Context: an optimization exercise on an open-source flow, tuned for small area. The choices shown serve that exercise and are no tape-out recipe.
Where RTL was checked, it was by simulation tests only, not by an equivalence proof against the original.
Not every run is shown, and edits may drop behaviour that the tests do not exercise.
Only the layout flow was run in runs 2 to 4; the RTL was not checked for function there.
The clock cells of runs 9 to 13 come from the design's own scripts or RTL, not from TritonCTS.
The clock port is modelled as an ideal driver, which makes a skipped or thinned clock tree look cheaper than it is; a real chip needs a root buffer or a tree.

`flow/run.sh`:
```
#!/bin/bash
# synth_recipe.tcl (not shown) runs the flow's synth.tcl, then flattens the netlist and writes it again
# the make line also repeats each setting of config.mk as NAME=value (left out here)
make -C /OpenROAD-flow-scripts/flow DESIGN_CONFIG=/design/flow/config.mk WORK_HOME=/design/flow/orfs CLKGATE_MAP_FILE= SYNTH_SCRIPT=/design/flow/synth_recipe.tcl finish
```
`flow/config.mk`:
```
export PLATFORM = sky130hd
export DESIGN_NAME = LaserMorse_Top
export DESIGN_NICKNAME = LaserMorse_Top
export VERILOG_FILES = /design/flow/design.v
export SDC_FILE = /design/flow/constraint.sdc
export NUM_CORES = 4
export LEC_CHECK = 0
export CAP_MARGIN = 20
export CORE_MARGIN = 2
export CORE_UTILIZATION = 40
export SLEW_MARGIN = 20
```
`flow/constraint.sdc`:
```
create_clock -name core_clock -period 130.0 [get_ports {CLK}]
set_input_delay 26.0000 -clock core_clock [delete_from_list [all_inputs] [get_ports {CLK}]]
set_output_delay 26.0000 -clock core_clock [all_outputs]
set_load 0.01 [all_outputs]
```
`flow/design.v`:
```
module UnitGenerator #(parameter CLK_SPEED=16_000_000)
(
  input  CLK,           
  input  rst,           
  output wire UnitClock,
  output wire UnitTick,  
  input  PIN_24,  
  input  PIN_23,
  input  PIN_22,
  input  PIN_21,
  input  PIN_19,  
  input  PIN_18,
  input  PIN_17,
  input  PIN_16,
  input  PIN_15,
  input  PIN_14
  );
  reg morse_clk;
  reg [31:0] result;
  reg [3:0] multiplier;
  reg [31:0] speed;
  reg [31:0] calculatedValue;
  reg [31:0] threshold;
  reg [31:0] clockCounter;
  function [31:0] funct (input [3:0] multiplierFlags);
    reg [31:0] out;
    begin
      case(multiplierFlags)
        4'b0001: out = 32'd1;
        4'b0010: out = 32'd10;
        4'b0100: out = 32'd1_000;  
        4'b1000: out = 32'd1_000_000;  
        default: out = 32'd0;
      endcase
      funct = out;
    end
  endfunction
  always @(*)
    begin
      multiplier = {PIN_24, PIN_23, PIN_22, PIN_21};
      result = funct(multiplier);
      speed = {26'd0, PIN_19, PIN_18, PIN_17, PIN_16, PIN_15, PIN_14};
      calculatedValue = result * speed;
      if (calculatedValue == 32'd0)
        threshold = 32'hFFFF_FFFF;
      else
        threshold = CLK_SPEED / calculatedValue;
    end
  wire hit = (clockCounter >= threshold);
  always @(posedge CLK)
    begin
      if (rst)
      begin
        morse_clk <= 1'b1;
        clockCounter <= 32'd0;
      end
      else if (hit)
      begin
        morse_clk <= ~morse_clk;
        clockCounter <= 32'd0;
      end
      else clockCounter <= clockCounter + 32'd1;
    end
  assign UnitClock = morse_clk;
  assign UnitTick = hit & ~morse_clk;
endmodule
module Sentence #(parameter CLK_SPEED=16_000_000)
  (
    input  CLK,
    input  rst,        
    input  UnitTick,   
    output wire ONOFF,
    output wire isDash
  );
  localparam [7:0] Sx = 8'd5;
  localparam [7:0] Ox = 8'd11;
  localparam [16:0] S = 17'b10101;
  localparam [16:0] O = 17'b11101110111;
  localparam CHAR = 0;
  localparam AFTER_CHAR = 1;
  localparam MAX = 3;
  reg        loading;               
  reg [3:0]  STATE;
  reg [7:0]  characterIncrementer;
  reg [31:0] bitIncrementer;
  reg        onoff;
  reg        indash;
  reg [16:0] currentCharacter;
  reg [7:0]  currentCharacterLength;
  function AreWeInADash (input [16:0] character,
                         input [31:0] bit_i);
    reg out;
    reg here, next, prev;
    begin
      here = (bit_i < 32'd17) ? character[bit_i[4:0]] : 1'b0;
      next = (bit_i < 32'd16) ? character[bit_i[4:0] + 5'd1] : 1'b0;
      prev = (bit_i >= 32'd1 && bit_i < 32'd18) ? character[bit_i[4:0] - 5'd1] : 1'b0;
      if (here && next)
        out = 1'b1;
      else if (here && prev)
        out = 1'b1;
      else
        out = 1'b0;
      AreWeInADash = out;
    end
  endfunction
  always @(*)
    begin
      case (characterIncrementer)
        8'd0: begin currentCharacter = S; currentCharacterLength = Sx; end
        8'd1: begin currentCharacter = O; currentCharacterLength = Ox; end
        8'd2: begin currentCharacter = S; currentCharacterLength = Sx; end
        default: begin currentCharacter = 17'd0; currentCharacterLength = 8'd0; end
      endcase
    end
  always @ (posedge CLK) begin
    if (rst)
    begin
      loading <= 1'b1;
      STATE <= CHAR;
      characterIncrementer <= 8'd0;
      bitIncrementer <= 32'd0;
      onoff <= 1'b0;
      indash <= 1'b0;
    end
    else if (UnitTick)
    begin
      if (loading)
        loading <= 1'b0;
      else
      begin
        case(STATE)
          CHAR:
            begin
              indash <= AreWeInADash(currentCharacter, bitIncrementer);
              if (bitIncrementer == {24'd0, currentCharacterLength})
              begin
                bitIncrementer <= 32'd0;
                characterIncrementer <= characterIncrementer + 8'd1;
                STATE <= AFTER_CHAR;
                onoff <= 1'b0;
              end
              else
              begin
                onoff <= (bitIncrementer < 32'd17) ? currentCharacter[bitIncrementer[4:0]] : 1'b0;
                bitIncrementer <= bitIncrementer + 32'd1;
              end
            end
          AFTER_CHAR:
            begin
              onoff <= 1'b0;
              if (bitIncrementer == 32'd3)
              begin
                if (characterIncrementer == MAX)
                begin
                  characterIncrementer <= 8'd0;
                  bitIncrementer <= 32'd0;
                  STATE <= CHAR;
                end
                else
                begin
                  bitIncrementer <= 32'd0;
                  STATE <= CHAR;
                end
              end
              else
              begin
                bitIncrementer <= bitIncrementer + 32'd1;
              end
            end
          default: ;
        endcase
      end
    end
  end
  assign ONOFF = onoff;
  assign isDash = indash;
endmodule
module LaserMorse_Top #(parameter CLK_SPEED=16_000_000)
  (input  CLK,           
   input  rst,           
   output PIN_12,
   output PIN_13,
   output LED,
   output USBPU,   
   input  PIN_24,  
   input  PIN_23,  
   input  PIN_22,  
   input  PIN_21,  
   input  PIN_19,  
   input  PIN_18,
   input  PIN_17,
   input  PIN_16,
   input  PIN_15,
   input  PIN_14
    );
  wire unitClock;
  wire unitTick;
  wire ledOnOff;
  wire isDash;
    UnitGenerator #(.CLK_SPEED(CLK_SPEED)) unit(.CLK(CLK),
                        .rst(rst),
                        .UnitClock(unitClock),
                        .UnitTick(unitTick),
                        .PIN_24(PIN_24),
                        .PIN_23(PIN_23),
                        .PIN_22(PIN_22),
                        .PIN_21(PIN_21),
                        .PIN_19(PIN_19),
                        .PIN_18(PIN_18),
                        .PIN_17(PIN_17),
                        .PIN_16(PIN_16),
                        .PIN_15(PIN_15),
                        .PIN_14(PIN_14)
                        );
    Sentence #(.CLK_SPEED(CLK_SPEED)) sentence(.CLK(CLK),
                      .rst(rst),
                      .UnitTick(unitTick),
                      .ONOFF(ledOnOff),
                      .isDash(isDash)
                      );
  assign LED = ledOnOff;
  assign PIN_13 = ledOnOff;
  assign PIN_12 = isDash;
  assign USBPU = 0;
endmodule
```
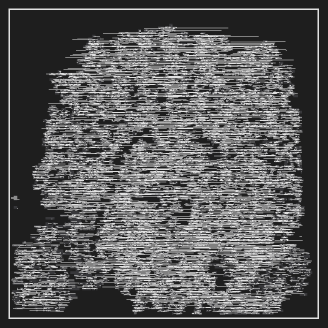
**Above:** run 1 (the metal 1 layer).
Drawn at 1 px/um. Cells faint in the background.
The layer carries 62.3 mm of wire. 5,592 nets have wire on it.
met1 Use GR: 0.385
vias after detailed routing: 40,000
final wirelength: 140,000 um

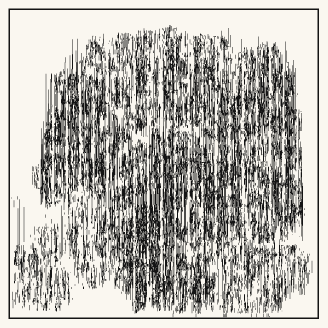
**Above:** run 1 (M2 wires).
Drawn at 1 px/um.
The wires run mostly vertical. The layer holds 43% of the routed length.
met2 usage: 0.457

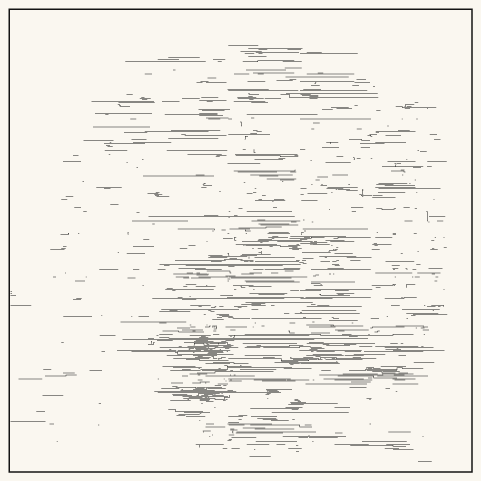
**Above:** run 1 (signal wires on met3).
Drawn at 1.5 px/um.
The layer carries 10,600 um of wire. 455 nets have wire on it. The layer holds 7.5% of the routed length.
M3 GR Usage: 0.0338

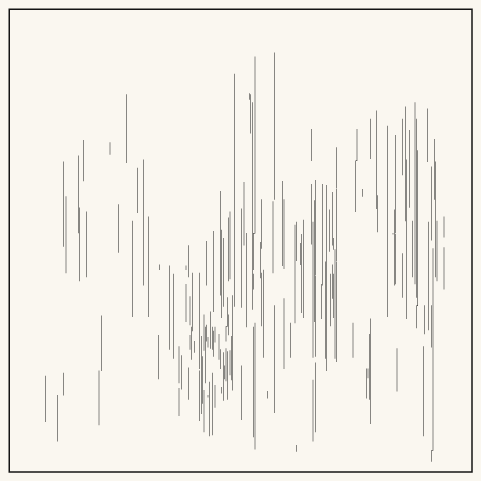
**Above:** run 1 (metal 4).
Drawn at 1.5 px/um.
The layer holds 4.9% of the routed length. The layer carries 6,850 um of wire.

## run 1: logic make-up (layout without fill, tap and decap cells)
logic type	after synthesis	after routing	share of synthesized area
muxes	150	150	0.0451
buffers and inverters	385	321	0.0411
other	1	3	0.000102
AOI/OAI and AO/OA	1675	1675	0.307
and+or+nand+nor	1926	1926	0.252
DFF	77	77	0.0418
xor gates and xnor gates	434	434	0.103
adders and majority gates	603	603	0.210
## run 1: per-layer routing
layer,wire length [um],global-route usage,vias to the layer above
li1,-,-,19400
met1,62300,0.385,18700
met2,60700,0.457,1576
met3,10600,0.0338,363
met4,6850,0.119,4
met5,27,0,-
## run 1: layout by cell type, fill, tap and decap left out, types with 138 or more instances in the layout
| cell type | count |
|---|---|
| nor2_1 | 594 |
| ha_1 | 575 |
| nand2_1 | 462 |
| a21oi_1 | 416 |
| xnor2_1 | 274 |
| o21ai_0 | 273 |
| a21o_1 | 226 |
| inv_1 | 217 |
| nor3_1 | 162 |
| xor2_1 | 152 |
| nand3_1 | 138 |
## run 1: path summary, 6_finish.rpt
kind                             start                     endpoint  slack (ps)  cells past startpoint
setup / recovery                PIN_22  sentence.bitIncrementer[25]        6730                    360
hold reg to reg        sentence.indash              sentence.indash         500                      1
setup reg to reg  unit.clockCounter[0]  sentence.bitIncrementer[25]      124430                     24
hold / removal         sentence.indash              sentence.indash         500                      1
## run 1: final cells by class
cell class                 instances  area [um^2]
tap                             1186         1480
inverter                         222          833
multi-input combinational       4790        34100
timing repair buffer              84          678
antenna                            1         2.50
clock buffer                      11          233
fill                            9519        52600
clock inverter                     4         73.8
sequential                        77         1540
## run 1: worst max-delay path: cells and delay by family
kind | cells | cell delay [ps]
buffers and inverters | 20 | 5580
AND/OR/NAND/NOR | 110 | 28860
multiplexers | 7 | 2510
adder cells (fa/ha/maj) | 35 | 11490
XOR/XNOR | 3 | 450
AO/OA/AOI/OAI | 185 | 48300
## run 1: what timing repair did
item / in CTS / in global routing
setup buffers: 0 / 4
setup endpoints to repair: 0 / 77
hold buffers: 0 / 0
resized for setup: 0 / 6
==> metrics.csv, run 1 <==
metric,value,unit
Port Buffer Count,14,
Max-slew headroom,0.150,
Slew @ Worst Pin,1240,ps
Largest regs,"sentence.bitIncrementer (32), unit.clockCounter (32), sentence.characterIncrementer (8)",
"Top FF cell, synth",dfxtp_1,
Initial Util,0.403,
initial antenna violation count,2,
Post-Syn Area,0.0369,mm^2
CTS Buffer Depth,2,
# nets final,5799,
Critical Path Sink Type,flop,
Post-DP HPWL,107000,um
Fmax,8.11,MHz
setup ws final,6730,ps
Core ar.,0.0915,mm^2
cell count after placement,6353,
I/O pin cnt,16,
synthesized instance count,5251,
gr ovfl total,0,
Synth area leader,ha_1,
H-Tree Depth,3,
CTS tree,yes,
Post-DP Area,0.0385,mm^2
Routed wire per std cell,22.0,um
worst-path fanout max,37,
iteration-0 DRC count of the detailed router,3531,
GRT Total Usage,0.285,
most frequent cell after synthesis,nor2_1,
Ys Warns,2,
Worst-Skew Late Latency,330,ps
fin. max-slew vios,0,
RePlAce Congestion,1.01,
clk root buf,clkbuf_16,
DRC Markers,0,
Die H,308,um
via/cell ratio,6.28,
setup TNS,0,ps
Pre-Repair DR Iteration Count,7,
share of the synthesized area in the top cell type,0.195,
Final setup viols,0,
Final ANT Viol Nets,0,
RSZ-0062 raised after global routing,false,
Yosys reg bits,77,
Setup Skew,7.89,ps
number of synthesized flops with an enable pin,0,
Startpoint Class,primary input,
post-route design area,0.0390,mm^2
ranking of synthesized cells by area,"ha_1, xnor2_1, nor2_1",
synth unique cells,119,
Critical Path Slowest Stage Cell,clkdlybuf4s50_1,
async set or reset register ratio after synthesis,0,
status,no timing/DRC/antenna violations,
die width,308,um
first-pass GRT wire length,214000,um
fin util,0.426,
sequential-to-total area share from yosys stat,0.0418,
clock sinks,77,
pre-CTS setup slack,7050,ps
crit path DAT,123470,ps
Finished Layout Cells,6375,
largest net degree at the start of global routing,38,
Tcrit/Tclk final,0.948,
Worst Path Required,130200,ps
worst setup path class,in -> reg,
Post-Syn Area per Cell,7.02,um^2
layout cells sized above 1,0.0642,
Area Overhead vs Synth,5.69,%
clk slew on worst S/H paths,60,ps
Final Hold Fails,0,
CTS Buf Count,9,
Final min period,123270,ps
hold_ws,498,ps
vias in the first global route,36900,
synth cell count leaders,"nor2_1, ha_1, nand2_1",
die area,0.0946,mm^2
total of max-cap violations,0,
standard-cell row count,111,
crit-path max cell delay,1000,ps
Worst Hold Class,reg -> reg,
==> run 2: a larger rewrite; changed files in full <==
removed: flow/run.sh
==> flow/design.v <==
module UnitGenerator
(
  input  CLK,           
  input  rst,           
  output wire UnitClock,
  output wire UnitTick,  
  input  PIN_24,  
  input  PIN_23,
  input  PIN_22,
  input  PIN_21,
  input  PIN_19,  
  input  PIN_18,
  input  PIN_17,
  input  PIN_16,
  input  PIN_15,
  input  PIN_14
  );
  reg        morse_clk;
  reg [5:0]  hi;
  reg [31:0] lo;
  wire [3:0] m = {PIN_24, PIN_23, PIN_22, PIN_21};
  wire [5:0] s = {PIN_19, PIN_18, PIN_17, PIN_16, PIN_15, PIN_14};
  reg [31:0] t1;   
  always @(*)
    case (s)
      6'd0: t1 = 32'h00000000;
      6'd1: t1 = 32'h16000000;
      6'd2: t1 = 32'h08000000;
      6'd3: t1 = 32'h05333333;
      6'd4: t1 = 32'h04000000;
      6'd5: t1 = 32'h03200000;
      6'd6: t1 = 32'h02666666;
      6'd7: t1 = 32'h02285714;
      6'd8: t1 = 32'h02000000;
      6'd9: t1 = 32'h01777777;
      6'd10: t1 = 32'h01600000;
      6'd11: t1 = 32'h01454545;
      6'd12: t1 = 32'h01333333;
      6'd13: t1 = 32'h01230769;
      6'd14: t1 = 32'h01142857;
      6'd15: t1 = 32'h01066666;
      6'd16: t1 = 32'h01000000;
      6'd17: t1 = 32'h00941176;
      6'd18: t1 = 32'h00888888;
      6'd19: t1 = 32'h00842105;
      6'd20: t1 = 32'h00800000;
      6'd21: t1 = 32'h00761904;
      6'd22: t1 = 32'h00727272;
      6'd23: t1 = 32'h00695652;
      6'd24: t1 = 32'h00666666;
      6'd25: t1 = 32'h00640000;
      6'd26: t1 = 32'h00615384;
      6'd27: t1 = 32'h00592592;
      6'd28: t1 = 32'h00571428;
      6'd29: t1 = 32'h00551724;
      6'd30: t1 = 32'h00533333;
      6'd31: t1 = 32'h00516129;
      6'd32: t1 = 32'h00500000;
      6'd33: t1 = 32'h00484848;
      6'd34: t1 = 32'h00470588;
      6'd35: t1 = 32'h00457142;
      6'd36: t1 = 32'h00444444;
      6'd37: t1 = 32'h00432432;
      6'd38: t1 = 32'h00421052;
      6'd39: t1 = 32'h00410256;
      6'd40: t1 = 32'h00400000;
      6'd41: t1 = 32'h00390243;
      6'd42: t1 = 32'h00380952;
      6'd43: t1 = 32'h00372093;
      6'd44: t1 = 32'h00363636;
      6'd45: t1 = 32'h00355555;
      6'd46: t1 = 32'h00347826;
      6'd47: t1 = 32'h00340425;
      6'd48: t1 = 32'h00333333;
      6'd49: t1 = 32'h00326530;
      6'd50: t1 = 32'h00320000;
      6'd51: t1 = 32'h00313725;
      6'd52: t1 = 32'h00307692;
      6'd53: t1 = 32'h00301886;
      6'd54: t1 = 32'h00296296;
      6'd55: t1 = 32'h00290909;
      6'd56: t1 = 32'h00285714;
      6'd57: t1 = 32'h00280701;
      6'd58: t1 = 32'h00275862;
      6'd59: t1 = 32'h00271186;
      6'd60: t1 = 32'h00266666;
      6'd61: t1 = 32'h00262295;
      6'd62: t1 = 32'h00258064;
      6'd63: t1 = 32'h00253968;
    endcase
  reg [31:0] lo_inc;
  reg [5:0]  hi_inc;
  reg        c;
  integer i;
  always @(*) begin
    c = 1'b1;
    for (i = 0; i < 8; i = i + 1) begin
      lo_inc[4*i]   = lo[4*i] ^ c;
      lo_inc[4*i+1] = (lo[4*i+1] ^ (c & lo[4*i])) & ~(c & lo[4*i+3]);
      lo_inc[4*i+2] = lo[4*i+2] ^ (c & lo[4*i+1] & lo[4*i]);
      lo_inc[4*i+3] = c ? ((lo[4*i+3] & ~lo[4*i]) | (lo[4*i+2] & lo[4*i+1] & lo[4*i])) : lo[4*i+3];
      c = c & lo[4*i+3] & lo[4*i];
    end
    hi_inc = hi + {5'd0, c};
  end
  wire ones = (hi == 6'd42) && (lo == 32'h94967295);    
  function ge(input [31:0] a, input [31:0] b, input integer w);
    integer k;
    reg g;
    begin
      g = 1'b1;
      for (k = 0; k < w; k = k + 1)
        g = (a[k] & ~b[k]) | (a[k] & g) | (~b[k] & g);
      ge = g;
    end
  endfunction
  reg [31:0] t;
  reg        mok;
  always @(*) begin
    t = t1; mok = 1'b1;
    case (m)
      4'b0001: t = t1;
      4'b0010: t = {4'd0, t1[31:4]};
      4'b0100: t = {12'd0, t1[31:12]};
      4'b1000: t = {24'd0, t1[31:24]};
      default: mok = 1'b0;
    endcase
  end
  wire ge_sel = mok & ((|hi) | ge(lo, t, 32));
  wire hit = ones || (ge_sel && s != 6'd0);
  always @(posedge CLK)
    if (rst) begin
      morse_clk <= 1'b1;
      hi <= 6'd0;
      lo <= 32'd0;
    end else if (hit) begin
      morse_clk <= ~morse_clk;
      hi <= 6'd0;
      lo <= 32'd0;
    end else begin
      hi <= hi_inc;
      lo <= lo_inc;
    end
  assign UnitClock = morse_clk;
  assign UnitTick = hit & ~morse_clk;
endmodule
module Sentence
  (
    input  CLK,
    input  rst,        
    input  UnitTick,   
    output wire ONOFF,
    output wire isDash
  );
  localparam [1:0] SEG_S2 = 2'b00;
  localparam [1:0] SEG_S1 = 2'b01;
  localparam [1:0] SEG_O  = 2'b10;
  reg [1:0] seg;
  reg [3:0] rem;
  reg       onoff;
  reg       indash;
  reg [1:0] seg_n;
  reg [3:0] rem_n;
  always @(*) begin
    seg_n = seg;
    rem_n = rem;
    if (rst) begin
      seg_n = SEG_S2;
      rem_n = 4'd0;
    end else if (UnitTick) begin
      if (rem == 4'd0) begin
        seg_n = (seg == SEG_S2) ? SEG_S1 : (seg == SEG_S1) ? SEG_O : SEG_S2;
        rem_n = (seg == SEG_S1) ? 4'd15 : 4'd9;
      end else
        rem_n = rem - 4'd1;
    end
  end
  wire on_n   = (rem_n[3] | rem_n[2]) & (seg_n[1] ? ~(rem_n[1] & rem_n[0]) : ~rem_n[0]);
  always @(posedge CLK) begin
    seg    <= seg_n;
    rem    <= rem_n;
    onoff  <= on_n;
    indash <= on_n & seg_n[1];
  end
  assign ONOFF = onoff;
  assign isDash = indash;
endmodule
module LaserMorse_Top #(parameter CLK_SPEED=16_000_000)
  (input  CLK,           
   input  rst,           
   output PIN_12,
   output PIN_13,
   output LED,
   output USBPU,   
   input  PIN_24,  
   input  PIN_23,  
   input  PIN_22,  
   input  PIN_21,  
   input  PIN_19,  
   input  PIN_18,
   input  PIN_17,
   input  PIN_16,
   input  PIN_15,
   input  PIN_14
    );
  wire unitClock;
  wire unitTick;
  wire ledOnOff;
  wire isDash;
  UnitGenerator unit(.CLK(CLK), .rst(rst),
                     .UnitClock(unitClock), .UnitTick(unitTick),
                     .PIN_24(PIN_24), .PIN_23(PIN_23), .PIN_22(PIN_22), .PIN_21(PIN_21),
                     .PIN_19(PIN_19), .PIN_18(PIN_18), .PIN_17(PIN_17),
                     .PIN_16(PIN_16), .PIN_15(PIN_15), .PIN_14(PIN_14));
  Sentence sentence(.CLK(CLK), .rst(rst), .UnitTick(unitTick),
                    .ONOFF(ledOnOff), .isDash(isDash));
  assign LED = ledOnOff;
  assign PIN_13 = ledOnOff;
  assign PIN_12 = isDash;
  assign USBPU = 1'b0;
endmodule
==> flow/flow/run.sh <==
#!/bin/bash
# Own layout flow: the standard layout (standard.sh), except that the
# synthesis maps the logic with an area-only ABC script (flow/abc_min.script)
# instead of ORFS's abc_area.script, which also buffers and upsizes for a
# delay target. Everything else in synthesis is ORFS's synth.tcl as
# synth_recipe.tcl runs it, so the registers are the standard ones.
set -euo pipefail
here=$(pwd)
flowdir=$here/flow

# synth.tcl with the ABC script replaced
sed "s|^source \$::env(SCRIPTS_DIR)/synth_preamble.tcl\$|&\nset abc_args [lreplace \$abc_args 1 1 $flowdir/abc_min.script]|" \
  "$FLOW_HOME/scripts/synth.tcl" > "$here/synth_min.tcl"
grep -q "abc_min.script" "$here/synth_min.tcl"
# synth_recipe.tcl, sourcing that instead of ORFS's synth.tcl
sed "s|^source \$::env(SCRIPTS_DIR)/synth.tcl\$|source $here/synth_min.tcl|" \
  "$here/synth_recipe.tcl" > "$here/synth_own.tcl"
grep -q "synth_min.tcl" "$here/synth_own.tcl"

bash "$here/standard.sh" SYNTH_SCRIPT="$here/synth_own.tcl" finish > "$here/flow_make.log" 2>&1
==> flow/flow/abc_min.script <==
strash
dch
map -a
topo
==> flow/standard.sh <==
#!/bin/bash
# synth_recipe.tcl (not shown) runs the flow's synth.tcl, then flattens the netlist and writes it again
# the make line also repeats each setting of config.mk as NAME=value (left out here)
make -C /OpenROAD-flow-scripts/flow DESIGN_CONFIG=/design/flow/config.mk WORK_HOME=/design/flow/orfs CLKGATE_MAP_FILE= SYNTH_SCRIPT=/design/flow/synth_recipe.tcl "${@:-finish}"
==> flow/config.mk <==
export PLATFORM = sky130hd
export DESIGN_NAME = LaserMorse_Top
export DESIGN_NICKNAME = LaserMorse_Top
export VERILOG_FILES = /design/flow/design.v
export SDC_FILE = /design/flow/constraint.sdc
export NUM_CORES = 4
export LEC_CHECK = 0
export ABC_AREA = 1
export CAP_MARGIN = 20
export CORE_MARGIN = 2
export CORE_UTILIZATION = 40
export SLEW_MARGIN = 20
==> run 2 against run 1 <==
Effect of this change: worst hold slack got worse by 46 ps; critical endpoint is now sentence.indash; first-iteration DRC count fell by 88%; non-clock buffer count fell by 62; sequential share of layout area rose by 15 points; cell count fell by 86%; setup slack improved by 89000 ps; register-to-register slack got worse by 470 ps; critical path depth fell by 309; routed wire length fell by 88%.
==> metrics.csv, run 2 <==
metric,value,unit
status,no timing/DRC/antenna violations,
synthesized instance count,708,
die width,109,um
diode count,0,
iteration-0 DRC count of the detailed router,407,
Die H,109,um
M3 GR Usage,0.0430,
Critical Path Slowest Stage Cell,o311ai_0,
Fmax,29.2,MHz
main combinational cell family by area after synthesis,compound AO/OA/AOI/OAI gates,
Final min period,34290,ps
Synth Area in Compound Gates,0.296,
Critical Path Sink Type,flop,
Initial Util,0.410,
vias in the first global route,4956,
Ys Warns,2,
first-pass GRT wire length,27000,um
Fillers,1173,
synth cell count leaders,"nor2_1, clkinv_1, nand2_1",
hold_buf cts,0,
Post-Syn Area per Cell,6.24,um^2
Max-slew headroom,0.418,
sequential cell area,941,um^2
multi-input logic area,0.00305,mm^2
Setup crit end,sentence.indash,
R2R Setup Slk,123960,ps
Reg2Reg Depth,44,
r2r startpoint,unit.lo[0],
clock sinks,47,
Tcrit/Tclk final,0.264,
fin. max-slew vios,0,
Worst Hold Class,reg -> reg,
via/cell ratio,6.09,
I/O pin cnt,16,
gr ovfl total,0,
clk slew on worst S/H paths,90,ps
setup TNS,0,ps
Yosys reg bits,47,
die area,0.0119,mm^2
XOR/XNOR Fraction of Synth Area,0.0159,
multiplexer area fraction after synthesis,0.00255,
most frequent cell after synthesis,nor2_1,
number of synthesized flops with an enable pin,0,
CTS tree,yes,
Routed wire per std cell,19.4,um
H-Tree Depth,2,
Synth area leader,dfxtp_1,
busiest layer in global routing,met2,
initial antenna violation count,0,
largest net degree at the start of global routing,38,
Worst Setup SP,PIN_15,
total of max-cap violations,0,
standard-cell row count,38,
Port Buffer Count,14,
Post-Syn Area,0.00442,mm^2
Slew @ Worst Pin,862,ps
Area Overhead vs Synth,11.0,%
adder-cell area share of the yosys netlist,0.0962,
post-cts gate resize count,0,
synth unique cells,37,
Setup Skew,10.8,ps
ranking of synthesized cells by area,"dfxtp_1, nor2_1, clkinv_1",
==> run 2: cell count changes in the layout (fill, tap and decap cells not counted), sizes merged, moves of 115 or more <==
cell,previous run,this run
ha,575,30
mux2,116,1
nor3,166,32
nor2,597,125
nand3,139,23
xnor2,279,5
a21o,226,0
xor2,155,3
a21oi,418,61
o21ai,299,62
inv,219,2
nand2,466,80
==> run 2: layout make-up <==
type | instances | share of cell area
clock inverters | 3 | 0.00943
flip-flops and latches | 47 | 0.192
clock buffers | 5 | 0.0140
multi-input cells | 546 | 0.622
well taps | 140 | 0.0357
repair buffers | 22 | 0.0408
inverters | 113 | 0.0864
==> run 2: worst min-delay path by stage <==
stage / start / endpoint / slack (ps) / cells after the start
global placement: flop / unit.lo[1] / 410 / 1
floorplan: flop / unit.lo[1] / 410 / 1
finish: flop / unit.lo[1] / 450 / 1
global route: flop / unit.lo[1] / 480 / 1
CTS: flop / unit.lo[1] / 440 / 1
detailed placement: flop / unit.lo[1] / 430 / 1
==> run 2: logic make-up after synthesis <==
family,after synthesis
DFF,47
AOI/OAI and AO/OA,213
other,1
and+or+nand+nor,288
adders and majority gates,35
buffers and inverters,115
xor gates and xnor gates,8
muxes,1
==> run 2: worst max-delay path, delay by kind of cell <==
| kind | cells | cell delay, ps |
|---|---|---|
| simple gates | 14 | 1690 |
| fa+ha+maj | 4 | 1480 |
| compound gates | 26 | 3750 |
| buf+inv | 7 | 1620 |
==> run 2: routing by layer <==
| layer | vias to the layer above | share of wire |
|---|---|---|
| li1 | 2546 | - |
| met1 | 2471 | 0.43 |
| met2 | 271 | 0.45 |
| met3 | 43 | 0.081 |
| met4 | 0 | 0.034 |
| met5 | - | 0 |
==> run 2: stage by stage <==
stage / cell area (um^2) / std cells / hold WS, ps / setup slack, ps
after CTS: 4910 / 876 / 441 / 95460
after floorplan: 4420 / 708 / 407 / 96300
after global placement: 4790 / 868 / 410 / 95300
final: 4910 / 876 / 452 / 95710
after detailed placement: 4790 / 868 / 426 / 95180
after global routing: 4910 / 876 / 484 / 94670
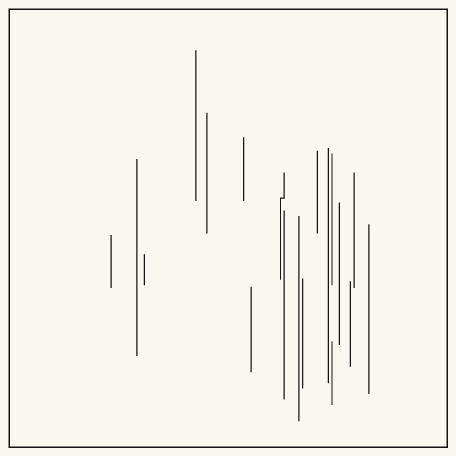
**Above:** run 2 (metal 4).
Drawn at 4 px/um.
The longest straight run is 58.5 um. The layer holds 3.4% of the routed length. The layer carries 580 um of wire.
vias after detailed routing: 5,331
final wirelength: 17,000 um

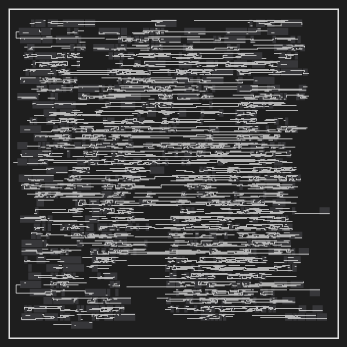
**Above:** run 2 (the metal 1 layer).
Drawn at 3 px/um. Cells faint in the background.
The layer carries 7,380 um of wire. The wires run mostly horizontal. The layer holds 43% of the routed length. 723 nets have wire on it.
met1 Use GR: 0.395

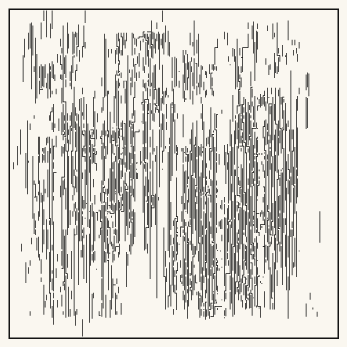
**Above:** run 2 (M2 wires).
Drawn at 3 px/um.
The layer holds 45% of the routed length. The layer carries 7,700 um of wire. The longest straight run is 50.7 um.
met2 usage: 0.479

==> run 3, diff against run 2 <==
==> flow/flow/run.sh (replaced) <==
#!/bin/bash
# Own layout flow: the standard layout (standard.sh) with these changes:
#  - synthesis maps the logic with an area-only ABC script (flow/abc_min.script)
#    instead of ORFS's abc_area.script (which buffers and upsizes for a delay
#    target), and leaves adders to ABC instead of mapping them to ha/fa cells
#    first. Everything else is ORFS's synth.tcl as synth_recipe.tcl runs it, so
#    the registers are the standard ones.
#  - port buffers are the smallest buffer, sky130_fd_sc_hd__buf_1.
set -euo pipefail
here=$(pwd)
flowdir=$here/flow

sed -e "s|^source \$::env(SCRIPTS_DIR)/synth_preamble.tcl\$|&\nset abc_args [lreplace \$abc_args 1 1 $flowdir/abc_min.script]|" \
    -e 's|^  \[env_var_exists_and_non_empty ADDER_MAP_FILE\] &&$|  0 \&\&|' \
  "$FLOW_HOME/scripts/synth.tcl" > "$here/synth_min.tcl"
grep -q "abc_min.script" "$here/synth_min.tcl"
grep -q "^  0 &&" "$here/synth_min.tcl"
sed "s|^source \$::env(SCRIPTS_DIR)/synth.tcl\$|source $here/synth_min.tcl|" \
  "$here/synth_recipe.tcl" > "$here/synth_own.tcl"
grep -q "synth_min.tcl" "$here/synth_own.tcl"

bash "$here/standard.sh" SYNTH_SCRIPT="$here/synth_own.tcl" \
  "BUFFER_PORTS_ARGS=-buffer_cell sky130_fd_sc_hd__buf_1" finish > "$here/flow_make.log" 2>&1
--- a/flow/config.mk
+++ b/flow/config.mk
@@ -5,8 +5,8 @@
 export SDC_FILE = /design/flow/constraint.sdc
 export NUM_CORES = 4
 export LEC_CHECK = 0
-export ABC_AREA = 1
 export CAP_MARGIN = 20
 export CORE_MARGIN = 2
 export CORE_UTILIZATION = 40
+export CTS_BUF_LIST = sky130_fd_sc_hd__clkbuf_8
 export SLEW_MARGIN = 20
==> run 3 against run 2 <==
Effect of this change: via count shrank 5.1%; core utilization shrank 0.37 points; critical endpoint unchanged; worst hold slack gained 29 ps.
==> metrics.csv, run 3 <==
metric,value,unit
status,no timing/DRC/antenna violations,
fin. max-slew vios,0,
total of max-cap violations,0,
most frequent cell after synthesis,nor2_1,
CTS Buf Count,5,
number of synthesized flops with an enable pin,0,
DRC Markers,0,
crit path DAT,34380,ps
Final Hold Fails,0,
Critical Path Slowest Stage Cell,clkinv_1,
hold_ws,480,ps
Die H,103,um
r2r startpoint,unit.lo[0],
Post-Syn Area,0.00392,mm^2
Tcrit/Tclk final,0.262,
hold wc startpoint,sentence.seg[0],
worst setup path class,in -> reg,
RePlAce Congestion,1.02,
Area Overhead vs Synth,10.8,%
diode count,0,
most frequent cells in the layout,"nor2_1, clkinv_1, nand2_1",
share of the synthesized area in the top cell type,0.240,
CTS Buffer Depth,2,
Yosys reg bits,47,
I/O pin cnt,16,
"most common cell after layout, fill and taps aside",nor2_1,
Initial Util,0.407,
Post-CTS Setup Inserts,0,
H-Tree Depth,2,
layout cells sized above 1,0.0343,
Worst Setup SP,PIN_17,
Finished Layout Cells,833,
GRT Total Usage,0.297,
synth unique cells,32,
setup TNS,0,ps
Critical Path Sink Type,flop,
vias in the first global route,4575,
RSZ-0062 raised after global routing,false,
iteration-0 DRC count of the detailed router,450,
Startpoint Class,primary input,
Setup Skew,6.91,ps
crit-path max cell delay,730,ps
clock sinks,47,
largest net degree at the start of global routing,31,
Max-slew headroom,0.393,
==> run 3: cell types whose count changed in the layout (fill, tap and decap cells not counted), sizes merged, moves of 5 or more <==
cell and delta:
a21oi -6, a211oi -5, nor2 +38, nor3 +7, or2 -7, nand2 -13
clkdlybuf4s50 -14, o21ai -7, o211ai -5, ha -30, buf +15
==> run 3: routing by layer <==
layer / vias to the layer above / wire (um) / GRT usage
met2: 282 / 6970 / 0.478
met4: 0 / 678 / 0.135
met3: 59 / 1310 / 0.0556
met5: - / 0 / 0
met1: 2300 / 6380 / 0.386
li1: 2416 / - / -
==> run 3: critical path, delay by kind of cell <==
family                   cells  cell delay [ps]
AO/OA/AOI/OAI               26             4050
adder cells (fa/ha/maj)      1              330
AND/OR/NAND/NOR             12             2180
buffers and inverters        7             1780
==> run 3: worst paths after layout <==
kind | end | depth (start not counted)
max | sentence.indash | 46
min reg2reg | sentence.seg[0] | 2
max reg2reg | sentence.indash | 38
min | sentence.seg[0] | 2
==> run 3: cell families (layout without fill, tap and decap cells) <==
family | after synthesis | in the layout | share of synthesized area
and+or+nand+nor | 313 | 313 | 0.334
AOI/OAI and AO/OA | 198 | 198 | 0.313
buffers and inverters | 110 | 139 | 0.107
DFF | 47 | 47 | 0.240
adders and majority gates | 1 | 1 | 0.00255
other | 1 | 1 | 0.000956
xor gates and xnor gates | 1 | 1 | 0.00223
==> run 3: final cells by class <==
| type | count | area (um^2) |
|---|---|---|
| fill | 1083 | 5290 |
| timing repair buffer | 23 | 120 |
| clock inverter | 3 | 71.3 |
| multi-input combinational | 514 | 2570 |
| tap | 133 | 166 |
| clock buffer | 5 | 68.8 |
| sequential | 47 | 941 |
| inverter | 108 | 405 |
==> run 3: through the flow <==
stage	setup slack [ps]	utilization	cell area, um^2
2_1_floorplan	96480	-	3920
3_3_place_gp	95930	0.436	4210
3_5_place_dp	95910	0.436	4210
4_1_cts	96160	0.451	4350
5_1_grt	95060	0.451	4350
6_report	95880	0.451	4350
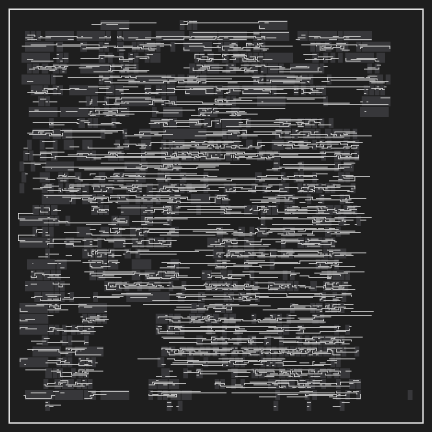
**Above:** run 3 (the metal 1 layer).
Drawn at 4 px/um. Cells faint in the background.
The layer holds 42% of the routed length. The longest straight run is 36.8 um. The layer carries 6,380 um of wire. The wires run mostly horizontal. 673 nets have wire on it.
final wirelength: 15,300 um
met1 Use GR: 0.386

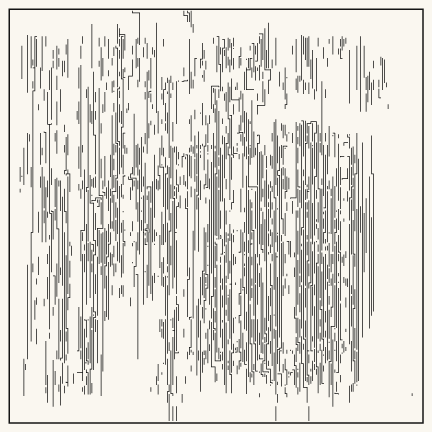
**Above:** run 3 (M2 wires).
Drawn at 4 px/um.
581 nets have wire on it. The layer holds 45% of the routed length. The longest straight run is 55.4 um. The layer carries 6,970 um of wire. The wires run mostly vertical.
met2 usage: 0.478
vias after detailed routing: 5,057

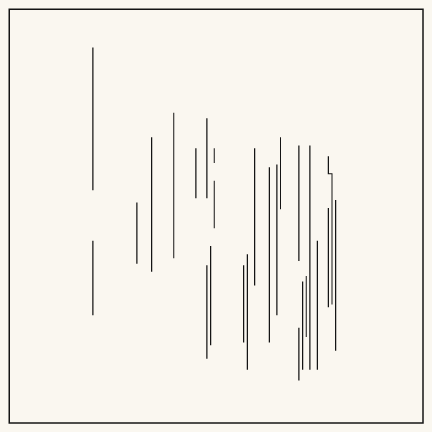
**Above:** run 3 (metal 4).
Drawn at 4 px/um.
The layer holds 4.4% of the routed length. 23 nets have wire on it. The wires run mostly vertical.

==> run 4, diff against run 3 <==
--- a/flow/design.v
+++ b/flow/design.v
@@ -16,8 +16,8 @@
   input  PIN_14
   );
   reg        morse_clk;
-  reg [5:0]  hi;
-  reg [31:0] lo;
+  reg [8:0]  hi;
+  reg [27:0] lo;
   wire [3:0] m = {PIN_24, PIN_23, PIN_22, PIN_21};
   wire [5:0] s = {PIN_19, PIN_18, PIN_17, PIN_16, PIN_15, PIN_14};
   reg [31:0] t1;   
@@ -88,22 +88,22 @@
       6'd62: t1 = 32'h00258064;
       6'd63: t1 = 32'h00253968;
     endcase
-  reg [31:0] lo_inc;
-  reg [5:0]  hi_inc;
+  reg [27:0] lo_inc;
+  reg [8:0]  hi_inc;
   reg        c;
   integer i;
   always @(*) begin
     c = 1'b1;
-    for (i = 0; i < 8; i = i + 1) begin
+    for (i = 0; i < 7; i = i + 1) begin
       lo_inc[4*i]   = lo[4*i] ^ c;
       lo_inc[4*i+1] = (lo[4*i+1] ^ (c & lo[4*i])) & ~(c & lo[4*i+3]);
       lo_inc[4*i+2] = lo[4*i+2] ^ (c & lo[4*i+1] & lo[4*i]);
       lo_inc[4*i+3] = c ? ((lo[4*i+3] & ~lo[4*i]) | (lo[4*i+2] & lo[4*i+1] & lo[4*i])) : lo[4*i+3];
       c = c & lo[4*i+3] & lo[4*i];
     end
-    hi_inc = hi + {5'd0, c};
-  end
-  wire ones = (hi == 6'd42) && (lo == 32'h94967295);    
+    hi_inc = hi + {8'd0, c};
+  end
+  wire ones = (hi == 9'd429) && (lo == 28'h4967295);    
   function ge(input [31:0] a, input [31:0] b, input integer w);
     integer k;
     reg g;
@@ -126,17 +126,17 @@
       default: mok = 1'b0;
     endcase
   end
-  wire ge_sel = mok & ((|hi) | ge(lo, t, 32));
+  wire ge_sel = mok & ((hi > {5'd0, t[31:28]}) | ((hi == {5'd0, t[31:28]}) & ge({4'd0, lo}, {4'd0, t[27:0]}, 28)));
   wire hit = ones || (ge_sel && s != 6'd0);
   always @(posedge CLK)
     if (rst) begin
       morse_clk <= 1'b1;
-      hi <= 6'd0;
-      lo <= 32'd0;
+      hi <= 9'd0;
+      lo <= 28'd0;
     end else if (hit) begin
       morse_clk <= ~morse_clk;
-      hi <= 6'd0;
-      lo <= 32'd0;
+      hi <= 9'd0;
+      lo <= 28'd0;
     end else begin
       hi <= hi_inc;
       lo <= lo_inc;
==> run 4 against run 3 <==
Effect of this change: via count down 1.8%; sequential share of layout area hardly changed; area after synthesis shrank 1.5%; setup slack lost 510 ps; critical path type unchanged.
==> metrics.csv, run 4 <==
metric,value,unit
CTS tree,yes,
Synth area leader,dfxtp_1,
Post-CTS Setup Inserts,0,
vias in the first global route,4592,
Top delay family on crit path,compound AO/OA/AOI/OAI gates,
Post-DP Area,0.00411,mm^2
Final setup viols,0,
Area Overhead vs Synth,9.87,%
Worst-Skew Late Latency,300,ps
hold_ws,468,ps
initial antenna violation count,0,
Final min period,34630,ps
layout cells sized above 1,0.0265,
gr ovfl total,0,
CTS Buf Count,5,
total of max-cap violations,0,
diode count,0,
die width,102,um
status,no timing/DRC/antenna violations,
iteration-0 DRC count of the detailed router,479,
Yosys reg bits,46,
post-route design area,0.00425,mm^2
"Top FF cell, synth",dfxtp_1,
Post-Syn Area,0.00387,mm^2
WP depth,43,
first-pass GRT wire length,23100,um
sequential-to-total area share from yosys stat,0.238,
Port Buffer Count,14,
clk slew on worst S/H paths,80,ps
worst setup path class,in -> reg,
Initial Util,0.414,
Worst Path Required,130250,ps
Die H,102,um
Routed wire per std cell,17.6,um
RePlAce Congestion,1.05,
worst hold path cell count,2,
H-Tree Depth,2,
Ys Warns,2,
Startpoint Class,primary input,
Post-Syn Area per Cell,5.91,um^2
clock sinks,46,
number of synthesized flops with an enable pin,0,
setup TNS,0,ps
critical path buffer and inverter count,4,
async set or reset register ratio after synthesis,0,
synth unique cells,32,
Worst Hold Class,reg -> reg,
crit-path max cell delay,590,ps
crit path DAT,34880,ps
via/cell ratio,6.14,
Final ANT Viol Nets,0,
sequential cell area,921,um^2
I/O pin cnt,16,
Post-DP HPWL,11100,um
"most common cell after layout, fill and taps aside",nor2_1,
hold_buf cts,0,
largest net degree at the start of global routing,38,
GRT Total Usage,0.280,
ranking of synthesized cells by area,"dfxtp_1, nor2_1, clkinv_1",
worst-path fanout max,10,
CTS Buffer Depth,2,
Tcrit/Tclk final,0.266,
Core ar.,0.00933,mm^2
Setup Skew,4.85,ps
Reg2Reg Depth,36,
fin. max-slew vios,0,
most frequent cell after synthesis,nor2_1,
clk root buf,clkbuf_8,
Slew @ Worst Pin,1140,ps
DRC Markers,0,
Max-slew headroom,0.234,
die area,0.0105,mm^2
share of the synthesized area in the top cell type,0.238,
synthesized instance count,654,
Critical Path Sink Type,flop,
Pre-Repair DR Iteration Count,5,
Final Hold Fails,0,
RSZ-0062 raised after global routing,false,
Fmax,28.9,MHz
most frequent cells in the layout,"nor2_1, clkinv_1, o21ai_0",
post-cts gate resize count,0,
# nets final,691,
Critical Path Slowest Stage Cell,nor2_1,
multi-input logic area,0.00252,mm^2
synth cell count leaders,"nor2_1, clkinv_1, o21ai_0",
run 4: routing by layer:
| metal | wire length (um) | up-vias | track usage |
|---|---|---|---|
| met3 | 1620 | 52 | 0.0855 |
| met5 | 0 | - | 0 |
| met2 | 6030 | 268 | 0.439 |
| met1 | 6130 | 2277 | 0.377 |
| met4 | 484 | 0 | 0.0708 |
| li1 | - | 2368 | - |
run 4: final cells by class:
type,instances,area share
multi-input cells,498,0.594
clock buffers,5,0.0162
inverters,108,0.0954
flip-flops and latches,46,0.217
well taps,129,0.0380
clock inverters,3,0.0162
repair buffers,20,0.0230
run 4: through the flow:
step | instances | util | setup slack [ps]
2_1_floorplan | 654 | - | 96330
3_3_place_gp | 801 | 0.441 | 95280
3_5_place_dp | 801 | 0.441 | 95300
4_1_cts | 809 | 0.455 | 95560
5_1_grt | 809 | 0.455 | 94660
6_report | 809 | 0.455 | 95370
run 4: final timing paths:
| kind | startpoint | to | slack, ps |
|---|---|---|---|
| setup / recovery | PIN_14 | sentence.indash | 95370 |
| hold / removal | sentence.seg[0] | sentence.seg[0] | 470 |
| setup reg to reg | unit.lo[0] | sentence.indash | 123350 |
| hold reg to reg | sentence.seg[0] | sentence.seg[0] | 470 |
run 4: cells by family after synthesis:
| group | count (synthesis) | share of synthesized area |
|---|---|---|
| flip-flops | 46 | 0.238 |
| AND/OR/NAND/NOR | 286 | 0.313 |
| XOR/XNOR | 2 | 0.00453 |
| other | 1 | 0.000970 |
| adder cells (fa/ha/maj) | 6 | 0.0155 |
| AO/OA/AOI/OAI | 203 | 0.319 |
| buffers and inverters | 110 | 0.109 |
run 4: tightest hold or removal path, delay by kind of cell, from the launching register on:
family                 cells  cell delay (ps)
buffers and inverters      1               60
flip-flops                 1              310
AO/OA/AOI/OAI              1               60
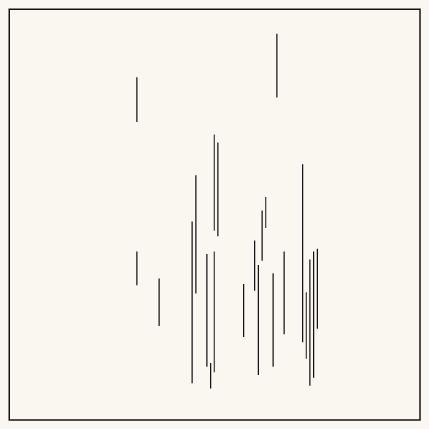
**Above:** run 4 (metal 4).
Drawn at 4 px/um.
The layer carries 485 um of wire. The layer holds 3.4% of the routed length. The longest straight run is 44.2 um.
final wirelength: 14,300 um
vias after detailed routing: 4,965

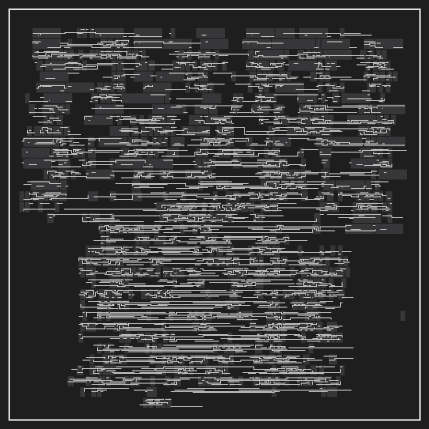
**Above:** run 4 (the metal 1 layer).
Drawn at 4 px/um. Cells faint in the background.
The layer holds 43% of the routed length. The layer carries 6,130 um of wire.
met1 Use GR: 0.377

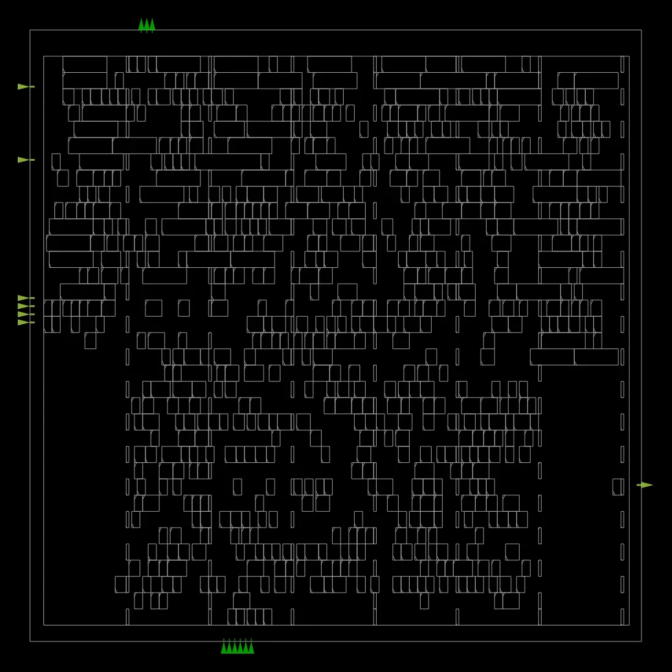
**Above:** run 4 (placed standard cells).
fin util: 0.455
seq_cells: 46
Fillers: 1,062
standard-cell row count: 35

==> run 5, diff against run 4 <==
--- a/flow/design.v
+++ b/flow/design.v
@@ -23,7 +23,7 @@
   reg [31:0] t1;   
   always @(*)
     case (s)
-      6'd0: t1 = 32'h00000000;
+      6'd0: t1 = 32'h08000000;
       6'd1: t1 = 32'h16000000;
       6'd2: t1 = 32'h08000000;
       6'd3: t1 = 32'h05333333;
@@ -98,7 +98,7 @@
       lo_inc[4*i]   = lo[4*i] ^ c;
       lo_inc[4*i+1] = (lo[4*i+1] ^ (c & lo[4*i])) & ~(c & lo[4*i+3]);
       lo_inc[4*i+2] = lo[4*i+2] ^ (c & lo[4*i+1] & lo[4*i]);
-      lo_inc[4*i+3] = c ? ((lo[4*i+3] & ~lo[4*i]) | (lo[4*i+2] & lo[4*i+1] & lo[4*i])) : lo[4*i+3];
+      lo_inc[4*i+3] = lo[4*i+3] ^ (c & lo[4*i] & (lo[4*i+3] | (lo[4*i+2] & lo[4*i+1])));
       c = c & lo[4*i+3] & lo[4*i];
     end
     hi_inc = hi + {8'd0, c};
--- a/flow/flow/run.sh
+++ b/flow/flow/run.sh
@@ -1,11 +1,15 @@
 #!/bin/bash
 # Own layout flow: the standard layout (standard.sh) with these changes:
-#  - synthesis maps the logic with an area-only ABC script (flow/abc_min.script)
+#  - synthesis maps the logic with an area-only ABC script (flow/abc_min.script:
+#    a long AIG optimisation, then mapping with area recovery)
 #    instead of ORFS's abc_area.script (which buffers and upsizes for a delay
 #    target), and leaves adders to ABC instead of mapping them to ha/fa cells
 #    first. Everything else is ORFS's synth.tcl as synth_recipe.tcl runs it, so
 #    the registers are the standard ones.
-#  - port buffers are the smallest buffer, sky130_fd_sc_hd__buf_1.
+#  - port buffers, and synthesis's buffers for outputs that share a net, are
+#    the smallest buffer, sky130_fd_sc_hd__buf_1.
+#  - clock tree synthesis gets its arguments from flow/cts_args (ORFS's own
+#    arguments, the buffer list and no dummy loads).
 set -euo pipefail
 here=$(pwd)
 flowdir=$here/flow
@@ -20,4 +24,6 @@
 grep -q "synth_min.tcl" "$here/synth_own.tcl"
 
 bash "$here/standard.sh" SYNTH_SCRIPT="$here/synth_own.tcl" \
-  "BUFFER_PORTS_ARGS=-buffer_cell sky130_fd_sc_hd__buf_1" finish > "$here/flow_make.log" 2>&1
+  "BUFFER_PORTS_ARGS=-buffer_cell sky130_fd_sc_hd__buf_1" \
+  "MIN_BUF_CELL_AND_PORTS=sky130_fd_sc_hd__buf_1 A X" \
+  "CTS_ARGS=$(cat "$flowdir/cts_args")" finish > "$here/flow_make.log" 2>&1
==> flow/flow/abc_min.script (replaced) <==
strash
&get -n
&deepsyn -T 150
&nf -R 1000 -p
&put
topo
==> flow/flow/cts_args (new file) <==
-sink_clustering_enable -repair_clock_nets -buf_list sky130_fd_sc_hd__clkbuf_8 -dont_use_dummy_load
--- a/flow/config.mk
+++ b/flow/config.mk
@@ -8,5 +8,5 @@
 export CAP_MARGIN = 20
 export CORE_MARGIN = 2
 export CORE_UTILIZATION = 40
-export CTS_BUF_LIST = sky130_fd_sc_hd__clkbuf_8
+export GPL_TIMING_DRIVEN = 0
 export SLEW_MARGIN = 20
==> run 5 against run 4 <==
Effect of this change: still clean on timing, DRC and antenna; synthesized cell count fell by 23%; worst hold slack got worse by 3.5 ps; global-route usage is 2.2 points lower; routed wire length fell by 10%.
==> metrics.csv, run 5 <==
metric,value,unit
die width,99.6,um
Synth area leader,dfxtp_1,
DRC Markers,0,
RePlAce Congestion,1.02,
setup TNS,0,ps
Ys Warns,2,
vias in the first global route,4015,
Setup Skew,35.1,ps
ranking of synthesized cells by area,"dfxtp_1, nor2_1, nand2_1",
Routed wire per std cell,20.2,um
RSZ-0062 raised after global routing,false,
Critical Path Sink Type,flop,
Post-CTS Setup Inserts,0,
Port Buffer Count,14,
r2r startpoint,unit.lo[1],
total of max-cap violations,0,
Initial Util,0.415,
Final ANT Viol Nets,0,
sequential-to-total area share from yosys stat,0.252,
Reg with most FFs,unit.lo,
clock sinks,46,
worst setup path class,in -> reg,
async set or reset register ratio after synthesis,0,
"most common cell after layout, fill and taps aside",nor2_1,
setup ws final,96100,ps
initial antenna violation count,0,
iteration-0 DRC count of the detailed router,448,
Tcrit/Tclk final,0.261,
Worst-Skew Late Latency,310,ps
first-pass GRT wire length,20600,um
worst-path fanout max,24,
R2R Setup Slk,124350,ps
diode count,0,
Fmax,29.5,MHz
hold wc startpoint,unit.morse_clk,
cell repeated most along the worst path,a21oi_1,
clk root buf,clkbuf_8,
CTS Buf Count,5,
Final setup viols,0,
Worst Path Required,130180,ps
clk slew on worst S/H paths,80,ps
Reg2Reg Depth,30,
Die H,99.6,um
Worst Hold Class,reg -> reg,
hold_buf cts,0,
die area,0.00992,mm^2
post-route design area,0.00396,mm^2
Worst Hold End,unit.morse_clk,
Final Hold Fails,0,
number of synthesized flops with an enable pin,0,
fin util,0.450,
Slew @ Worst Pin,1100,ps
Worst Setup SP,PIN_17,
status,no timing/DRC/antenna violations,
Crit Reg-Reg Endpoint,sentence.indash,
gr ovfl total,0,
Post-DP HPWL,9470,um
synth unique cells,54,
sequential cell area,921,um^2
via/cell ratio,6.83,
Pre-Repair DR Iteration Count,5,
share of the synthesized area in the top cell type,0.252,
fin. max-slew vios,0,
Final min period,33900,ps
most frequent cell after synthesis,nor2_1,
crit-path max cell delay,980,ps
crit path DAT,34080,ps
Post-DP Area,0.00388,mm^2
Critical Path Slowest Stage Cell,a2111oi_1,
H-Tree Depth,2,
synth cell count leaders,"nor2_1, dfxtp_1, nand2_1",
Area Overhead vs Synth,8.32,%
Post-Syn Area,0.00365,mm^2
layout cells sized above 1,0.0265,
Startpoint Class,primary input,
GRT Total Usage,0.258,
post-cts gate resize count,0,
"Top FF cell, synth",dfxtp_1,
worst hold path cell count,2,
CTS Buffer Depth,2,
pre-CTS setup slack,96020,ps
Yosys reg bits,46,
Core ar.,0.00881,mm^2
multi-input logic area,0.00271,mm^2
synthesized instance count,506,
Post-Syn Area per Cell,7.22,um^2
max FFs per register,28,
Max-slew headroom,0.265,
Largest regs,"unit.lo (28), unit.hi (9), sentence.rem (4)",
# nets final,542,
CTS tree,yes,
largest net degree at the start of global routing,41,
most frequent cells in the layout,"nor2_1, nand2_1, dfxtp_1",
I/O pin cnt,16,
==> run 5: cell families after synthesis <==
logic type               after synthesis  share of synthesized area
AO/OA/AOI/OAI                        183                      0.351
other                                  1                    0.00103
adder cells (fa/ha/maj)                2                    0.00548
multiplexers                           2                    0.00548
buffers and inverters                  8                    0.00822
flip-flops                            46                      0.252
XOR/XNOR                              13                     0.0312
AND/OR/NAND/NOR                      251                      0.346
==> run 5: final cells by class <==
type                       count  share of cell area
multi-input combinational    452               0.685
sequential                    46               0.233
tap                          108              0.0341
timing repair buffer          17              0.0231
clock buffer                   5              0.0174
inverter                       6             0.00569
buffer                         2             0.00190
==> run 5: layer usage <==
layer | track usage | share of wire | wire [um] | vias to the layer above
met1 | 0.336 | 0.43 | 5500 | 2006
met5 | 0 | 0 | 0 | -
met4 | 0.141 | 0.046 | 586 | 0
li1 | - | - | - | 2061
met3 | 0.0330 | 0.071 | 907 | 51
met2 | 0.415 | 0.46 | 5840 | 225
==> run 5: worst max path at each step <==
stage,endpoint,slack (ps),depth (start not counted)
floorplan,sentence.indash,98180,35
global placement,sentence.indash,94930,36
detailed placement,sentence.indash,96020,36
CTS,sentence.indash,96290,36
global route,sentence.indash,95320,36
finish,sentence.indash,96100,36
==> run 5: worst max-delay path, delay by kind of cell <==
family	cells	cell delay [ps]
compound gates	26	4950
simple gates	8	2110
buf+inv	1	790
fa+ha+maj	1	210
==> run 5: through the flow <==
| stage | cells | hold slack (ps) |
|---|---|---|
| 2_1_floorplan | 506 | 445 |
| 3_3_place_gp | 628 | 460 |
| 3_5_place_dp | 630 | 456 |
| 4_1_cts | 635 | 469 |
| 5_1_grt | 636 | 506 |
| 6_report | 636 | 465 |
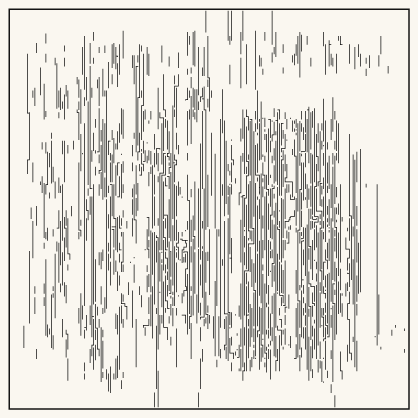
**Above:** run 5 (M2 wires).
Drawn at 4 px/um.
The wires run mostly vertical. The longest straight run is 52.0 um. The layer carries 5,840 um of wire.
met2 usage: 0.415
final wirelength: 12,800 um
vias after detailed routing: 4,343

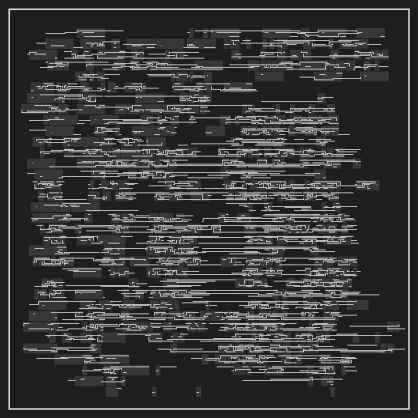
**Above:** run 5 (the metal 1 layer).
Drawn at 4 px/um. Cells faint in the background.
The layer carries 5,500 um of wire. 509 nets have wire on it.
met1 Use GR: 0.336

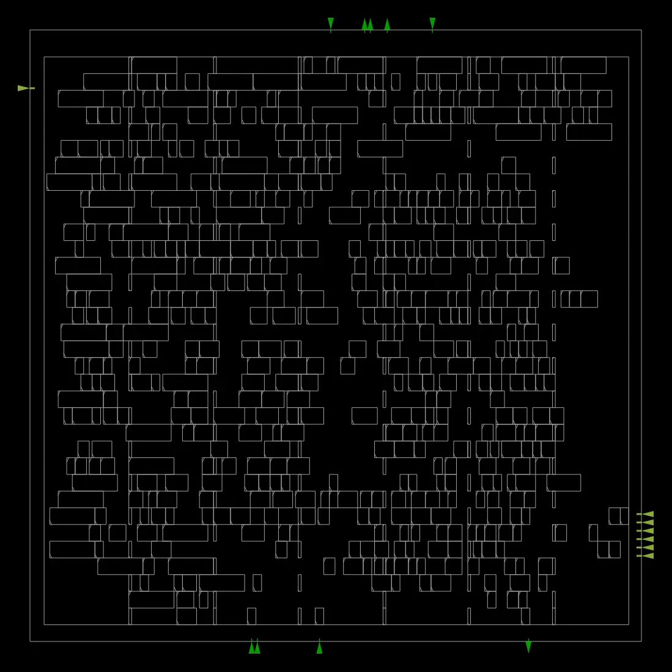
**Above:** run 5 (placed standard cells).
standard-cell row count: 34
tapcells inserted: 108
Seq/total area: 0.233
Fillers: 924

==> run 6, diff against run 5 <==
--- a/flow/design.v
+++ b/flow/design.v
@@ -103,7 +103,14 @@
     end
     hi_inc = hi + {8'd0, c};
   end
-  wire ones = (hi == 9'd429) && (lo == 28'h4967295);    
+  wire ones = hi[8] & hi[7] & hi[5] & hi[3] & hi[2] & hi[0]
+            & lo[26] & ~lo[25] & ~lo[24]                  
+            & lo[23] & lo[20]                             
+            & lo[18] & lo[17] & ~lo[16]                   
+            & lo[14] & lo[13] & lo[12]                    
+            & ~lo[10] & lo[9] & ~lo[8]                    
+            & lo[7] & lo[4]                               
+            & lo[2] & ~lo[1] & lo[0];                     
   function ge(input [31:0] a, input [31:0] b, input integer w);
     integer k;
     reg g;
--- a/flow/config.mk
+++ b/flow/config.mk
@@ -5,8 +5,8 @@
 export SDC_FILE = /design/flow/constraint.sdc
 export NUM_CORES = 4
 export LEC_CHECK = 0
-export CAP_MARGIN = 20
+export CAP_MARGIN = 0
 export CORE_MARGIN = 2
 export CORE_UTILIZATION = 40
 export GPL_TIMING_DRIVEN = 0
-export SLEW_MARGIN = 20
+export SLEW_MARGIN = 0
==> run 6 against run 5 <==
Effect of this change: design area rose by 0.95%; critical path depth grew 7; flip-flop and latch count did not move; routed wire length decreased by 1.4%; critical path type unchanged; highest routed layer unchanged; register-to-register slack worse by 1100 ps; global-route usage down 0.20 points.
==> metrics.csv, run 6 <==
metric,value,unit
clk slew on worst S/H paths,80,ps
multi-input logic area,0.00268,mm^2
crit path DAT,35450,ps
Slew @ Worst Pin,1250,ps
synth cell count leaders,"nor2_1, nand2_1, o21ai_0",
ranking of synthesized cells by area,"dfxtp_1, nor2_1, o21ai_0",
setup ws final,94800,ps
Setup crit end,sentence.indash,
top sig layer,met4,
Final min period,35200,ps
initial antenna violation count,0,
gr ovfl total,0,
Post-DP Area,0.00393,mm^2
H-Tree Depth,2,
Critical Path Slowest Stage Cell,buf_1,
worst setup path class,in -> reg,
CTS tree,yes,
sequential-to-total area share from yosys stat,0.253,
setup TNS,0,ps
"Top FF cell, synth",dfxtp_1,
r2r startpoint,unit.lo[0],
diode count,0,
max FFs per register,28,
number of synthesized flops with an enable pin,0,
Port Buffer Count,14,
CTS Buf Count,5,
Startpoint Class,primary input,
Largest regs,"unit.lo (28), unit.hi (9), sentence.rem (4)",
hold_buf cts,0,
synthesized instance count,523,
"most common cell after layout, fill and taps aside",nor2_1,
Post-Syn Area per Cell,6.97,um^2
Worst-Skew Late Latency,300,ps
cell count after placement,651,
standard-cell row count,34,
worst hold path cell count,2,
iteration-0 DRC count of the detailed router,595,
first-pass GRT wire length,20500,um
Final Hold Fails,0,
die width,99.4,um
fin. max-slew vios,0,
Fmax,28.4,MHz
die area,0.00989,mm^2
share of the synthesized area in the top cell type,0.253,
Pre-Repair DR Iteration Count,8,
Final setup viols,0,
crit-path max cell delay,820,ps
R2R Setup Slk,123270,ps
Crit Reg-Reg Endpoint,sentence.indash,
Ys Warns,2,
CTS Buffer Depth,2,
worst-path fanout max,27,
cell repeated most along the worst path,maj3_1,
Yosys reg bits,46,
Critical Path Sink Type,flop,
layout cells sized above 1,0.0292,
Worst Setup SP,PIN_14,
clock sinks,46,
Post-DP HPWL,9490,um
Reg2Reg Depth,35,
Final ANT Viol Nets,0,
sequential cell area,921,um^2
Tcrit/Tclk final,0.271,
Reg with most FFs,unit.lo,
RSZ-0062 raised after global routing,false,
post-route design area,0.00400,mm^2
pre-CTS setup slack,94690,ps
M1 wire length,5450,um
DRC Markers,0,
most frequent cell after synthesis,nor2_1,
synth unique cells,53,
Max-slew headroom,0.164,
Die H,99.4,um
Initial Util,0.416,
Post-CTS Setup Inserts,0,
status,no timing/DRC/antenna violations,
clk root buf,clkbuf_8,
# nets final,562,
Met3 Routed Length,1410,um
GRT Total Usage,0.256,
via/cell ratio,6.74,
post-cts gate resize count,0,
most frequent cells in the layout,"nor2_1, nand2_1, o21ai_0",
Post-Syn Area,0.00364,mm^2
Worst Hold Class,reg -> reg,
fin util,0.456,
Setup Skew,11.7,ps
largest net degree at the start of global routing,44,
I/O pin cnt,16,
total of max-cap violations,0,
Area Overhead vs Synth,9.68,%
Worst Path Required,130250,ps
RePlAce Congestion,0.985,
vias in the first global route,4008,
Synth area leader,dfxtp_1,
Routed wire per std cell,19.3,um
met2 routed WL,5420,um
==> run 6: changes by cell type after synthesis, moves of 8 or more <==
cell | previous run | this run
o21ai_0 | 32 | 47
a21oi_1 | 33 | 44
nand2_1 | 46 | 57
nand2b_1 | 18 | 7
clkinv_1 | 6 | 14
nor3_1 | 32 | 24
==> run 6: worst min-delay path by stage <==
stage / endpoint / slack (ps) / from
6_report: unit.morse_clk / 490 / unit.morse_clk
5_1_grt: sentence.seg[0] / 540 / sentence.seg[0]
4_1_cts: unit.morse_clk / 500 / unit.morse_clk
3_5_place_dp: unit.morse_clk / 480 / unit.morse_clk
3_3_place_gp: unit.morse_clk / 480 / unit.morse_clk
2_1_floorplan: unit.morse_clk / 450 / unit.morse_clk
==> run 6: metal layers <==
metal / global-route usage / vias to the layer above
li1: - / 2085
met1: 0.354 / 2034
met2: 0.390 / 268
met3: 0.0682 / 33
met4: 0.0801 / 0
met5: 0 / -
==> run 6: cell type report <==
type                       instances  area share
buffer                             2     0.00188
clock buffer                       5      0.0172
inverter                          14      0.0131
multi-input combinational        461       0.671
sequential                        46       0.230
tap                              108      0.0338
timing repair buffer              20      0.0329
==> run 6: logic make-up (layout without fill, tap and decap cells) <==
| family | Yosys count | after routing | synth area share |
|---|---|---|---|
| AOI/OAI and AO/OA | 204 | 204 | 0.370 |
| DFF | 46 | 46 | 0.253 |
| xor gates and xnor gates | 14 | 14 | 0.0337 |
| adders and majority gates | 6 | 6 | 0.0165 |
| other | 1 | 1 | 0.00103 |
| and+or+nand+nor | 236 | 236 | 0.310 |
| buffers and inverters | 16 | 41 | 0.0165 |
==> run 6: worst max-delay path: cells and delay by family <==
kind / cells / cell delay, ps
adders and majority gates: 6 / 2140
buffers and inverters: 1 / 820
and+or+nand+nor: 13 / 2740
AOI/OAI and AO/OA: 23 / 3730
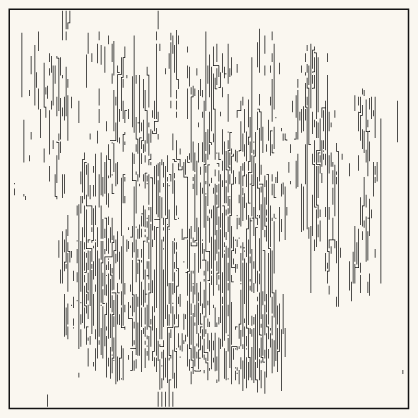
**Above:** run 6 (M2 wires).
Drawn at 4 px/um.
The wires run mostly vertical. 476 nets have wire on it. The layer holds 43% of the routed length.
vias after detailed routing: 4,420
final wirelength: 12,700 um
met2 usage: 0.390

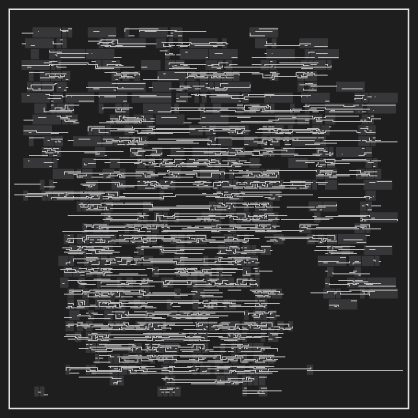
**Above:** run 6 (the metal 1 layer).
Drawn at 4 px/um. Cells faint in the background.
531 nets have wire on it. The longest straight run is 27.6 um. The layer holds 43% of the routed length. The wires run mostly horizontal. The layer carries 5,450 um of wire.
met1 Use GR: 0.354

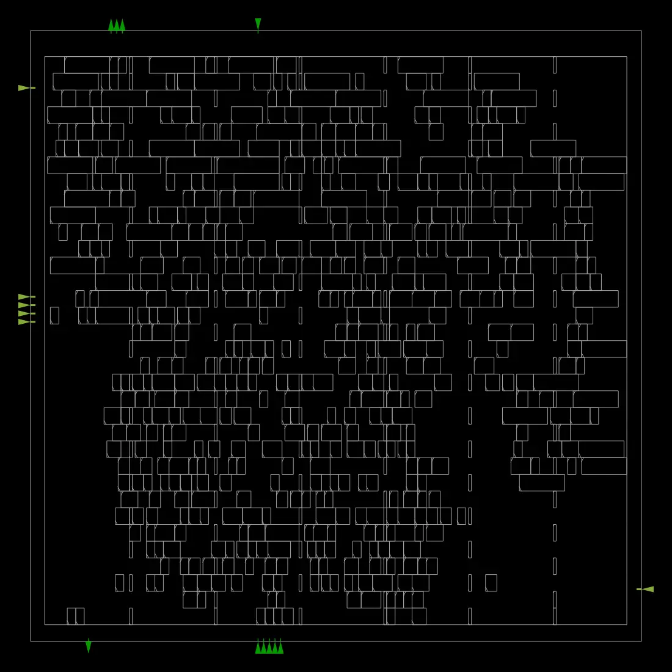
**Above:** run 6 (placed standard cells).
Core ar.: 0.00876 mm^2
Fillers: 931
Finished Layout Cells: 656

==> run 7, diff against run 6 <==
--- a/flow/config.mk
+++ b/flow/config.mk
@@ -5,8 +5,8 @@
 export SDC_FILE = /design/flow/constraint.sdc
 export NUM_CORES = 4
 export LEC_CHECK = 0
-export CAP_MARGIN = 0
+export CAP_MARGIN = 20
 export CORE_MARGIN = 2
 export CORE_UTILIZATION = 40
 export GPL_TIMING_DRIVEN = 0
-export SLEW_MARGIN = 0
+export SLEW_MARGIN = 20
==> run 7 against run 6 <==
Effect of this change: flip-flop and latch count did not move; highest routed layer unchanged; setup slack better by 85 ps; die area did not move; core utilization down 0.50 points; critical path type unchanged; via count decreased by 0.48%; largest cell class unchanged.
==> metrics.csv, run 7 <==
metric,value,unit
Port Buffer Count,14,
async set or reset register ratio after synthesis,0,
synthesized instance count,523,
number of synthesized flops with an enable pin,0,
I/O pin cnt,16,
hold_buf cts,0,
DRC Markers,0,
most frequent cell after synthesis,nor2_1,
Area Overhead vs Synth,8.48,%
Reg with most FFs,unit.lo,
via/cell ratio,6.73,
status,no timing/DRC/antenna violations,
WP depth,43,
Fmax,28.5,MHz
gr ovfl total,0,
sequential cell area,921,um^2
Slew @ Worst Pin,1040,ps
Worst Hold Class,reg -> reg,
standard-cell row count,34,
Ys Warns,2,
diode count,0,
Largest regs,"unit.lo (28), unit.hi (9), sentence.rem (4)",
vias in the first global route,3966,
worst-path fanout max,23,
post-cts gate resize count,0,
setup TNS,0,ps
Synth Area in Compound Gates,0.370,
Post-Syn Area,0.00364,mm^2
hold_ws,497,ps
first-pass GRT wire length,20700,um
Core ar.,0.00876,mm^2
synth unique cells,53,
max FFs per register,28,
RePlAce Congestion,0.985,
main combinational cell family by area after synthesis,compound AO/OA/AOI/OAI gates,
CTS Buffer Depth,2,
XOR/XNOR Fraction of Synth Area,0.0337,
crit path DAT,35370,ps
Top delay family on crit path,compound AO/OA/AOI/OAI gates,
Tcrit/Tclk final,0.270,
initial antenna violation count,0,
clock sinks,46,
Worst Path Required,130250,ps
"Top FF cell, synth",dfxtp_1,
total of max-cap violations,0,
Simple-Gate Fraction of Synth Area,0.310,
sequential-to-total area share from yosys stat,0.253,
Final Hold Fails,0,
critical path buffer and inverter count,1,
clk slew on worst S/H paths,90,ps
Setup Skew,11.6,ps
Yosys reg bits,46,
iteration-0 DRC count of the detailed router,577,
layout cells sized above 1,0.0330,
ranking of synthesized cells by area,"dfxtp_1, nor2_1, o21ai_0",
Post-DP HPWL,9490,um
multiplexer area fraction after synthesis,0,
worst hold path cell count,2,
"most common cell after layout, fill and taps aside",nor2_1,
Post-Syn Area per Cell,6.97,um^2
adder-cell area share of the yosys netlist,0.0165,
multi-input logic area,0.00268,mm^2
## run 7: cell counts after synthesis
No cell type changed its count.
## run 7: cells by family (layout without fill, tap and decap cells)
| family | after synthesis | count (layout) |
|---|---|---|
| adder cells (fa/ha/maj) | 6 | 6 |
| AND/OR/NAND/NOR | 236 | 236 |
| buffers and inverters | 16 | 39 |
| other | 1 | 1 |
| AO/OA/AOI/OAI | 204 | 204 |
| XOR/XNOR | 14 | 14 |
| flip-flops | 46 | 46 |
## run 7: worst paths after layout
| kind | start | to | slack [ps] |
|---|---|---|---|
| hold reg to reg | unit.morse_clk | unit.morse_clk | 500 |
| setup reg to reg | unit.lo[0] | sentence.indash | 123180 |
| setup / recovery | PIN_16 | sentence.indash | 94890 |
| hold / removal | unit.morse_clk | unit.morse_clk | 500 |
## run 7: cell type report
| type | instances | area share |
|---|---|---|
| Tap cell | 108 | 0.0342 |
| Multi-Input combinational cell | 461 | 0.678 |
| Timing Repair Buffer | 18 | 0.0222 |
| Inverter | 14 | 0.0133 |
| Sequential cell | 46 | 0.233 |
| Buffer | 2 | 0.00190 |
| Clock buffer | 5 | 0.0174 |
## run 7: layer usage
layer / up-vias / GRT usage / part of all wire
met3: 30 / 0.0675 / 0.10
met4: 0 / 0.0832 / 0.025
met5: - / 0 / 0
met1: 2037 / 0.371 / 0.45
met2: 250 / 0.381 / 0.42
li1: 2082 / - / -
## run 7: metrics by stage
stage | area, um^2 | utilization | cells | worst slack [ps]
after floorplan | 3640 | - | 523 | 95870
after global placement | 3830 | 0.437 | 645 | 93790
after detailed placement | 3880 | 0.443 | 649 | 94670
after CTS | 3950 | 0.451 | 654 | 94980
after global routing | 3950 | 0.451 | 654 | 94250
final | 3950 | 0.451 | 654 | 94890
## run 7: tightest hold or removal path, delay by kind of cell, from the launching register on
family / cells / cell delay, ps
buf+inv: 1 / 60
flops: 1 / 310
compound gates: 1 / 80
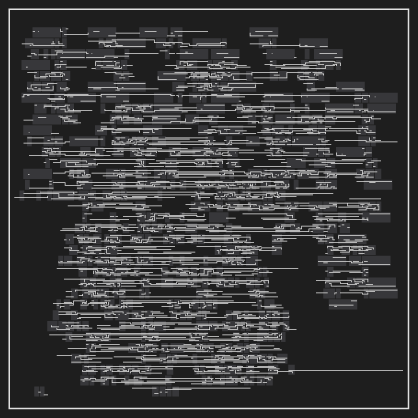
**Above:** run 7 (the metal 1 layer).
Drawn at 4 px/um. Cells faint in the background.
537 nets have wire on it. The wires run mostly horizontal. The longest straight run is 33.6 um. The layer holds 45% of the routed length. The layer carries 5,710 um of wire.
met1 Use GR: 0.371
vias after detailed routing: 4,399
final wirelength: 12,700 um

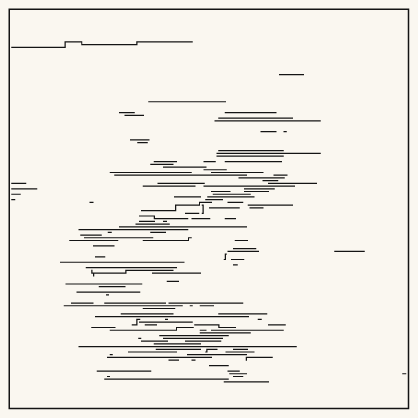
**Above:** run 7 (signal wires on met3).
Drawn at 4 px/um.
The layer carries 1,320 um of wire. The wires run mostly horizontal. The layer holds 10% of the routed length.
M3 GR Usage: 0.0675

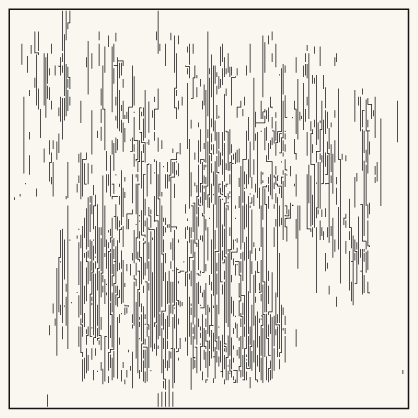
**Above:** run 7 (M2 wires).
Drawn at 4 px/um.
The layer carries 5,380 um of wire. The longest straight run is 35.7 um. The layer holds 42% of the routed length. The wires run mostly vertical.
met2 usage: 0.381

==> run 8, diff against run 7 <==
--- a/flow/design.v
+++ b/flow/design.v
@@ -154,40 +154,40 @@
 module Sentence
   (
     input  CLK,
-    input  rst,        
-    input  UnitTick,   
+    input  rst,
+    input  UnitTick,
     output wire ONOFF,
     output wire isDash
   );
-  localparam [1:0] SEG_S2 = 2'b00;
-  localparam [1:0] SEG_S1 = 2'b01;
-  localparam [1:0] SEG_O  = 2'b10;
+  localparam [1:0] SEG_S1 = 2'b00;
+  localparam [1:0] SEG_O  = 2'b01;
+  localparam [1:0] SEG_S2 = 2'b10;
   reg [1:0] seg;
-  reg [3:0] rem;
+  reg [3:0] pos;
   reg       onoff;
   reg       indash;
   reg [1:0] seg_n;
-  reg [3:0] rem_n;
+  reg [3:0] pos_n;
   always @(*) begin
     seg_n = seg;
-    rem_n = rem;
+    pos_n = pos;
     if (rst) begin
       seg_n = SEG_S2;
-      rem_n = 4'd0;
+      pos_n = 4'd15;
     end else if (UnitTick) begin
-      if (rem == 4'd0) begin
-        seg_n = (seg == SEG_S2) ? SEG_S1 : (seg == SEG_S1) ? SEG_O : SEG_S2;
-        rem_n = (seg == SEG_S1) ? 4'd15 : 4'd9;
+      if (pos == 4'd15) begin
+        seg_n = (seg == SEG_S1) ? SEG_O : (seg == SEG_O) ? SEG_S2 : SEG_S1;
+        pos_n = (seg == SEG_S1) ? 4'd0 : 4'd6;
       end else
-        rem_n = rem - 4'd1;
-    end
-  end
-  wire on_n   = (rem_n[3] | rem_n[2]) & (seg_n[1] ? ~(rem_n[1] & rem_n[0]) : ~rem_n[0]);
+        pos_n = pos + 4'd1;
+    end
+  end
+  wire on_n = ~(pos_n[3] & pos_n[2]) & (seg_n[0] ? (pos_n[1] | pos_n[0]) : pos_n[0]);
   always @(posedge CLK) begin
     seg    <= seg_n;
-    rem    <= rem_n;
+    pos    <= pos_n;
     onoff  <= on_n;
-    indash <= on_n & seg_n[1];
+    indash <= on_n & seg_n[0];
   end
   assign ONOFF = onoff;
   assign isDash = indash;
==> run 8 against run 7 <==
Effect of this change: flip-flop and latch count did not move; via count fell by 0.18%; die area fell by 1.9%; first-iteration DRC count fell by 12%; clock skew rose by 5.6 ps; largest cell class unchanged; worst hold slack got worse by 30 ps.
==> metrics.csv, run 8 <==
metric,value,unit
top sig layer,met4,
hold_ws,468,ps
vias in the first global route,4014,
sequential-to-total area share from yosys stat,0.258,
Post-Syn Area per Cell,6.88,um^2
DRC Markers,0,
Max-slew headroom,0.209,
status,no timing/DRC/antenna violations,
H-Tree Depth,2,
gr ovfl total,0,
Critical Path Sink Type,flop,
M1 wire length,5530,um
synthesized instance count,519,
RePlAce Congestion,1.01,
cell count after placement,644,
Top delay family on crit path,compound AO/OA/AOI/OAI gates,
Final ANT Viol Nets,0,
Worst Hold End,unit.morse_clk,
Initial Util,0.411,
Post-Syn Area,0.00357,mm^2
most frequent cell after synthesis,nor2_1,
Final Hold Fails,0,
die width,98.5,um
number of synthesized flops with an enable pin,0,
max FFs per register,28,
largest net degree at the start of global routing,38,
total of max-cap violations,0,
cell repeated most along the worst path,a21oi_1,
"most common cell after layout, fill and taps aside",nor2_1,
Reg2Reg Depth,33,
crit-path max cell delay,670,ps
fin. max-slew vios,0,
Die H,98.5,um
Post-DP HPWL,9860,um
Final min period,33660,ps
hold_buf cts,0,
async set or reset register ratio after synthesis,0,
met2 routed WL,6110,um
CTS Buffer Depth,2,
Met3 Routed Length,1120,um
# nets final,557,
post-cts gate resize count,0,
R2R Setup Slk,124430,ps
Crit Reg-Reg Endpoint,sentence.indash,
CTS Buf Count,5,
RSZ-0062 raised after global routing,false,
Fmax,29.7,MHz
worst hold path cell count,2,
CTS tree,yes,
Worst Path Required,130250,ps
Port Buffer Count,14,
Ys Warns,2,
via/cell ratio,6.75,
Final setup viols,0,
clk root buf,clkbuf_8,
Startpoint Class,primary input,
clock sinks,46,
iteration-0 DRC count of the detailed router,506,
crit path DAT,33920,ps
critical path buffer and inverter count,2,
Slew @ Worst Pin,1190,ps
Routed wire per std cell,20.6,um
standard-cell row count,34,
synth unique cells,49,
Area Overhead vs Synth,8.79,%
## run 8: cell count changes after synthesis, moves of 4 or more
cell      change
a21oi_1       -5
a221oi_1      -5
a222oi_1      +7
clkinv_1      -6
maj3_1        -5
nand2_1      +13
nand2b_1      +4
nor3_1       +10
o21a_1        -4
o21ai_0      -11
## run 8: worst reg2reg max path: cells and delay by family, from the launching register on
family,cells,cell delay (ps)
DFF,1,440
and+or+nand+nor,9,1250
AOI/OAI and AO/OA,24,3820
## run 8: worst max-delay path by stage
stage	startpoint	depth (start not counted)	endpoint	slack (ps)
floorplan	PIN_22	38	sentence.indash	97360
detailed placement	PIN_14	43	sentence.indash	95590
global route	PIN_14	43	sentence.indash	95540
global placement	PIN_14	35	unit.lo[3]	95360
CTS	PIN_14	43	sentence.indash	95880
finish	PIN_14	43	sentence.indash	96340
## run 8: layout make-up
class / instances / area (um^2)
fill: 949 / 4790
multi-input combinational: 463 / 2620
sequential: 46 / 921
tap: 108 / 135
timing repair buffer: 19 / 105
clock buffer: 5 / 68.8
inverter: 8 / 30.0
buffer: 2 / 7.51
## run 8: metrics by stage
| stage | area, um^2 | setup WS [ps] |
|---|---|---|
| after floorplan | 3570 | 97360 |
| after global placement | 3760 | 95360 |
| after detailed placement | 3790 | 95590 |
| after CTS | 3860 | 95880 |
| after global routing | 3880 | 95540 |
| final | 3880 | 96340 |
## run 8: logic make-up (layout without fill, tap and decap cells)
logic type,count (synthesis),count (layout),synth area share
simple gates,265,265,0.353
buf+inv,10,34,0.0105
xor+xnor,15,15,0.0368
compound gates,181,181,0.338
fa+ha+maj,1,1,0.00280
flops,46,46,0.258
other cells,1,1,0.00105
## run 8: metal layers
layer / GRT usage / vias up
met3: 0.0355 / 45
li1: - / 2063
met4: 0.132 / 0
met2: 0.433 / 226
met5: 0 / -
met1: 0.354 / 2057
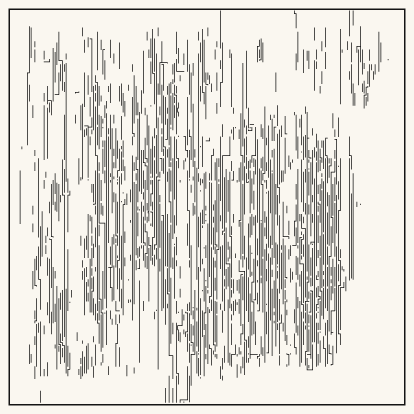
**Above:** run 8 (M2 wires).
Drawn at 4 px/um.
The layer carries 6,110 um of wire. 463 nets have wire on it. The wires run mostly vertical.
vias after detailed routing: 4,391
met2 usage: 0.433
final wirelength: 13,400 um

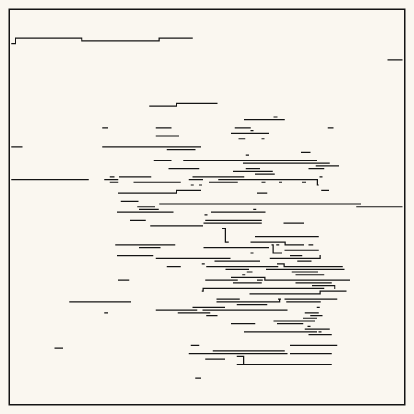
**Above:** run 8 (signal wires on met3).
Drawn at 4 px/um.
The wires run mostly horizontal. The layer holds 8.4% of the routed length. 84 nets have wire on it.
M3 GR Usage: 0.0355

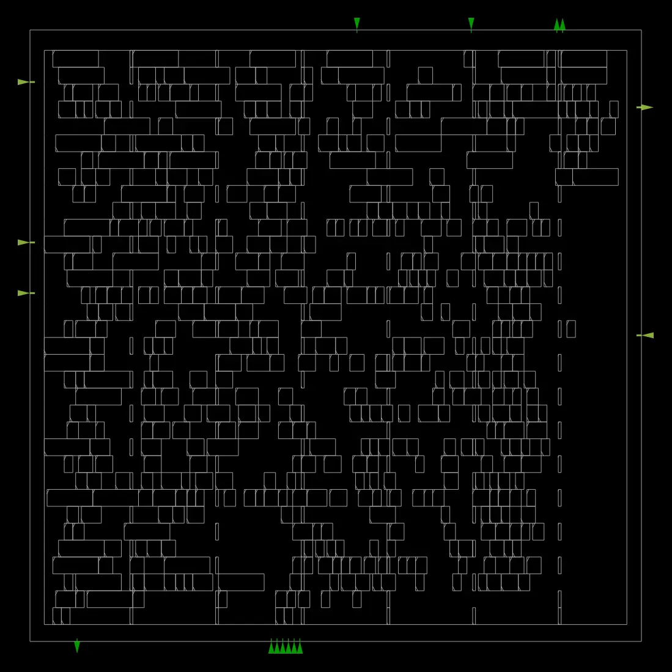
**Above:** run 8 (placed standard cells).
Core ar.: 0.00868 mm^2
Seq/total area: 0.237
Finished Layout Cells: 651
Fillers: 949
fin util: 0.448

==> run 9, diff against run 8 <==
--- a/flow/flow/run.sh
+++ b/flow/flow/run.sh
@@ -8,8 +8,9 @@
 #    the registers are the standard ones.
 #  - port buffers, and synthesis's buffers for outputs that share a net, are
 #    the smallest buffer, sky130_fd_sc_hd__buf_1.
-#  - clock tree synthesis gets its arguments from flow/cts_args (ORFS's own
-#    arguments, the buffer list and no dummy loads).
+#  - the clock is buffered by flow/manual_cts.tcl (three clock buffers, each
+#    driving a cluster of registers) in place of TritonCTS, whose H-tree puts
+#    five buffers on this small design.
 set -euo pipefail
 here=$(pwd)
 flowdir=$here/flow
@@ -25,5 +26,5 @@
 
 bash "$here/standard.sh" SYNTH_SCRIPT="$here/synth_own.tcl" \
   "BUFFER_PORTS_ARGS=-buffer_cell sky130_fd_sc_hd__buf_1" \
-  "MIN_BUF_CELL_AND_PORTS=sky130_fd_sc_hd__buf_1 A X" \
-  "CTS_ARGS=$(cat "$flowdir/cts_args")" finish > "$here/flow_make.log" 2>&1
+  "MIN_BUF_CELL_AND_PORTS=sky130_fd_sc_hd__buf_1 A X" SYNTH_INSBUF=0 \
+  "PRE_CTS_TCL=$flowdir/manual_cts.tcl" finish > "$here/flow_make.log" 2>&1
==> flow/flow/manual_cts.tcl (new file) <==
# Clock buffering in place of TritonCTS, for a small design: the clock port
# drives $nbuf clock buffers of cell $cell; the registers are split into
# $nbuf groups by k-means on their positions, and each buffer, placed at the
# centre of its group, drives that group's clock pins.
proc manual_clock_buffers {clkname cell nbuf} {
  set block [ord::get_db_block]
  set clknet [$block findNet $clkname]
  set master [[ord::get_db] findMaster $cell]
  set pts {}
  foreach it [$clknet getITerms] {
    set bb [[$it getInst] getBBox]
    lappend pts [list [expr {([$bb xMin] + [$bb xMax]) / 2.0}] [expr {([$bb yMin] + [$bb yMax]) / 2.0}] $it]
  }
  set n [llength $pts]
  # initial centres: points spread along x
  set sorted [lsort -real -index 0 $pts]
  set cs {}
  for {set g 0} {$g < $nbuf} {incr g} {
    set p [lindex $sorted [expr {int(($g + 0.5) * $n / $nbuf)}]]
    lappend cs [list [lindex $p 0] [lindex $p 1]]
  }
  for {set iter 0} {$iter < 50} {incr iter} {
    set sums {}
    for {set g 0} {$g < $nbuf} {incr g} { lappend sums {0 0 0} }
    set assign {}
    foreach p $pts {
      set best 0; set bd 1e30
      for {set g 0} {$g < $nbuf} {incr g} {
        set c [lindex $cs $g]
        set d [expr {abs([lindex $p 0] - [lindex $c 0]) + abs([lindex $p 1] - [lindex $c 1])}]
        if {$d < $bd} { set bd $d; set best $g }
      }
      lappend assign $best
      set s [lindex $sums $best]
      lset sums $best [list [expr {[lindex $s 0] + [lindex $p 0]}] [expr {[lindex $s 1] + [lindex $p 1]}] [expr {[lindex $s 2] + 1}]]
    }
    for {set g 0} {$g < $nbuf} {incr g} {
      set s [lindex $sums $g]
      if {[lindex $s 2] > 0} { lset cs $g [list [expr {[lindex $s 0] / [lindex $s 2]}] [expr {[lindex $s 1] / [lindex $s 2]}]] }
    }
  }
  for {set g 0} {$g < $nbuf} {incr g} {
    set inst [odb::dbInst_create $block $master "clkbuf_manual_$g"]
    set net [odb::dbNet_create $block "clknet_manual_$g"]
    $net setSigType CLOCK
    set k 0
    foreach p $pts a $assign {
      if {$a != $g} continue
      set it [lindex $p 2]
      $it disconnect
      $it connect $net
      incr k
    }
    [$inst findITerm A] connect $clknet
    [$inst findITerm X] connect $net
    set c [lindex $cs $g]
    $inst setLocation [expr {int([lindex $c 0])}] [expr {int([lindex $c 1])}]
    $inst setPlacementStatus PLACED
    puts "manual clock buffer $g: $cell driving $k clock pins"
  }
}

# Used as ORFS's PRE_CTS_TCL hook: cts.tcl's call of clock_tree_synthesis
# then buffers the clock this way instead.
proc clock_tree_synthesis {args} {
  puts "clock_tree_synthesis replaced by manual_clock_buffers (ORFS arguments: $args)"
  manual_clock_buffers CLK sky130_fd_sc_hd__clkbuf_8 3
}
removed: flow/flow/cts_args
==> run 9 against run 8 <==
Effect of this change: global-route usage down 0.42 points; clock skew fell by 5.7 ps; flip-flop and latch count stayed put; first-iteration DRC count rose by 25%; synthesized cell count shrank 0.39%.
==> metrics.csv, run 9 <==
metric,value,unit
status,no timing/DRC/antenna violations,
Ys Warns,2,
number of synthesized flops with an enable pin,0,
Final min period,33590,ps
DRC Markers,0,
worst setup path class,in -> reg,
via/cell ratio,6.74,
crit-path max cell delay,580,ps
crit path DAT,33680,ps
vias in the first global route,4055,
RSZ-0062 raised after global routing,false,
Post-Syn Area per Cell,6.89,um^2
setup TNS,0,ps
async set or reset register ratio after synthesis,0,
standard-cell row count,34,
diode count,0,
first-pass GRT wire length,21100,um
sequential-to-total area share from yosys stat,0.258,
max FFs per register,28,
Post-DP HPWL,9770,um
Worst Hold Class,reg -> reg,
synthesized instance count,517,
die width,98.4,um
"most common cell after layout, fill and taps aside",nor2_1,
layout cells sized above 1,0.0261,
Largest regs,"unit.lo (28), unit.hi (9), sentence.pos (4)",
Post-Syn Area,0.00356,mm^2
Worst-Skew Late Latency,150,ps
Routed wire per std cell,20.5,um
Area Overhead vs Synth,7.62,%
Fmax,29.8,MHz
die area,0.00968,mm^2
Final Hold Fails,0,
Yosys reg bits,46,
Synth area leader,dfxtp_1,
"Top FF cell, synth",dfxtp_1,
Startpoint Class,primary input,
clk slew on worst S/H paths,80,ps
total of max-cap violations,0,
Port Buffer Count,14,
Tcrit/Tclk final,0.258,
gr ovfl total,0,
fin. max-slew vios,0,
hold_buf cts,0,
Final ANT Viol Nets,0,
Final setup viols,0,
post-cts gate resize count,0,
Critical Path Sink Type,flop,
Worst Path Required,130090,ps
ranking of synthesized cells by area,"dfxtp_1, nor2_1, nand2_1",
largest net degree at the start of global routing,38,
share of the synthesized area in the top cell type,0.258,
iteration-0 DRC count of the detailed router,632,
most frequent cell after synthesis,nor2_1,
Slew @ Worst Pin,901,ps
Setup Skew,11.4,ps
cell repeated most along the worst path,a21oi_1,
Pre-Repair DR Iteration Count,5,
synth cell count leaders,"nor2_1, nand2_1, dfxtp_1",
Critical Path Slowest Stage Cell,nor2_1,
GRT Total Usage,0.264,
worst-path fanout max,23,
# nets final,551,
initial antenna violation count,0,
Initial Util,0.411,
Die H,98.4,um
RePlAce Congestion,1.02,
Reg with most FFs,unit.lo,
Core ar.,0.00868,mm^2
Post-CTS Setup Inserts,0,
hold_ws,474,ps
Max-slew headroom,0.399,
most frequent cells in the layout,"nor2_1, nand2_1, dfxtp_1",
I/O pin cnt,16,
synth unique cells,48,
run 9: cell count changes in the layout (fill, tap and decap cells not counted), sizes merged:
cell and delta:
clkbuf -1, buf -5
run 9: final timing paths:
check                                     from              end  slack [ps]  depth (start not counted)
worst max-delay path                    PIN_14  sentence.indash       96410                         43
worst min-delay path            unit.morse_clk   unit.morse_clk         470                          2
worst max register to register      unit.lo[0]  sentence.indash      124500                         33
worst min register to register  unit.morse_clk   unit.morse_clk         470                          2
run 9: metrics by stage:
| step | util | setup slack (ps) | std cells | area, um^2 |
|---|---|---|---|---|
| finish | 0.442 | 96410 | 645 | 3830 |
| global route | 0.442 | 95660 | 645 | 3830 |
| CTS | 0.440 | 96230 | 644 | 3820 |
| detailed placement | 0.435 | 96260 | 641 | 3780 |
| global placement | 0.432 | 95390 | 639 | 3750 |
| floorplan | - | 97360 | 517 | 3560 |
run 9: worst max-delay path, delay by kind of cell:
family	cells	cell delay, ps
AND/OR/NAND/NOR	14	2460
AO/OA/AOI/OAI	27	4320
buffers and inverters	2	860
run 9: cell type report:
type                    instances  area, um^2  area share
repair buffers                 17        90.1      0.0235
multi-input cells             463        2620       0.683
flip-flops and latches         46         921       0.240
plain buffers                   3        41.3      0.0108
well taps                     108         135      0.0352
inverters                       8        30.0     0.00783
run 9: layer usage:
metal  up-vias  GRT usage  part of all wire  wire, um
li1       2056          -                 -         -
met1      2014      0.351              0.42      5570
met2       223      0.420              0.44      5850
met3        53     0.0372             0.083      1100
met4         0      0.132             0.054       709
met5         -          0                 0         0
run 9: cells by family after synthesis:
| group | share of synthesized area |
|---|---|
| flops | 0.258 |
| fa+ha+maj | 0.00281 |
| buf+inv | 0.00843 |
| simple gates | 0.354 |
| other cells | 0.00105 |
| xor+xnor | 0.0369 |
| compound gates | 0.338 |
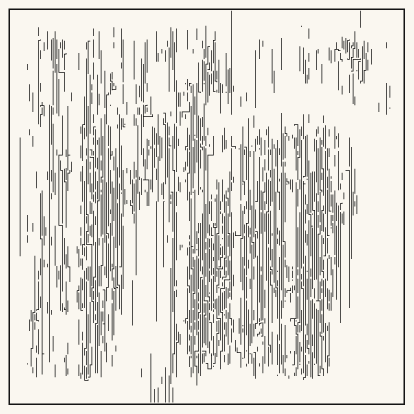
**Above:** run 9 (M2 wires).
Drawn at 4 px/um.
The wires run mostly vertical. The layer holds 44% of the routed length. The layer carries 5,850 um of wire. The longest straight run is 64.3 um.
met2 usage: 0.420
final wirelength: 13,200 um
vias after detailed routing: 4,346

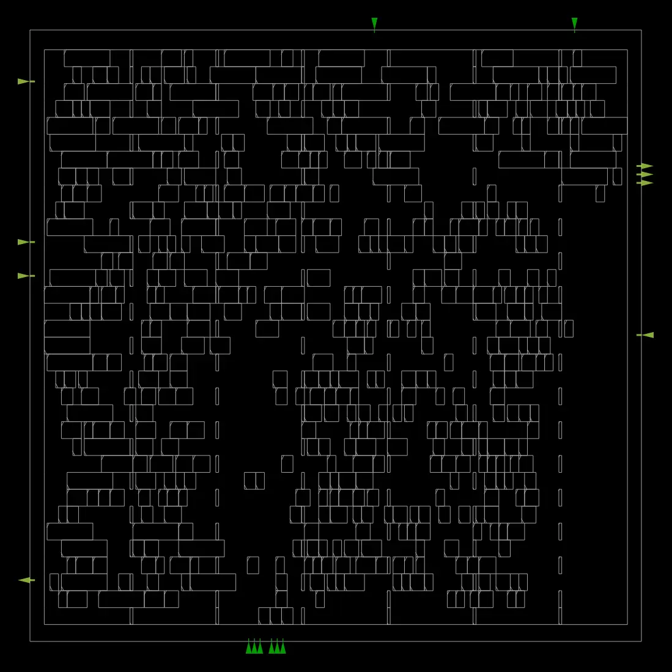
**Above:** run 9 (placed standard cells).
Fillers: 952
fin util: 0.442
Seq/total area: 0.240
Finished Layout Cells: 645

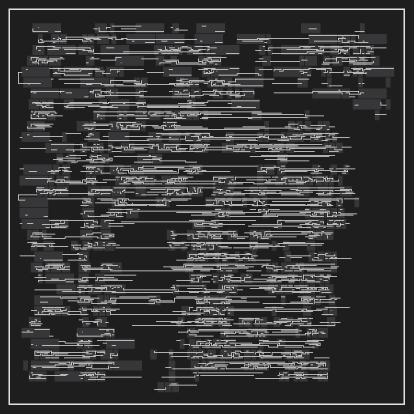
**Above:** run 9 (the metal 1 layer).
Drawn at 4 px/um. Cells faint in the background.
The longest straight run is 31.7 um. The layer holds 42% of the routed length. 518 nets have wire on it. The wires run mostly horizontal. The layer carries 5,570 um of wire.
met1 Use GR: 0.351

==> run 10, diff against run 9 <==
--- a/flow/flow/run.sh
+++ b/flow/flow/run.sh
@@ -26,5 +26,5 @@
 
 bash "$here/standard.sh" SYNTH_SCRIPT="$here/synth_own.tcl" \
   "BUFFER_PORTS_ARGS=-buffer_cell sky130_fd_sc_hd__buf_1" \
-  "MIN_BUF_CELL_AND_PORTS=sky130_fd_sc_hd__buf_1 A X" SYNTH_INSBUF=0 \
+  "MIN_BUF_CELL_AND_PORTS=sky130_fd_sc_hd__buf_1 A X" \
   "PRE_CTS_TCL=$flowdir/manual_cts.tcl" finish > "$here/flow_make.log" 2>&1
==> run 10 against run 9 <==
Effect of this change: still clean; die area grew 0.20%; global-route usage shrank 0.50 points; synthesized cell count grew 0.39%; area after synthesis grew 0.21%; critical path type unchanged; highest routed layer unchanged.
==> metrics.csv, run 10 <==
metric,value,unit
Worst Path Required,130100,ps
# nets final,555,
Worst-Skew Late Latency,160,ps
Core ar.,0.00868,mm^2
I/O pin cnt,16,
initial antenna violation count,0,
"Top FF cell, synth",dfxtp_1,
iteration-0 DRC count of the detailed router,420,
number of synthesized flops with an enable pin,0,
synthesized instance count,519,
Die H,98.5,um
synth cell count leaders,"nor2_1, nand2_1, dfxtp_1",
Post-CTS Setup Inserts,0,
Critical Path Sink Type,flop,
Synth area leader,dfxtp_1,
Largest regs,"unit.lo (28), unit.hi (9), sentence.pos (4)",
Max-slew headroom,0.208,
Routed wire per std cell,20.2,um
ranking of synthesized cells by area,"dfxtp_1, nor2_1, nand2_1",
Initial Util,0.411,
via/cell ratio,6.67,
DRC Markers,0,
cell repeated most along the worst path,a21oi_1,
Reg with most FFs,unit.lo,
Post-DP HPWL,9860,um
Critical Path Slowest Stage Cell,buf_1,
R2R Setup Slk,124420,ps
Area Overhead vs Synth,8.02,%
Tcrit/Tclk final,0.260,
multi-input logic area,0.00262,mm^2
synth unique cells,49,
Final Hold Fails,0,
Setup Skew,11.7,ps
Worst Hold Class,reg -> reg,
GRT Total Usage,0.259,
Startpoint Class,primary input,
post-cts gate resize count,0,
most frequent cell after synthesis,nor2_1,
hold_buf cts,0,
total of max-cap violations,0,
max FFs per register,28,
"most common cell after layout, fill and taps aside",nor2_1,
async set or reset register ratio after synthesis,0,
Fmax,29.6,MHz
die area,0.00970,mm^2
most frequent cells in the layout,"nor2_1, nand2_1, dfxtp_1",
RSZ-0062 raised after global routing,false,
standard-cell row count,34,
Post-Syn Area per Cell,6.88,um^2
sequential-to-total area share from yosys stat,0.258,
fin. max-slew vios,0,
clk slew on worst S/H paths,90,ps
worst setup path class,in -> reg,
setup TNS,0,ps
crit-path max cell delay,850,ps
status,no timing/DRC/antenna violations,
layout cells sized above 1,0.0240,
gr ovfl total,0,
Post-Syn Area,0.00357,mm^2
Port Buffer Count,14,
first-pass GRT wire length,20700,um
vias in the first global route,4003,
Final setup viols,0,
die width,98.5,um
Fillers,947,
crit path DAT,33890,ps
RePlAce Congestion,1.01,
post-route design area,0.00386,mm^2
share of the synthesized area in the top cell type,0.258,
Yosys reg bits,46,
worst-path fanout max,26,
## run 10: changes by cell type after synthesis, sizes merged
| cell | change |
|---|---|
| buf | +2 |
## run 10: critical path, delay by kind of cell
family / cells / cell delay, ps
AO/OA/AOI/OAI: 27 / 4270
AND/OR/NAND/NOR: 14 / 2730
buffers and inverters: 1 / 850
## run 10: through the flow
stage	util	std cells	setup WS, ps	hold WS, ps
after floorplan	-	519	97360	434
after global placement	0.433	641	95360	453
after detailed placement	0.437	644	95590	458
after CTS	0.442	647	95560	458
after global routing	0.444	649	95390	509
final	0.444	649	96200	467
## run 10: cells by family after synthesis
family,share of synthesized area
AOI/OAI and AO/OA,0.338
DFF,0.258
and+or+nand+nor,0.353
buffers and inverters,0.0105
other,0.00105
adders and majority gates,0.00280
xor gates and xnor gates,0.0368
## run 10: worst paths after layout
path                      to  cells past startpoint      startpoint
min reg2reg   unit.morse_clk                      2  unit.morse_clk
min           unit.morse_clk                      2  unit.morse_clk
max reg2reg  sentence.indash                     33      unit.lo[0]
max          sentence.indash                     42          PIN_15
## run 10: metal layers
layer	up-vias	track usage	part of all wire
met5	-	0	0
met4	0	0.104	0.043
met3	42	0.0227	0.083
met2	215	0.429	0.46
met1	2007	0.350	0.41
li1	2066	-	-
## run 10: cell type report
cell class | instances | area share
buffer | 5 | 0.0127
inverter | 8 | 0.00778
multi-input combinational | 463 | 0.679
sequential | 46 | 0.239
tap | 108 | 0.0350
timing repair buffer | 19 | 0.0272
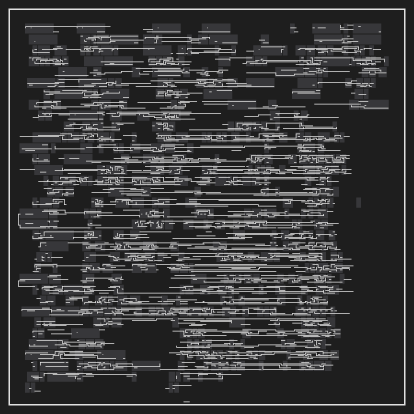
**Above:** run 10 (the metal 1 layer).
Drawn at 4 px/um. Cells faint in the background.
The layer holds 41% of the routed length. The wires run mostly horizontal.
vias after detailed routing: 4,330
met1 Use GR: 0.350
final wirelength: 13,100 um

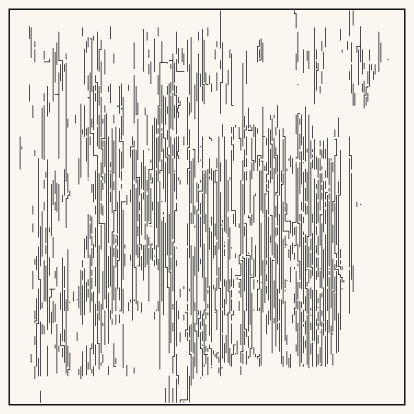
**Above:** run 10 (M2 wires).
Drawn at 4 px/um.
The layer carries 6,090 um of wire. The layer holds 46% of the routed length. The longest straight run is 48.6 um. The wires run mostly vertical.
met2 usage: 0.429

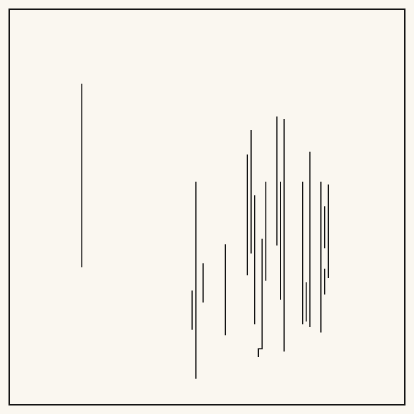
**Above:** run 10 (metal 4).
Drawn at 4 px/um.
The longest straight run is 57.8 um. The layer holds 4.3% of the routed length.

==> run 11, diff against run 10 <==
--- a/flow/flow/run.sh
+++ b/flow/flow/run.sh
@@ -6,8 +6,9 @@
 #    target), and leaves adders to ABC instead of mapping them to ha/fa cells
 #    first. Everything else is ORFS's synth.tcl as synth_recipe.tcl runs it, so
 #    the registers are the standard ones.
-#  - port buffers, and synthesis's buffers for outputs that share a net, are
-#    the smallest buffer, sky130_fd_sc_hd__buf_1.
+#  - port buffers are the smallest buffer, sky130_fd_sc_hd__buf_1; synthesis
+#    adds no buffers of its own for outputs that share a net or a constant
+#    (SYNTH_INSBUF=0), since every output port gets its port buffer anyway.
 #  - the clock is buffered by flow/manual_cts.tcl (three clock buffers, each
 #    driving a cluster of registers) in place of TritonCTS, whose H-tree puts
 #    five buffers on this small design.
@@ -26,5 +27,5 @@
 
 bash "$here/standard.sh" SYNTH_SCRIPT="$here/synth_own.tcl" \
   "BUFFER_PORTS_ARGS=-buffer_cell sky130_fd_sc_hd__buf_1" \
-  "MIN_BUF_CELL_AND_PORTS=sky130_fd_sc_hd__buf_1 A X" \
+  "MIN_BUF_CELL_AND_PORTS=sky130_fd_sc_hd__buf_1 A X" SYNTH_INSBUF=0 \
   "PRE_CTS_TCL=$flowdir/manual_cts.tcl" finish > "$here/flow_make.log" 2>&1
--- a/flow/config.mk
+++ b/flow/config.mk
@@ -9,4 +9,5 @@
 export CORE_MARGIN = 2
 export CORE_UTILIZATION = 40
 export GPL_TIMING_DRIVEN = 0
+export PLACE_DENSITY = 0.85
 export SLEW_MARGIN = 20
==> run 11 against run 10 <==
Effect of this change: area after synthesis shrank 0.21%; via count increased by 3.7%; synthesized cell count shrank 0.39%; critical endpoint unchanged; global-route usage shrank 0.068 points; design area fell by 0.78%; worst hold slack improved by 12 ps; routed wire length shrank 1.1%; setup slack got worse by 610 ps; first-iteration DRC count rose by 100%; still clean on timing, DRC and antenna.
==> metrics.csv, run 11 <==
metric,value,unit
Reg2Reg Depth,33,
Slew @ Worst Pin,1200,ps
synthesized instance count,517,
crit-path max cell delay,860,ps
I/O pin cnt,16,
sequential-to-total area share from yosys stat,0.258,
via/cell ratio,6.97,
fin. max-slew vios,0,
Startpoint Class,primary input,
Ys Warns,2,
worst-path fanout max,23,
synth cell count leaders,"nor2_1, nand2_1, dfxtp_1",
most frequent cell after synthesis,nor2_1,
Setup Skew,13.0,ps
cell repeated most along the worst path,a21oi_1,
Post-DP Area,0.00378,mm^2
worst setup path class,in -> reg,
Final ANT Viol Nets,0,
status,no timing/DRC/antenna violations,
max FFs per register,28,
Max-slew headroom,0.202,
Reg with most FFs,unit.lo,
Fmax,29.1,MHz
initial antenna violation count,0,
Final setup viols,0,
clk slew on worst S/H paths,100,ps
Largest regs,"unit.lo (28), unit.hi (9), sentence.pos (4)",
diode count,0,
GRT Total Usage,0.259,
"Top FF cell, synth",dfxtp_1,
Yosys reg bits,46,
standard-cell row count,34,
Worst Path Required,130110,ps
Area Overhead vs Synth,7.41,%
die width,98.4,um
hold_buf cts,0,
iteration-0 DRC count of the detailed router,840,
"most common cell after layout, fill and taps aside",nor2_1,
synth unique cells,48,
Post-Syn Area per Cell,6.89,um^2
post-route design area,0.00383,mm^2
Worst Hold Class,reg -> reg,
Routed wire per std cell,20.2,um
Final min period,34400,ps
share of the synthesized area in the top cell type,0.258,
first-pass GRT wire length,21000,um
Port Buffer Count,14,
DRC Markers,0,
async set or reset register ratio after synthesis,0,
total of max-cap violations,0,
number of synthesized flops with an enable pin,0,
die area,0.00968,mm^2
Die H,98.4,um
Synth area leader,dfxtp_1,
Pre-Repair DR Iteration Count,8,
# nets final,550,
Critical Path Slowest Stage Cell,buf_1,
most frequent cells in the layout,"nor2_1, nand2_1, dfxtp_1",
layout cells sized above 1,0.0224,
Post-CTS Setup Inserts,0,
vias in the first global route,4050,
Worst-Skew Late Latency,160,ps
crit path DAT,34510,ps
largest net degree at the start of global routing,34,
Post-DP HPWL,9610,um
RSZ-0062 raised after global routing,false,
worst hold path cell count,2,
Initial Util,0.411,
## run 11: cell count changes after synthesis
cell | previous run | this run
buf_1 | 2 | 0
## run 11: worst paths after layout
| check | start | end | slack (ps) |
|---|---|---|---|
| worst max-delay path | PIN_14 | sentence.indash | 95600 |
| worst min-delay path | unit.morse_clk | unit.morse_clk | 480 |
| worst max register to register | unit.lo[0] | sentence.indash | 124510 |
| worst min register to register | unit.morse_clk | unit.morse_clk | 480 |
## run 11: final cells by class
type | count | area [um^2]
fill | 923 | 4850
sequential | 46 | 921
multi-input combinational | 463 | 2620
timing repair buffer | 16 | 82.6
inverter | 8 | 30.0
buffer | 3 | 41.3
tap | 108 | 135
## run 11: metrics by stage
step	std cells	setup slack (ps)	utilization	hold slack [ps]
floorplan	517	97360	-	434
detailed placement	641	95800	0.436	469
global placement	639	95570	0.432	450
finish	644	95600	0.441	480
CTS	644	95740	0.441	469
global route	644	94850	0.441	526
## run 11: routing by layer
metal | vias to the layer above | track usage | share of wire
met5 | - | 0 | 0
li1 | 2052 | - | -
met3 | 40 | 0.0387 | 0.12
met4 | 0 | 0.0643 | 0.029
met1 | 2059 | 0.370 | 0.41
met2 | 340 | 0.409 | 0.44
## run 11: logic make-up (layout without fill, tap and decap cells)
family          Yosys count  count (layout)  synth area share
flops                    46              46             0.258
compound gates          181             181             0.338
buf+inv                   8              27           0.00843
other cells               1               1           0.00105
xor+xnor                 15              15            0.0369
simple gates            265             265             0.354
fa+ha+maj                 1               1           0.00281
## run 11: worst max-delay path, delay by kind of cell
| kind | cells | cell delay [ps] |
|---|---|---|
| AOI/OAI and AO/OA | 27 | 4340 |
| and+or+nand+nor | 14 | 2620 |
| buffers and inverters | 2 | 1510 |
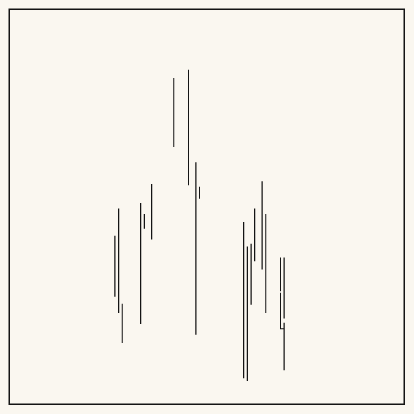
**Above:** run 11 (metal 4).
Drawn at 4 px/um.
The wires run mostly vertical. The longest straight run is 42.8 um. The layer carries 379 um of wire. The layer holds 2.9% of the routed length.
final wirelength: 13,000 um
vias after detailed routing: 4,491

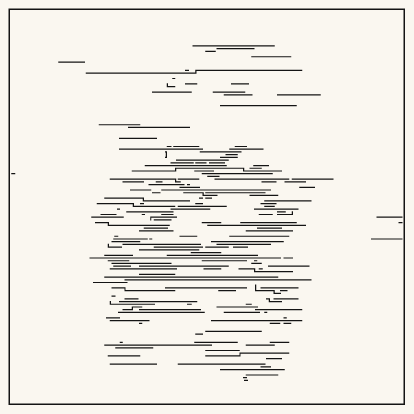
**Above:** run 11 (signal wires on met3).
Drawn at 4 px/um.
The layer holds 12% of the routed length. 112 nets have wire on it. The layer carries 1,590 um of wire. The longest straight run is 47.6 um. The wires run mostly horizontal.
M3 GR Usage: 0.0387

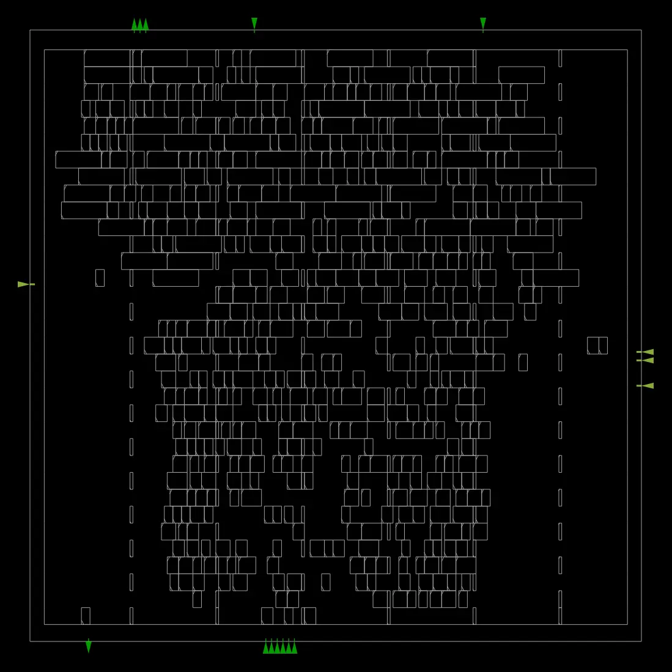
**Above:** run 11 (placed standard cells).
Finished Layout Cells: 644
fin util: 0.441

==> run 12, diff against run 11 <==
--- a/flow/config.mk
+++ b/flow/config.mk
@@ -9,5 +9,4 @@
 export CORE_MARGIN = 2
 export CORE_UTILIZATION = 40
 export GPL_TIMING_DRIVEN = 0
-export PLACE_DENSITY = 0.85
 export SLEW_MARGIN = 20
==> run 12 against run 11 <==
Effect of this change: still clean on timing, DRC and antenna; design area is 0.20% higher; die area did not move; sequential share of layout area hardly changed; critical endpoint unchanged.
==> metrics.csv, run 12 <==
metric,value,unit
async set or reset register ratio after synthesis,0,
die width,98.4,um
synthesized instance count,517,
Final Hold Fails,0,
iteration-0 DRC count of the detailed router,632,
Die H,98.4,um
synth unique cells,48,
cell repeated most along the worst path,a21oi_1,
die area,0.00968,mm^2
worst-path fanout max,23,
"most common cell after layout, fill and taps aside",nor2_1,
Post-CTS Setup Inserts,0,
Startpoint Class,primary input,
Post-DP HPWL,9770,um
pre-CTS setup slack,96260,ps
Critical Path Sink Type,flop,
number of synthesized flops with an enable pin,0,
setup ws final,96410,ps
sequential-to-total area share from yosys stat,0.258,
Largest regs,"unit.lo (28), unit.hi (9), sentence.pos (4)",
clk slew on worst S/H paths,80,ps
Final ANT Viol Nets,0,
Routed wire per std cell,20.5,um
first-pass GRT wire length,21100,um
Critical Path Slowest Stage Cell,nor2_1,
most frequent cell after synthesis,nor2_1,
status,no timing/DRC/antenna violations,
Synth area leader,dfxtp_1,
Slew @ Worst Pin,901,ps
crit path DAT,33680,ps
RePlAce Congestion,1.02,
Final setup viols,0,
post-route design area,0.00383,mm^2
post-cts gate resize count,0,
DRC Markers,0,
Fmax,29.8,MHz
# nets final,551,
worst setup path class,in -> reg,
most frequent cells in the layout,"nor2_1, nand2_1, dfxtp_1",
standard-cell row count,34,
Pre-Repair DR Iteration Count,5,
hold_buf cts,0,
Reg with most FFs,unit.lo,
Post-Syn Area per Cell,6.89,um^2
Ys Warns,2,
synth cell count leaders,"nor2_1, nand2_1, dfxtp_1",
Setup Skew,11.4,ps
Max-slew headroom,0.399,
layout cells sized above 1,0.0261,
Core ar.,0.00868,mm^2
Final min period,33590,ps
Worst Hold Class,reg -> reg,
GRT Total Usage,0.264,
gr ovfl total,0,
Post-Syn Area,0.00356,mm^2
run 12: cell count changes in the layout (fill, tap and decap cells not counted):
cell	delta
or2_2	+1
buf_4	+1
or2_1	-1
buf_2	+1
clkbuf_2	-1
run 12: per-layer routing:
metal  vias up  part of all wire
met4         0             0.054
li1       2056                 -
met2       223              0.44
met5         -                 0
met3        53             0.083
met1      2014              0.42
run 12: worst max-delay path: cells and delay by family:
family,cells,cell delay (ps)
AOI/OAI and AO/OA,27,4320
and+or+nand+nor,14,2460
buffers and inverters,2,860
run 12: metrics by stage:
stage	cells	hold WS [ps]	utilization
2_1_floorplan	517	434	-
3_3_place_gp	639	452	0.432
5_1_grt	645	525	0.442
4_1_cts	644	463	0.440
6_report	645	474	0.442
3_5_place_dp	641	460	0.435
run 12: area by class of cell:
type / instances / area [um^2] / area share
sequential: 46 / 921 / 0.240
inverter: 8 / 30.0 / 0.00783
buffer: 3 / 41.3 / 0.0108
tap: 108 / 135 / 0.0352
timing repair buffer: 17 / 90.1 / 0.0235
multi-input combinational: 463 / 2620 / 0.683
run 12: worst paths after layout:
| check | startpoint | endpoint | slack [ps] | cells after the start |
|---|---|---|---|---|
| max | PIN_14 | sentence.indash | 96410 | 43 |
| min | unit.morse_clk | unit.morse_clk | 470 | 2 |
| max reg2reg | unit.lo[0] | sentence.indash | 124500 | 33 |
| min reg2reg | unit.morse_clk | unit.morse_clk | 470 | 2 |
run 12: kinds of logic after synthesis:
kind of cell | share of synthesized area
AO/OA/AOI/OAI | 0.338
XOR/XNOR | 0.0369
adder cells (fa/ha/maj) | 0.00281
buffers and inverters | 0.00843
flip-flops | 0.258
other | 0.00105
AND/OR/NAND/NOR | 0.354
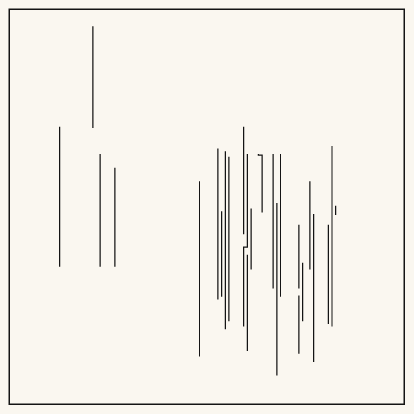
**Above:** run 12 (metal 4).
Drawn at 4 px/um.
The longest straight run is 44.9 um. The wires run mostly vertical. The layer holds 5.4% of the routed length. 22 nets have wire on it.
final wirelength: 13,200 um
vias after detailed routing: 4,346

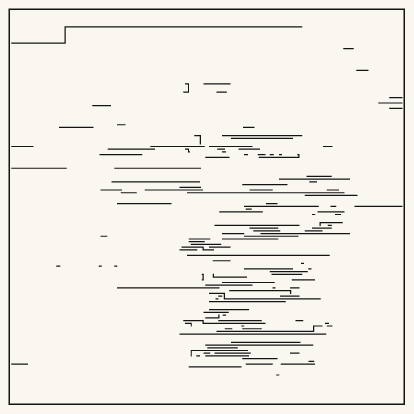
**Above:** run 12 (signal wires on met3).
Drawn at 4 px/um.
77 nets have wire on it. The longest straight run is 59.1 um. The layer holds 8.3% of the routed length. The layer carries 1,100 um of wire. The wires run mostly horizontal.
M3 GR Usage: 0.0372

==> run 13, diff against run 12 <==
--- a/flow/config.mk
+++ b/flow/config.mk
@@ -7,6 +7,6 @@
 export LEC_CHECK = 0
 export CAP_MARGIN = 20
 export CORE_MARGIN = 2
-export CORE_UTILIZATION = 40
+export CORE_UTILIZATION = 60
 export GPL_TIMING_DRIVEN = 0
 export SLEW_MARGIN = 20
==> run 13 against run 12 <==
Effect of this change: sequential share of layout area rose by 0.31 points; worst hold slack better by 3.4 ps; die area is 32% lower; register-to-register slack worse by 190 ps; first-iteration DRC count rose by 77%; flip-flop and latch count unchanged; critical path depth decreased by 2; critical endpoint unchanged.
==> metrics.csv, run 13 <==
metric,value,unit
clk slew on worst S/H paths,100,ps
status,no timing/DRC/antenna violations,
Setup Skew,16.5,ps
Slew @ Worst Pin,1100,ps
Yosys reg bits,46,
Post-DP HPWL,9190,um
Port Buffer Count,14,
Final min period,34680,ps
first-pass GRT wire length,19900,um
fin util,0.651,
async set or reset register ratio after synthesis,0,
standard-cell row count,28,
number of synthesized flops with an enable pin,0,
Initial Util,0.613,
Tcrit/Tclk final,0.267,
diode count,0,
"most common cell after layout, fill and taps aside",nor2_1,
RePlAce Congestion,1.06,
Post-Syn Area per Cell,6.89,um^2
Post-Syn Area,0.00356,mm^2
Final ANT Viol Nets,0,
largest net degree at the start of global routing,34,
Post-CTS Setup Inserts,0,
Ys Warns,2,
Top delay family on crit path,compound AO/OA/AOI/OAI gates,
Final Hold Fails,0,
I/O pin cnt,16,
Startpoint Class,primary input,
crit path DAT,34780,ps
total of max-cap violations,0,
synth unique cells,48,
max FFs per register,28,
Worst Path Required,130100,ps
iteration-0 DRC count of the detailed router,1118,
crit-path max cell delay,800,ps
setup TNS,0,ps
most frequent cell after synthesis,nor2_1,
hold_buf cts,0,
Worst Hold Class,reg -> reg,
Synth area leader,dfxtp_1,
Die H,81.1,um
layout cells sized above 1,0.0224,
worst-path fanout max,23,
synth cell count leaders,"nor2_1, nand2_1, dfxtp_1",
Pre-Repair DR Iteration Count,7,
Largest regs,"unit.lo (28), unit.hi (9), sentence.pos (4)",
Critical Path Sink Type,flop,
worst setup path class,in -> reg,
run 13: cell counts after synthesis:
Identical to the previous run, type by type.
run 13: stage by stage:
step	area, um^2	std cells	hold slack [ps]
detailed placement	3740	608	465
global placement	3710	606	452
global route	3790	611	514
CTS	3780	611	468
finish	3790	611	477
floorplan	3560	517	434
run 13: final timing paths:
kind                        from               to  slack [ps]  cells past startpoint
setup / recovery          PIN_14  sentence.indash       95320                     41
hold / removal    unit.morse_clk   unit.morse_clk         480                      2
setup reg to reg      unit.lo[0]  sentence.indash      124310                     33
hold reg to reg   unit.morse_clk   unit.morse_clk         480                      2
run 13: final cells by class:
class                           count  area [um^2]
Multi-Input combinational cell    463         2620
Fill cell                         520         2030
Sequential cell                    46          921
Tap cell                           75         93.8
Timing Repair Buffer               16         82.6
Buffer                              3         41.3
Inverter                            8         30.0
run 13: tightest hold or removal path: cells and delay by family (launching register included):
family          cells  cell delay [ps]
flops               1              310
compound gates      1               70
buf+inv             1               40
run 13: logic make-up after synthesis:
logic type / share of synthesized area
xor+xnor: 0.0369
compound gates: 0.338
buf+inv: 0.00843
fa+ha+maj: 0.00281
simple gates: 0.354
other cells: 0.00105
flops: 0.258
run 13: routing by layer:
layer	part of all wire	up-vias	GRT usage
met4	0.039	0	0.0780
met1	0.38	2044	0.523
met2	0.43	407	0.593
met5	0	-	0
met3	0.16	70	0.103
li1	-	2044	-
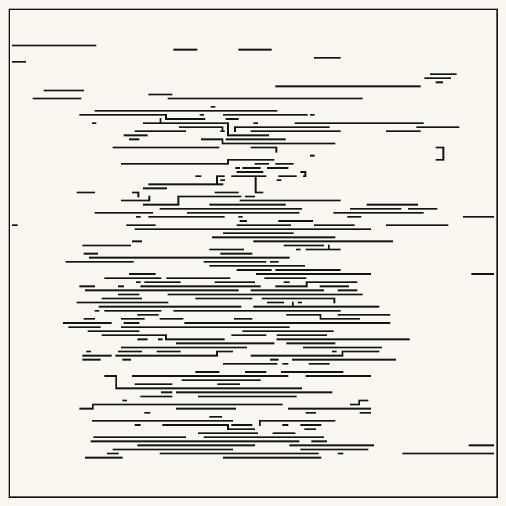
**Above:** run 13 (signal wires on met3).
Drawn at 6 px/um.
The layer holds 16% of the routed length. The layer carries 2,000 um of wire. The longest straight run is 39.1 um. 137 nets have wire on it.
M3 GR Usage: 0.103
vias after detailed routing: 4,565
final wirelength: 12,900 um

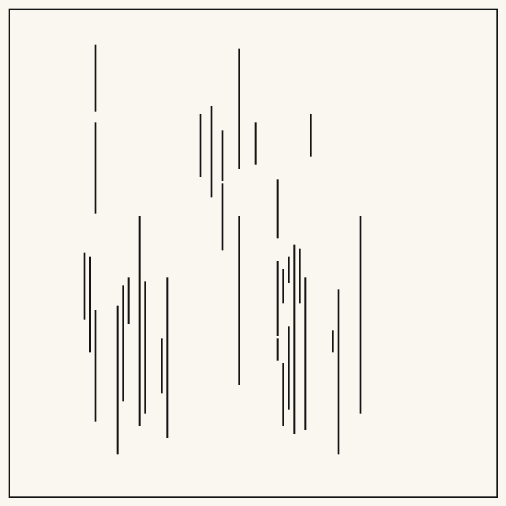
**Above:** run 13 (metal 4).
Drawn at 6 px/um.
32 nets have wire on it. The longest straight run is 34.7 um. The layer carries 506 um of wire. The wires run mostly vertical. The layer holds 3.9% of the routed length.

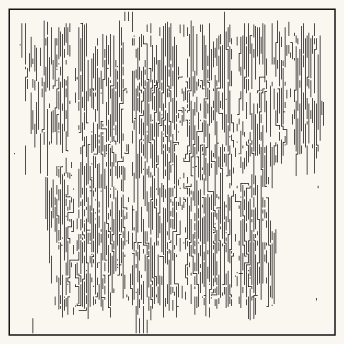
**Above:** run 13 (M2 wires).
Drawn at 4 px/um.
478 nets have wire on it. The layer carries 5,490 um of wire.
met2 usage: 0.593

what the ideal ports hide:
The results above use ideal ports. As a check the final layouts listed here were re-extracted and re-timed, cells and wires unchanged. Step 1 (the two cells are an assumption about what drives the block):
set clk [get_ports {CLK}]
set_driving_cell -lib_cell sky130_fd_sc_hd__clkbuf_16 $clk
set_driving_cell -lib_cell sky130_fd_sc_hd__buf_2 [delete_from_list [all_inputs] $clk]
Step 2 also shifts input and output timing later by t, the mid clock arrival at the registers, as if the neighbouring blocks saw the same clock. a / b / c = ideal ports / drivers / drivers and shift; a / b = the first two.
run	t, ns	setup slack, ns	hold WS [ns]	worst setup path after step 2	latest minus earliest clock arrival (ns)
run 1	0.367	6.734 / 6.745 / 6.378	0.498 / 0.498 / 0.498	input to register	0.008 / 0.008
run 2	0.349	95.706 / 95.715 / 95.366	0.452 / 0.452 / 0.452	input to register	0.010 / 0.011
run 3	0.339	95.883 / 95.895 / 95.556	0.480 / 0.480 / 0.480	input to register	0.007 / 0.007
run 4	0.320	95.368 / 95.367 / 95.048	0.468 / 0.468 / 0.468	input to register	0.005 / 0.005
run 5	0.322	96.101 / 96.100 / 95.778	0.465 / 0.465 / 0.465	input to register	0.035 / 0.035
run 6	0.325	94.800 / 94.804 / 94.480	0.491 / 0.491 / 0.491	input to register	0.012 / 0.011
run 7	0.331	94.885 / 94.893 / 94.562	0.497 / 0.497 / 0.497	input to register	0.011 / 0.011
run 8	0.328	96.336 / 96.345 / 96.018	0.468 / 0.468 / 0.468	input to register	0.017 / 0.017
run 9	0.202	96.410 / 96.440 / 96.238	0.474 / 0.474 / 0.474	input to register	0.011 / 0.012
run 10	0.203	96.202 / 96.223 / 96.020	0.467 / 0.467 / 0.467	input to register	0.011 / 0.012
run 11	0.191	95.595 / 95.606 / 95.416	0.480 / 0.480 / 0.480	input to register	0.014 / 0.013
run 12	0.202	96.410 / 96.440 / 96.238	0.474 / 0.474 / 0.474	input to register	0.011 / 0.012
run 13	0.194	95.322 / 95.336 / 95.143	0.477 / 0.477 / 0.477	input to register	0.016 / 0.017
After both steps setup and hold are still met in every run listed. The setup slack of run 1, which loses most, moves by +0.011 ns with the drivers and by -0.356 ns with both steps.
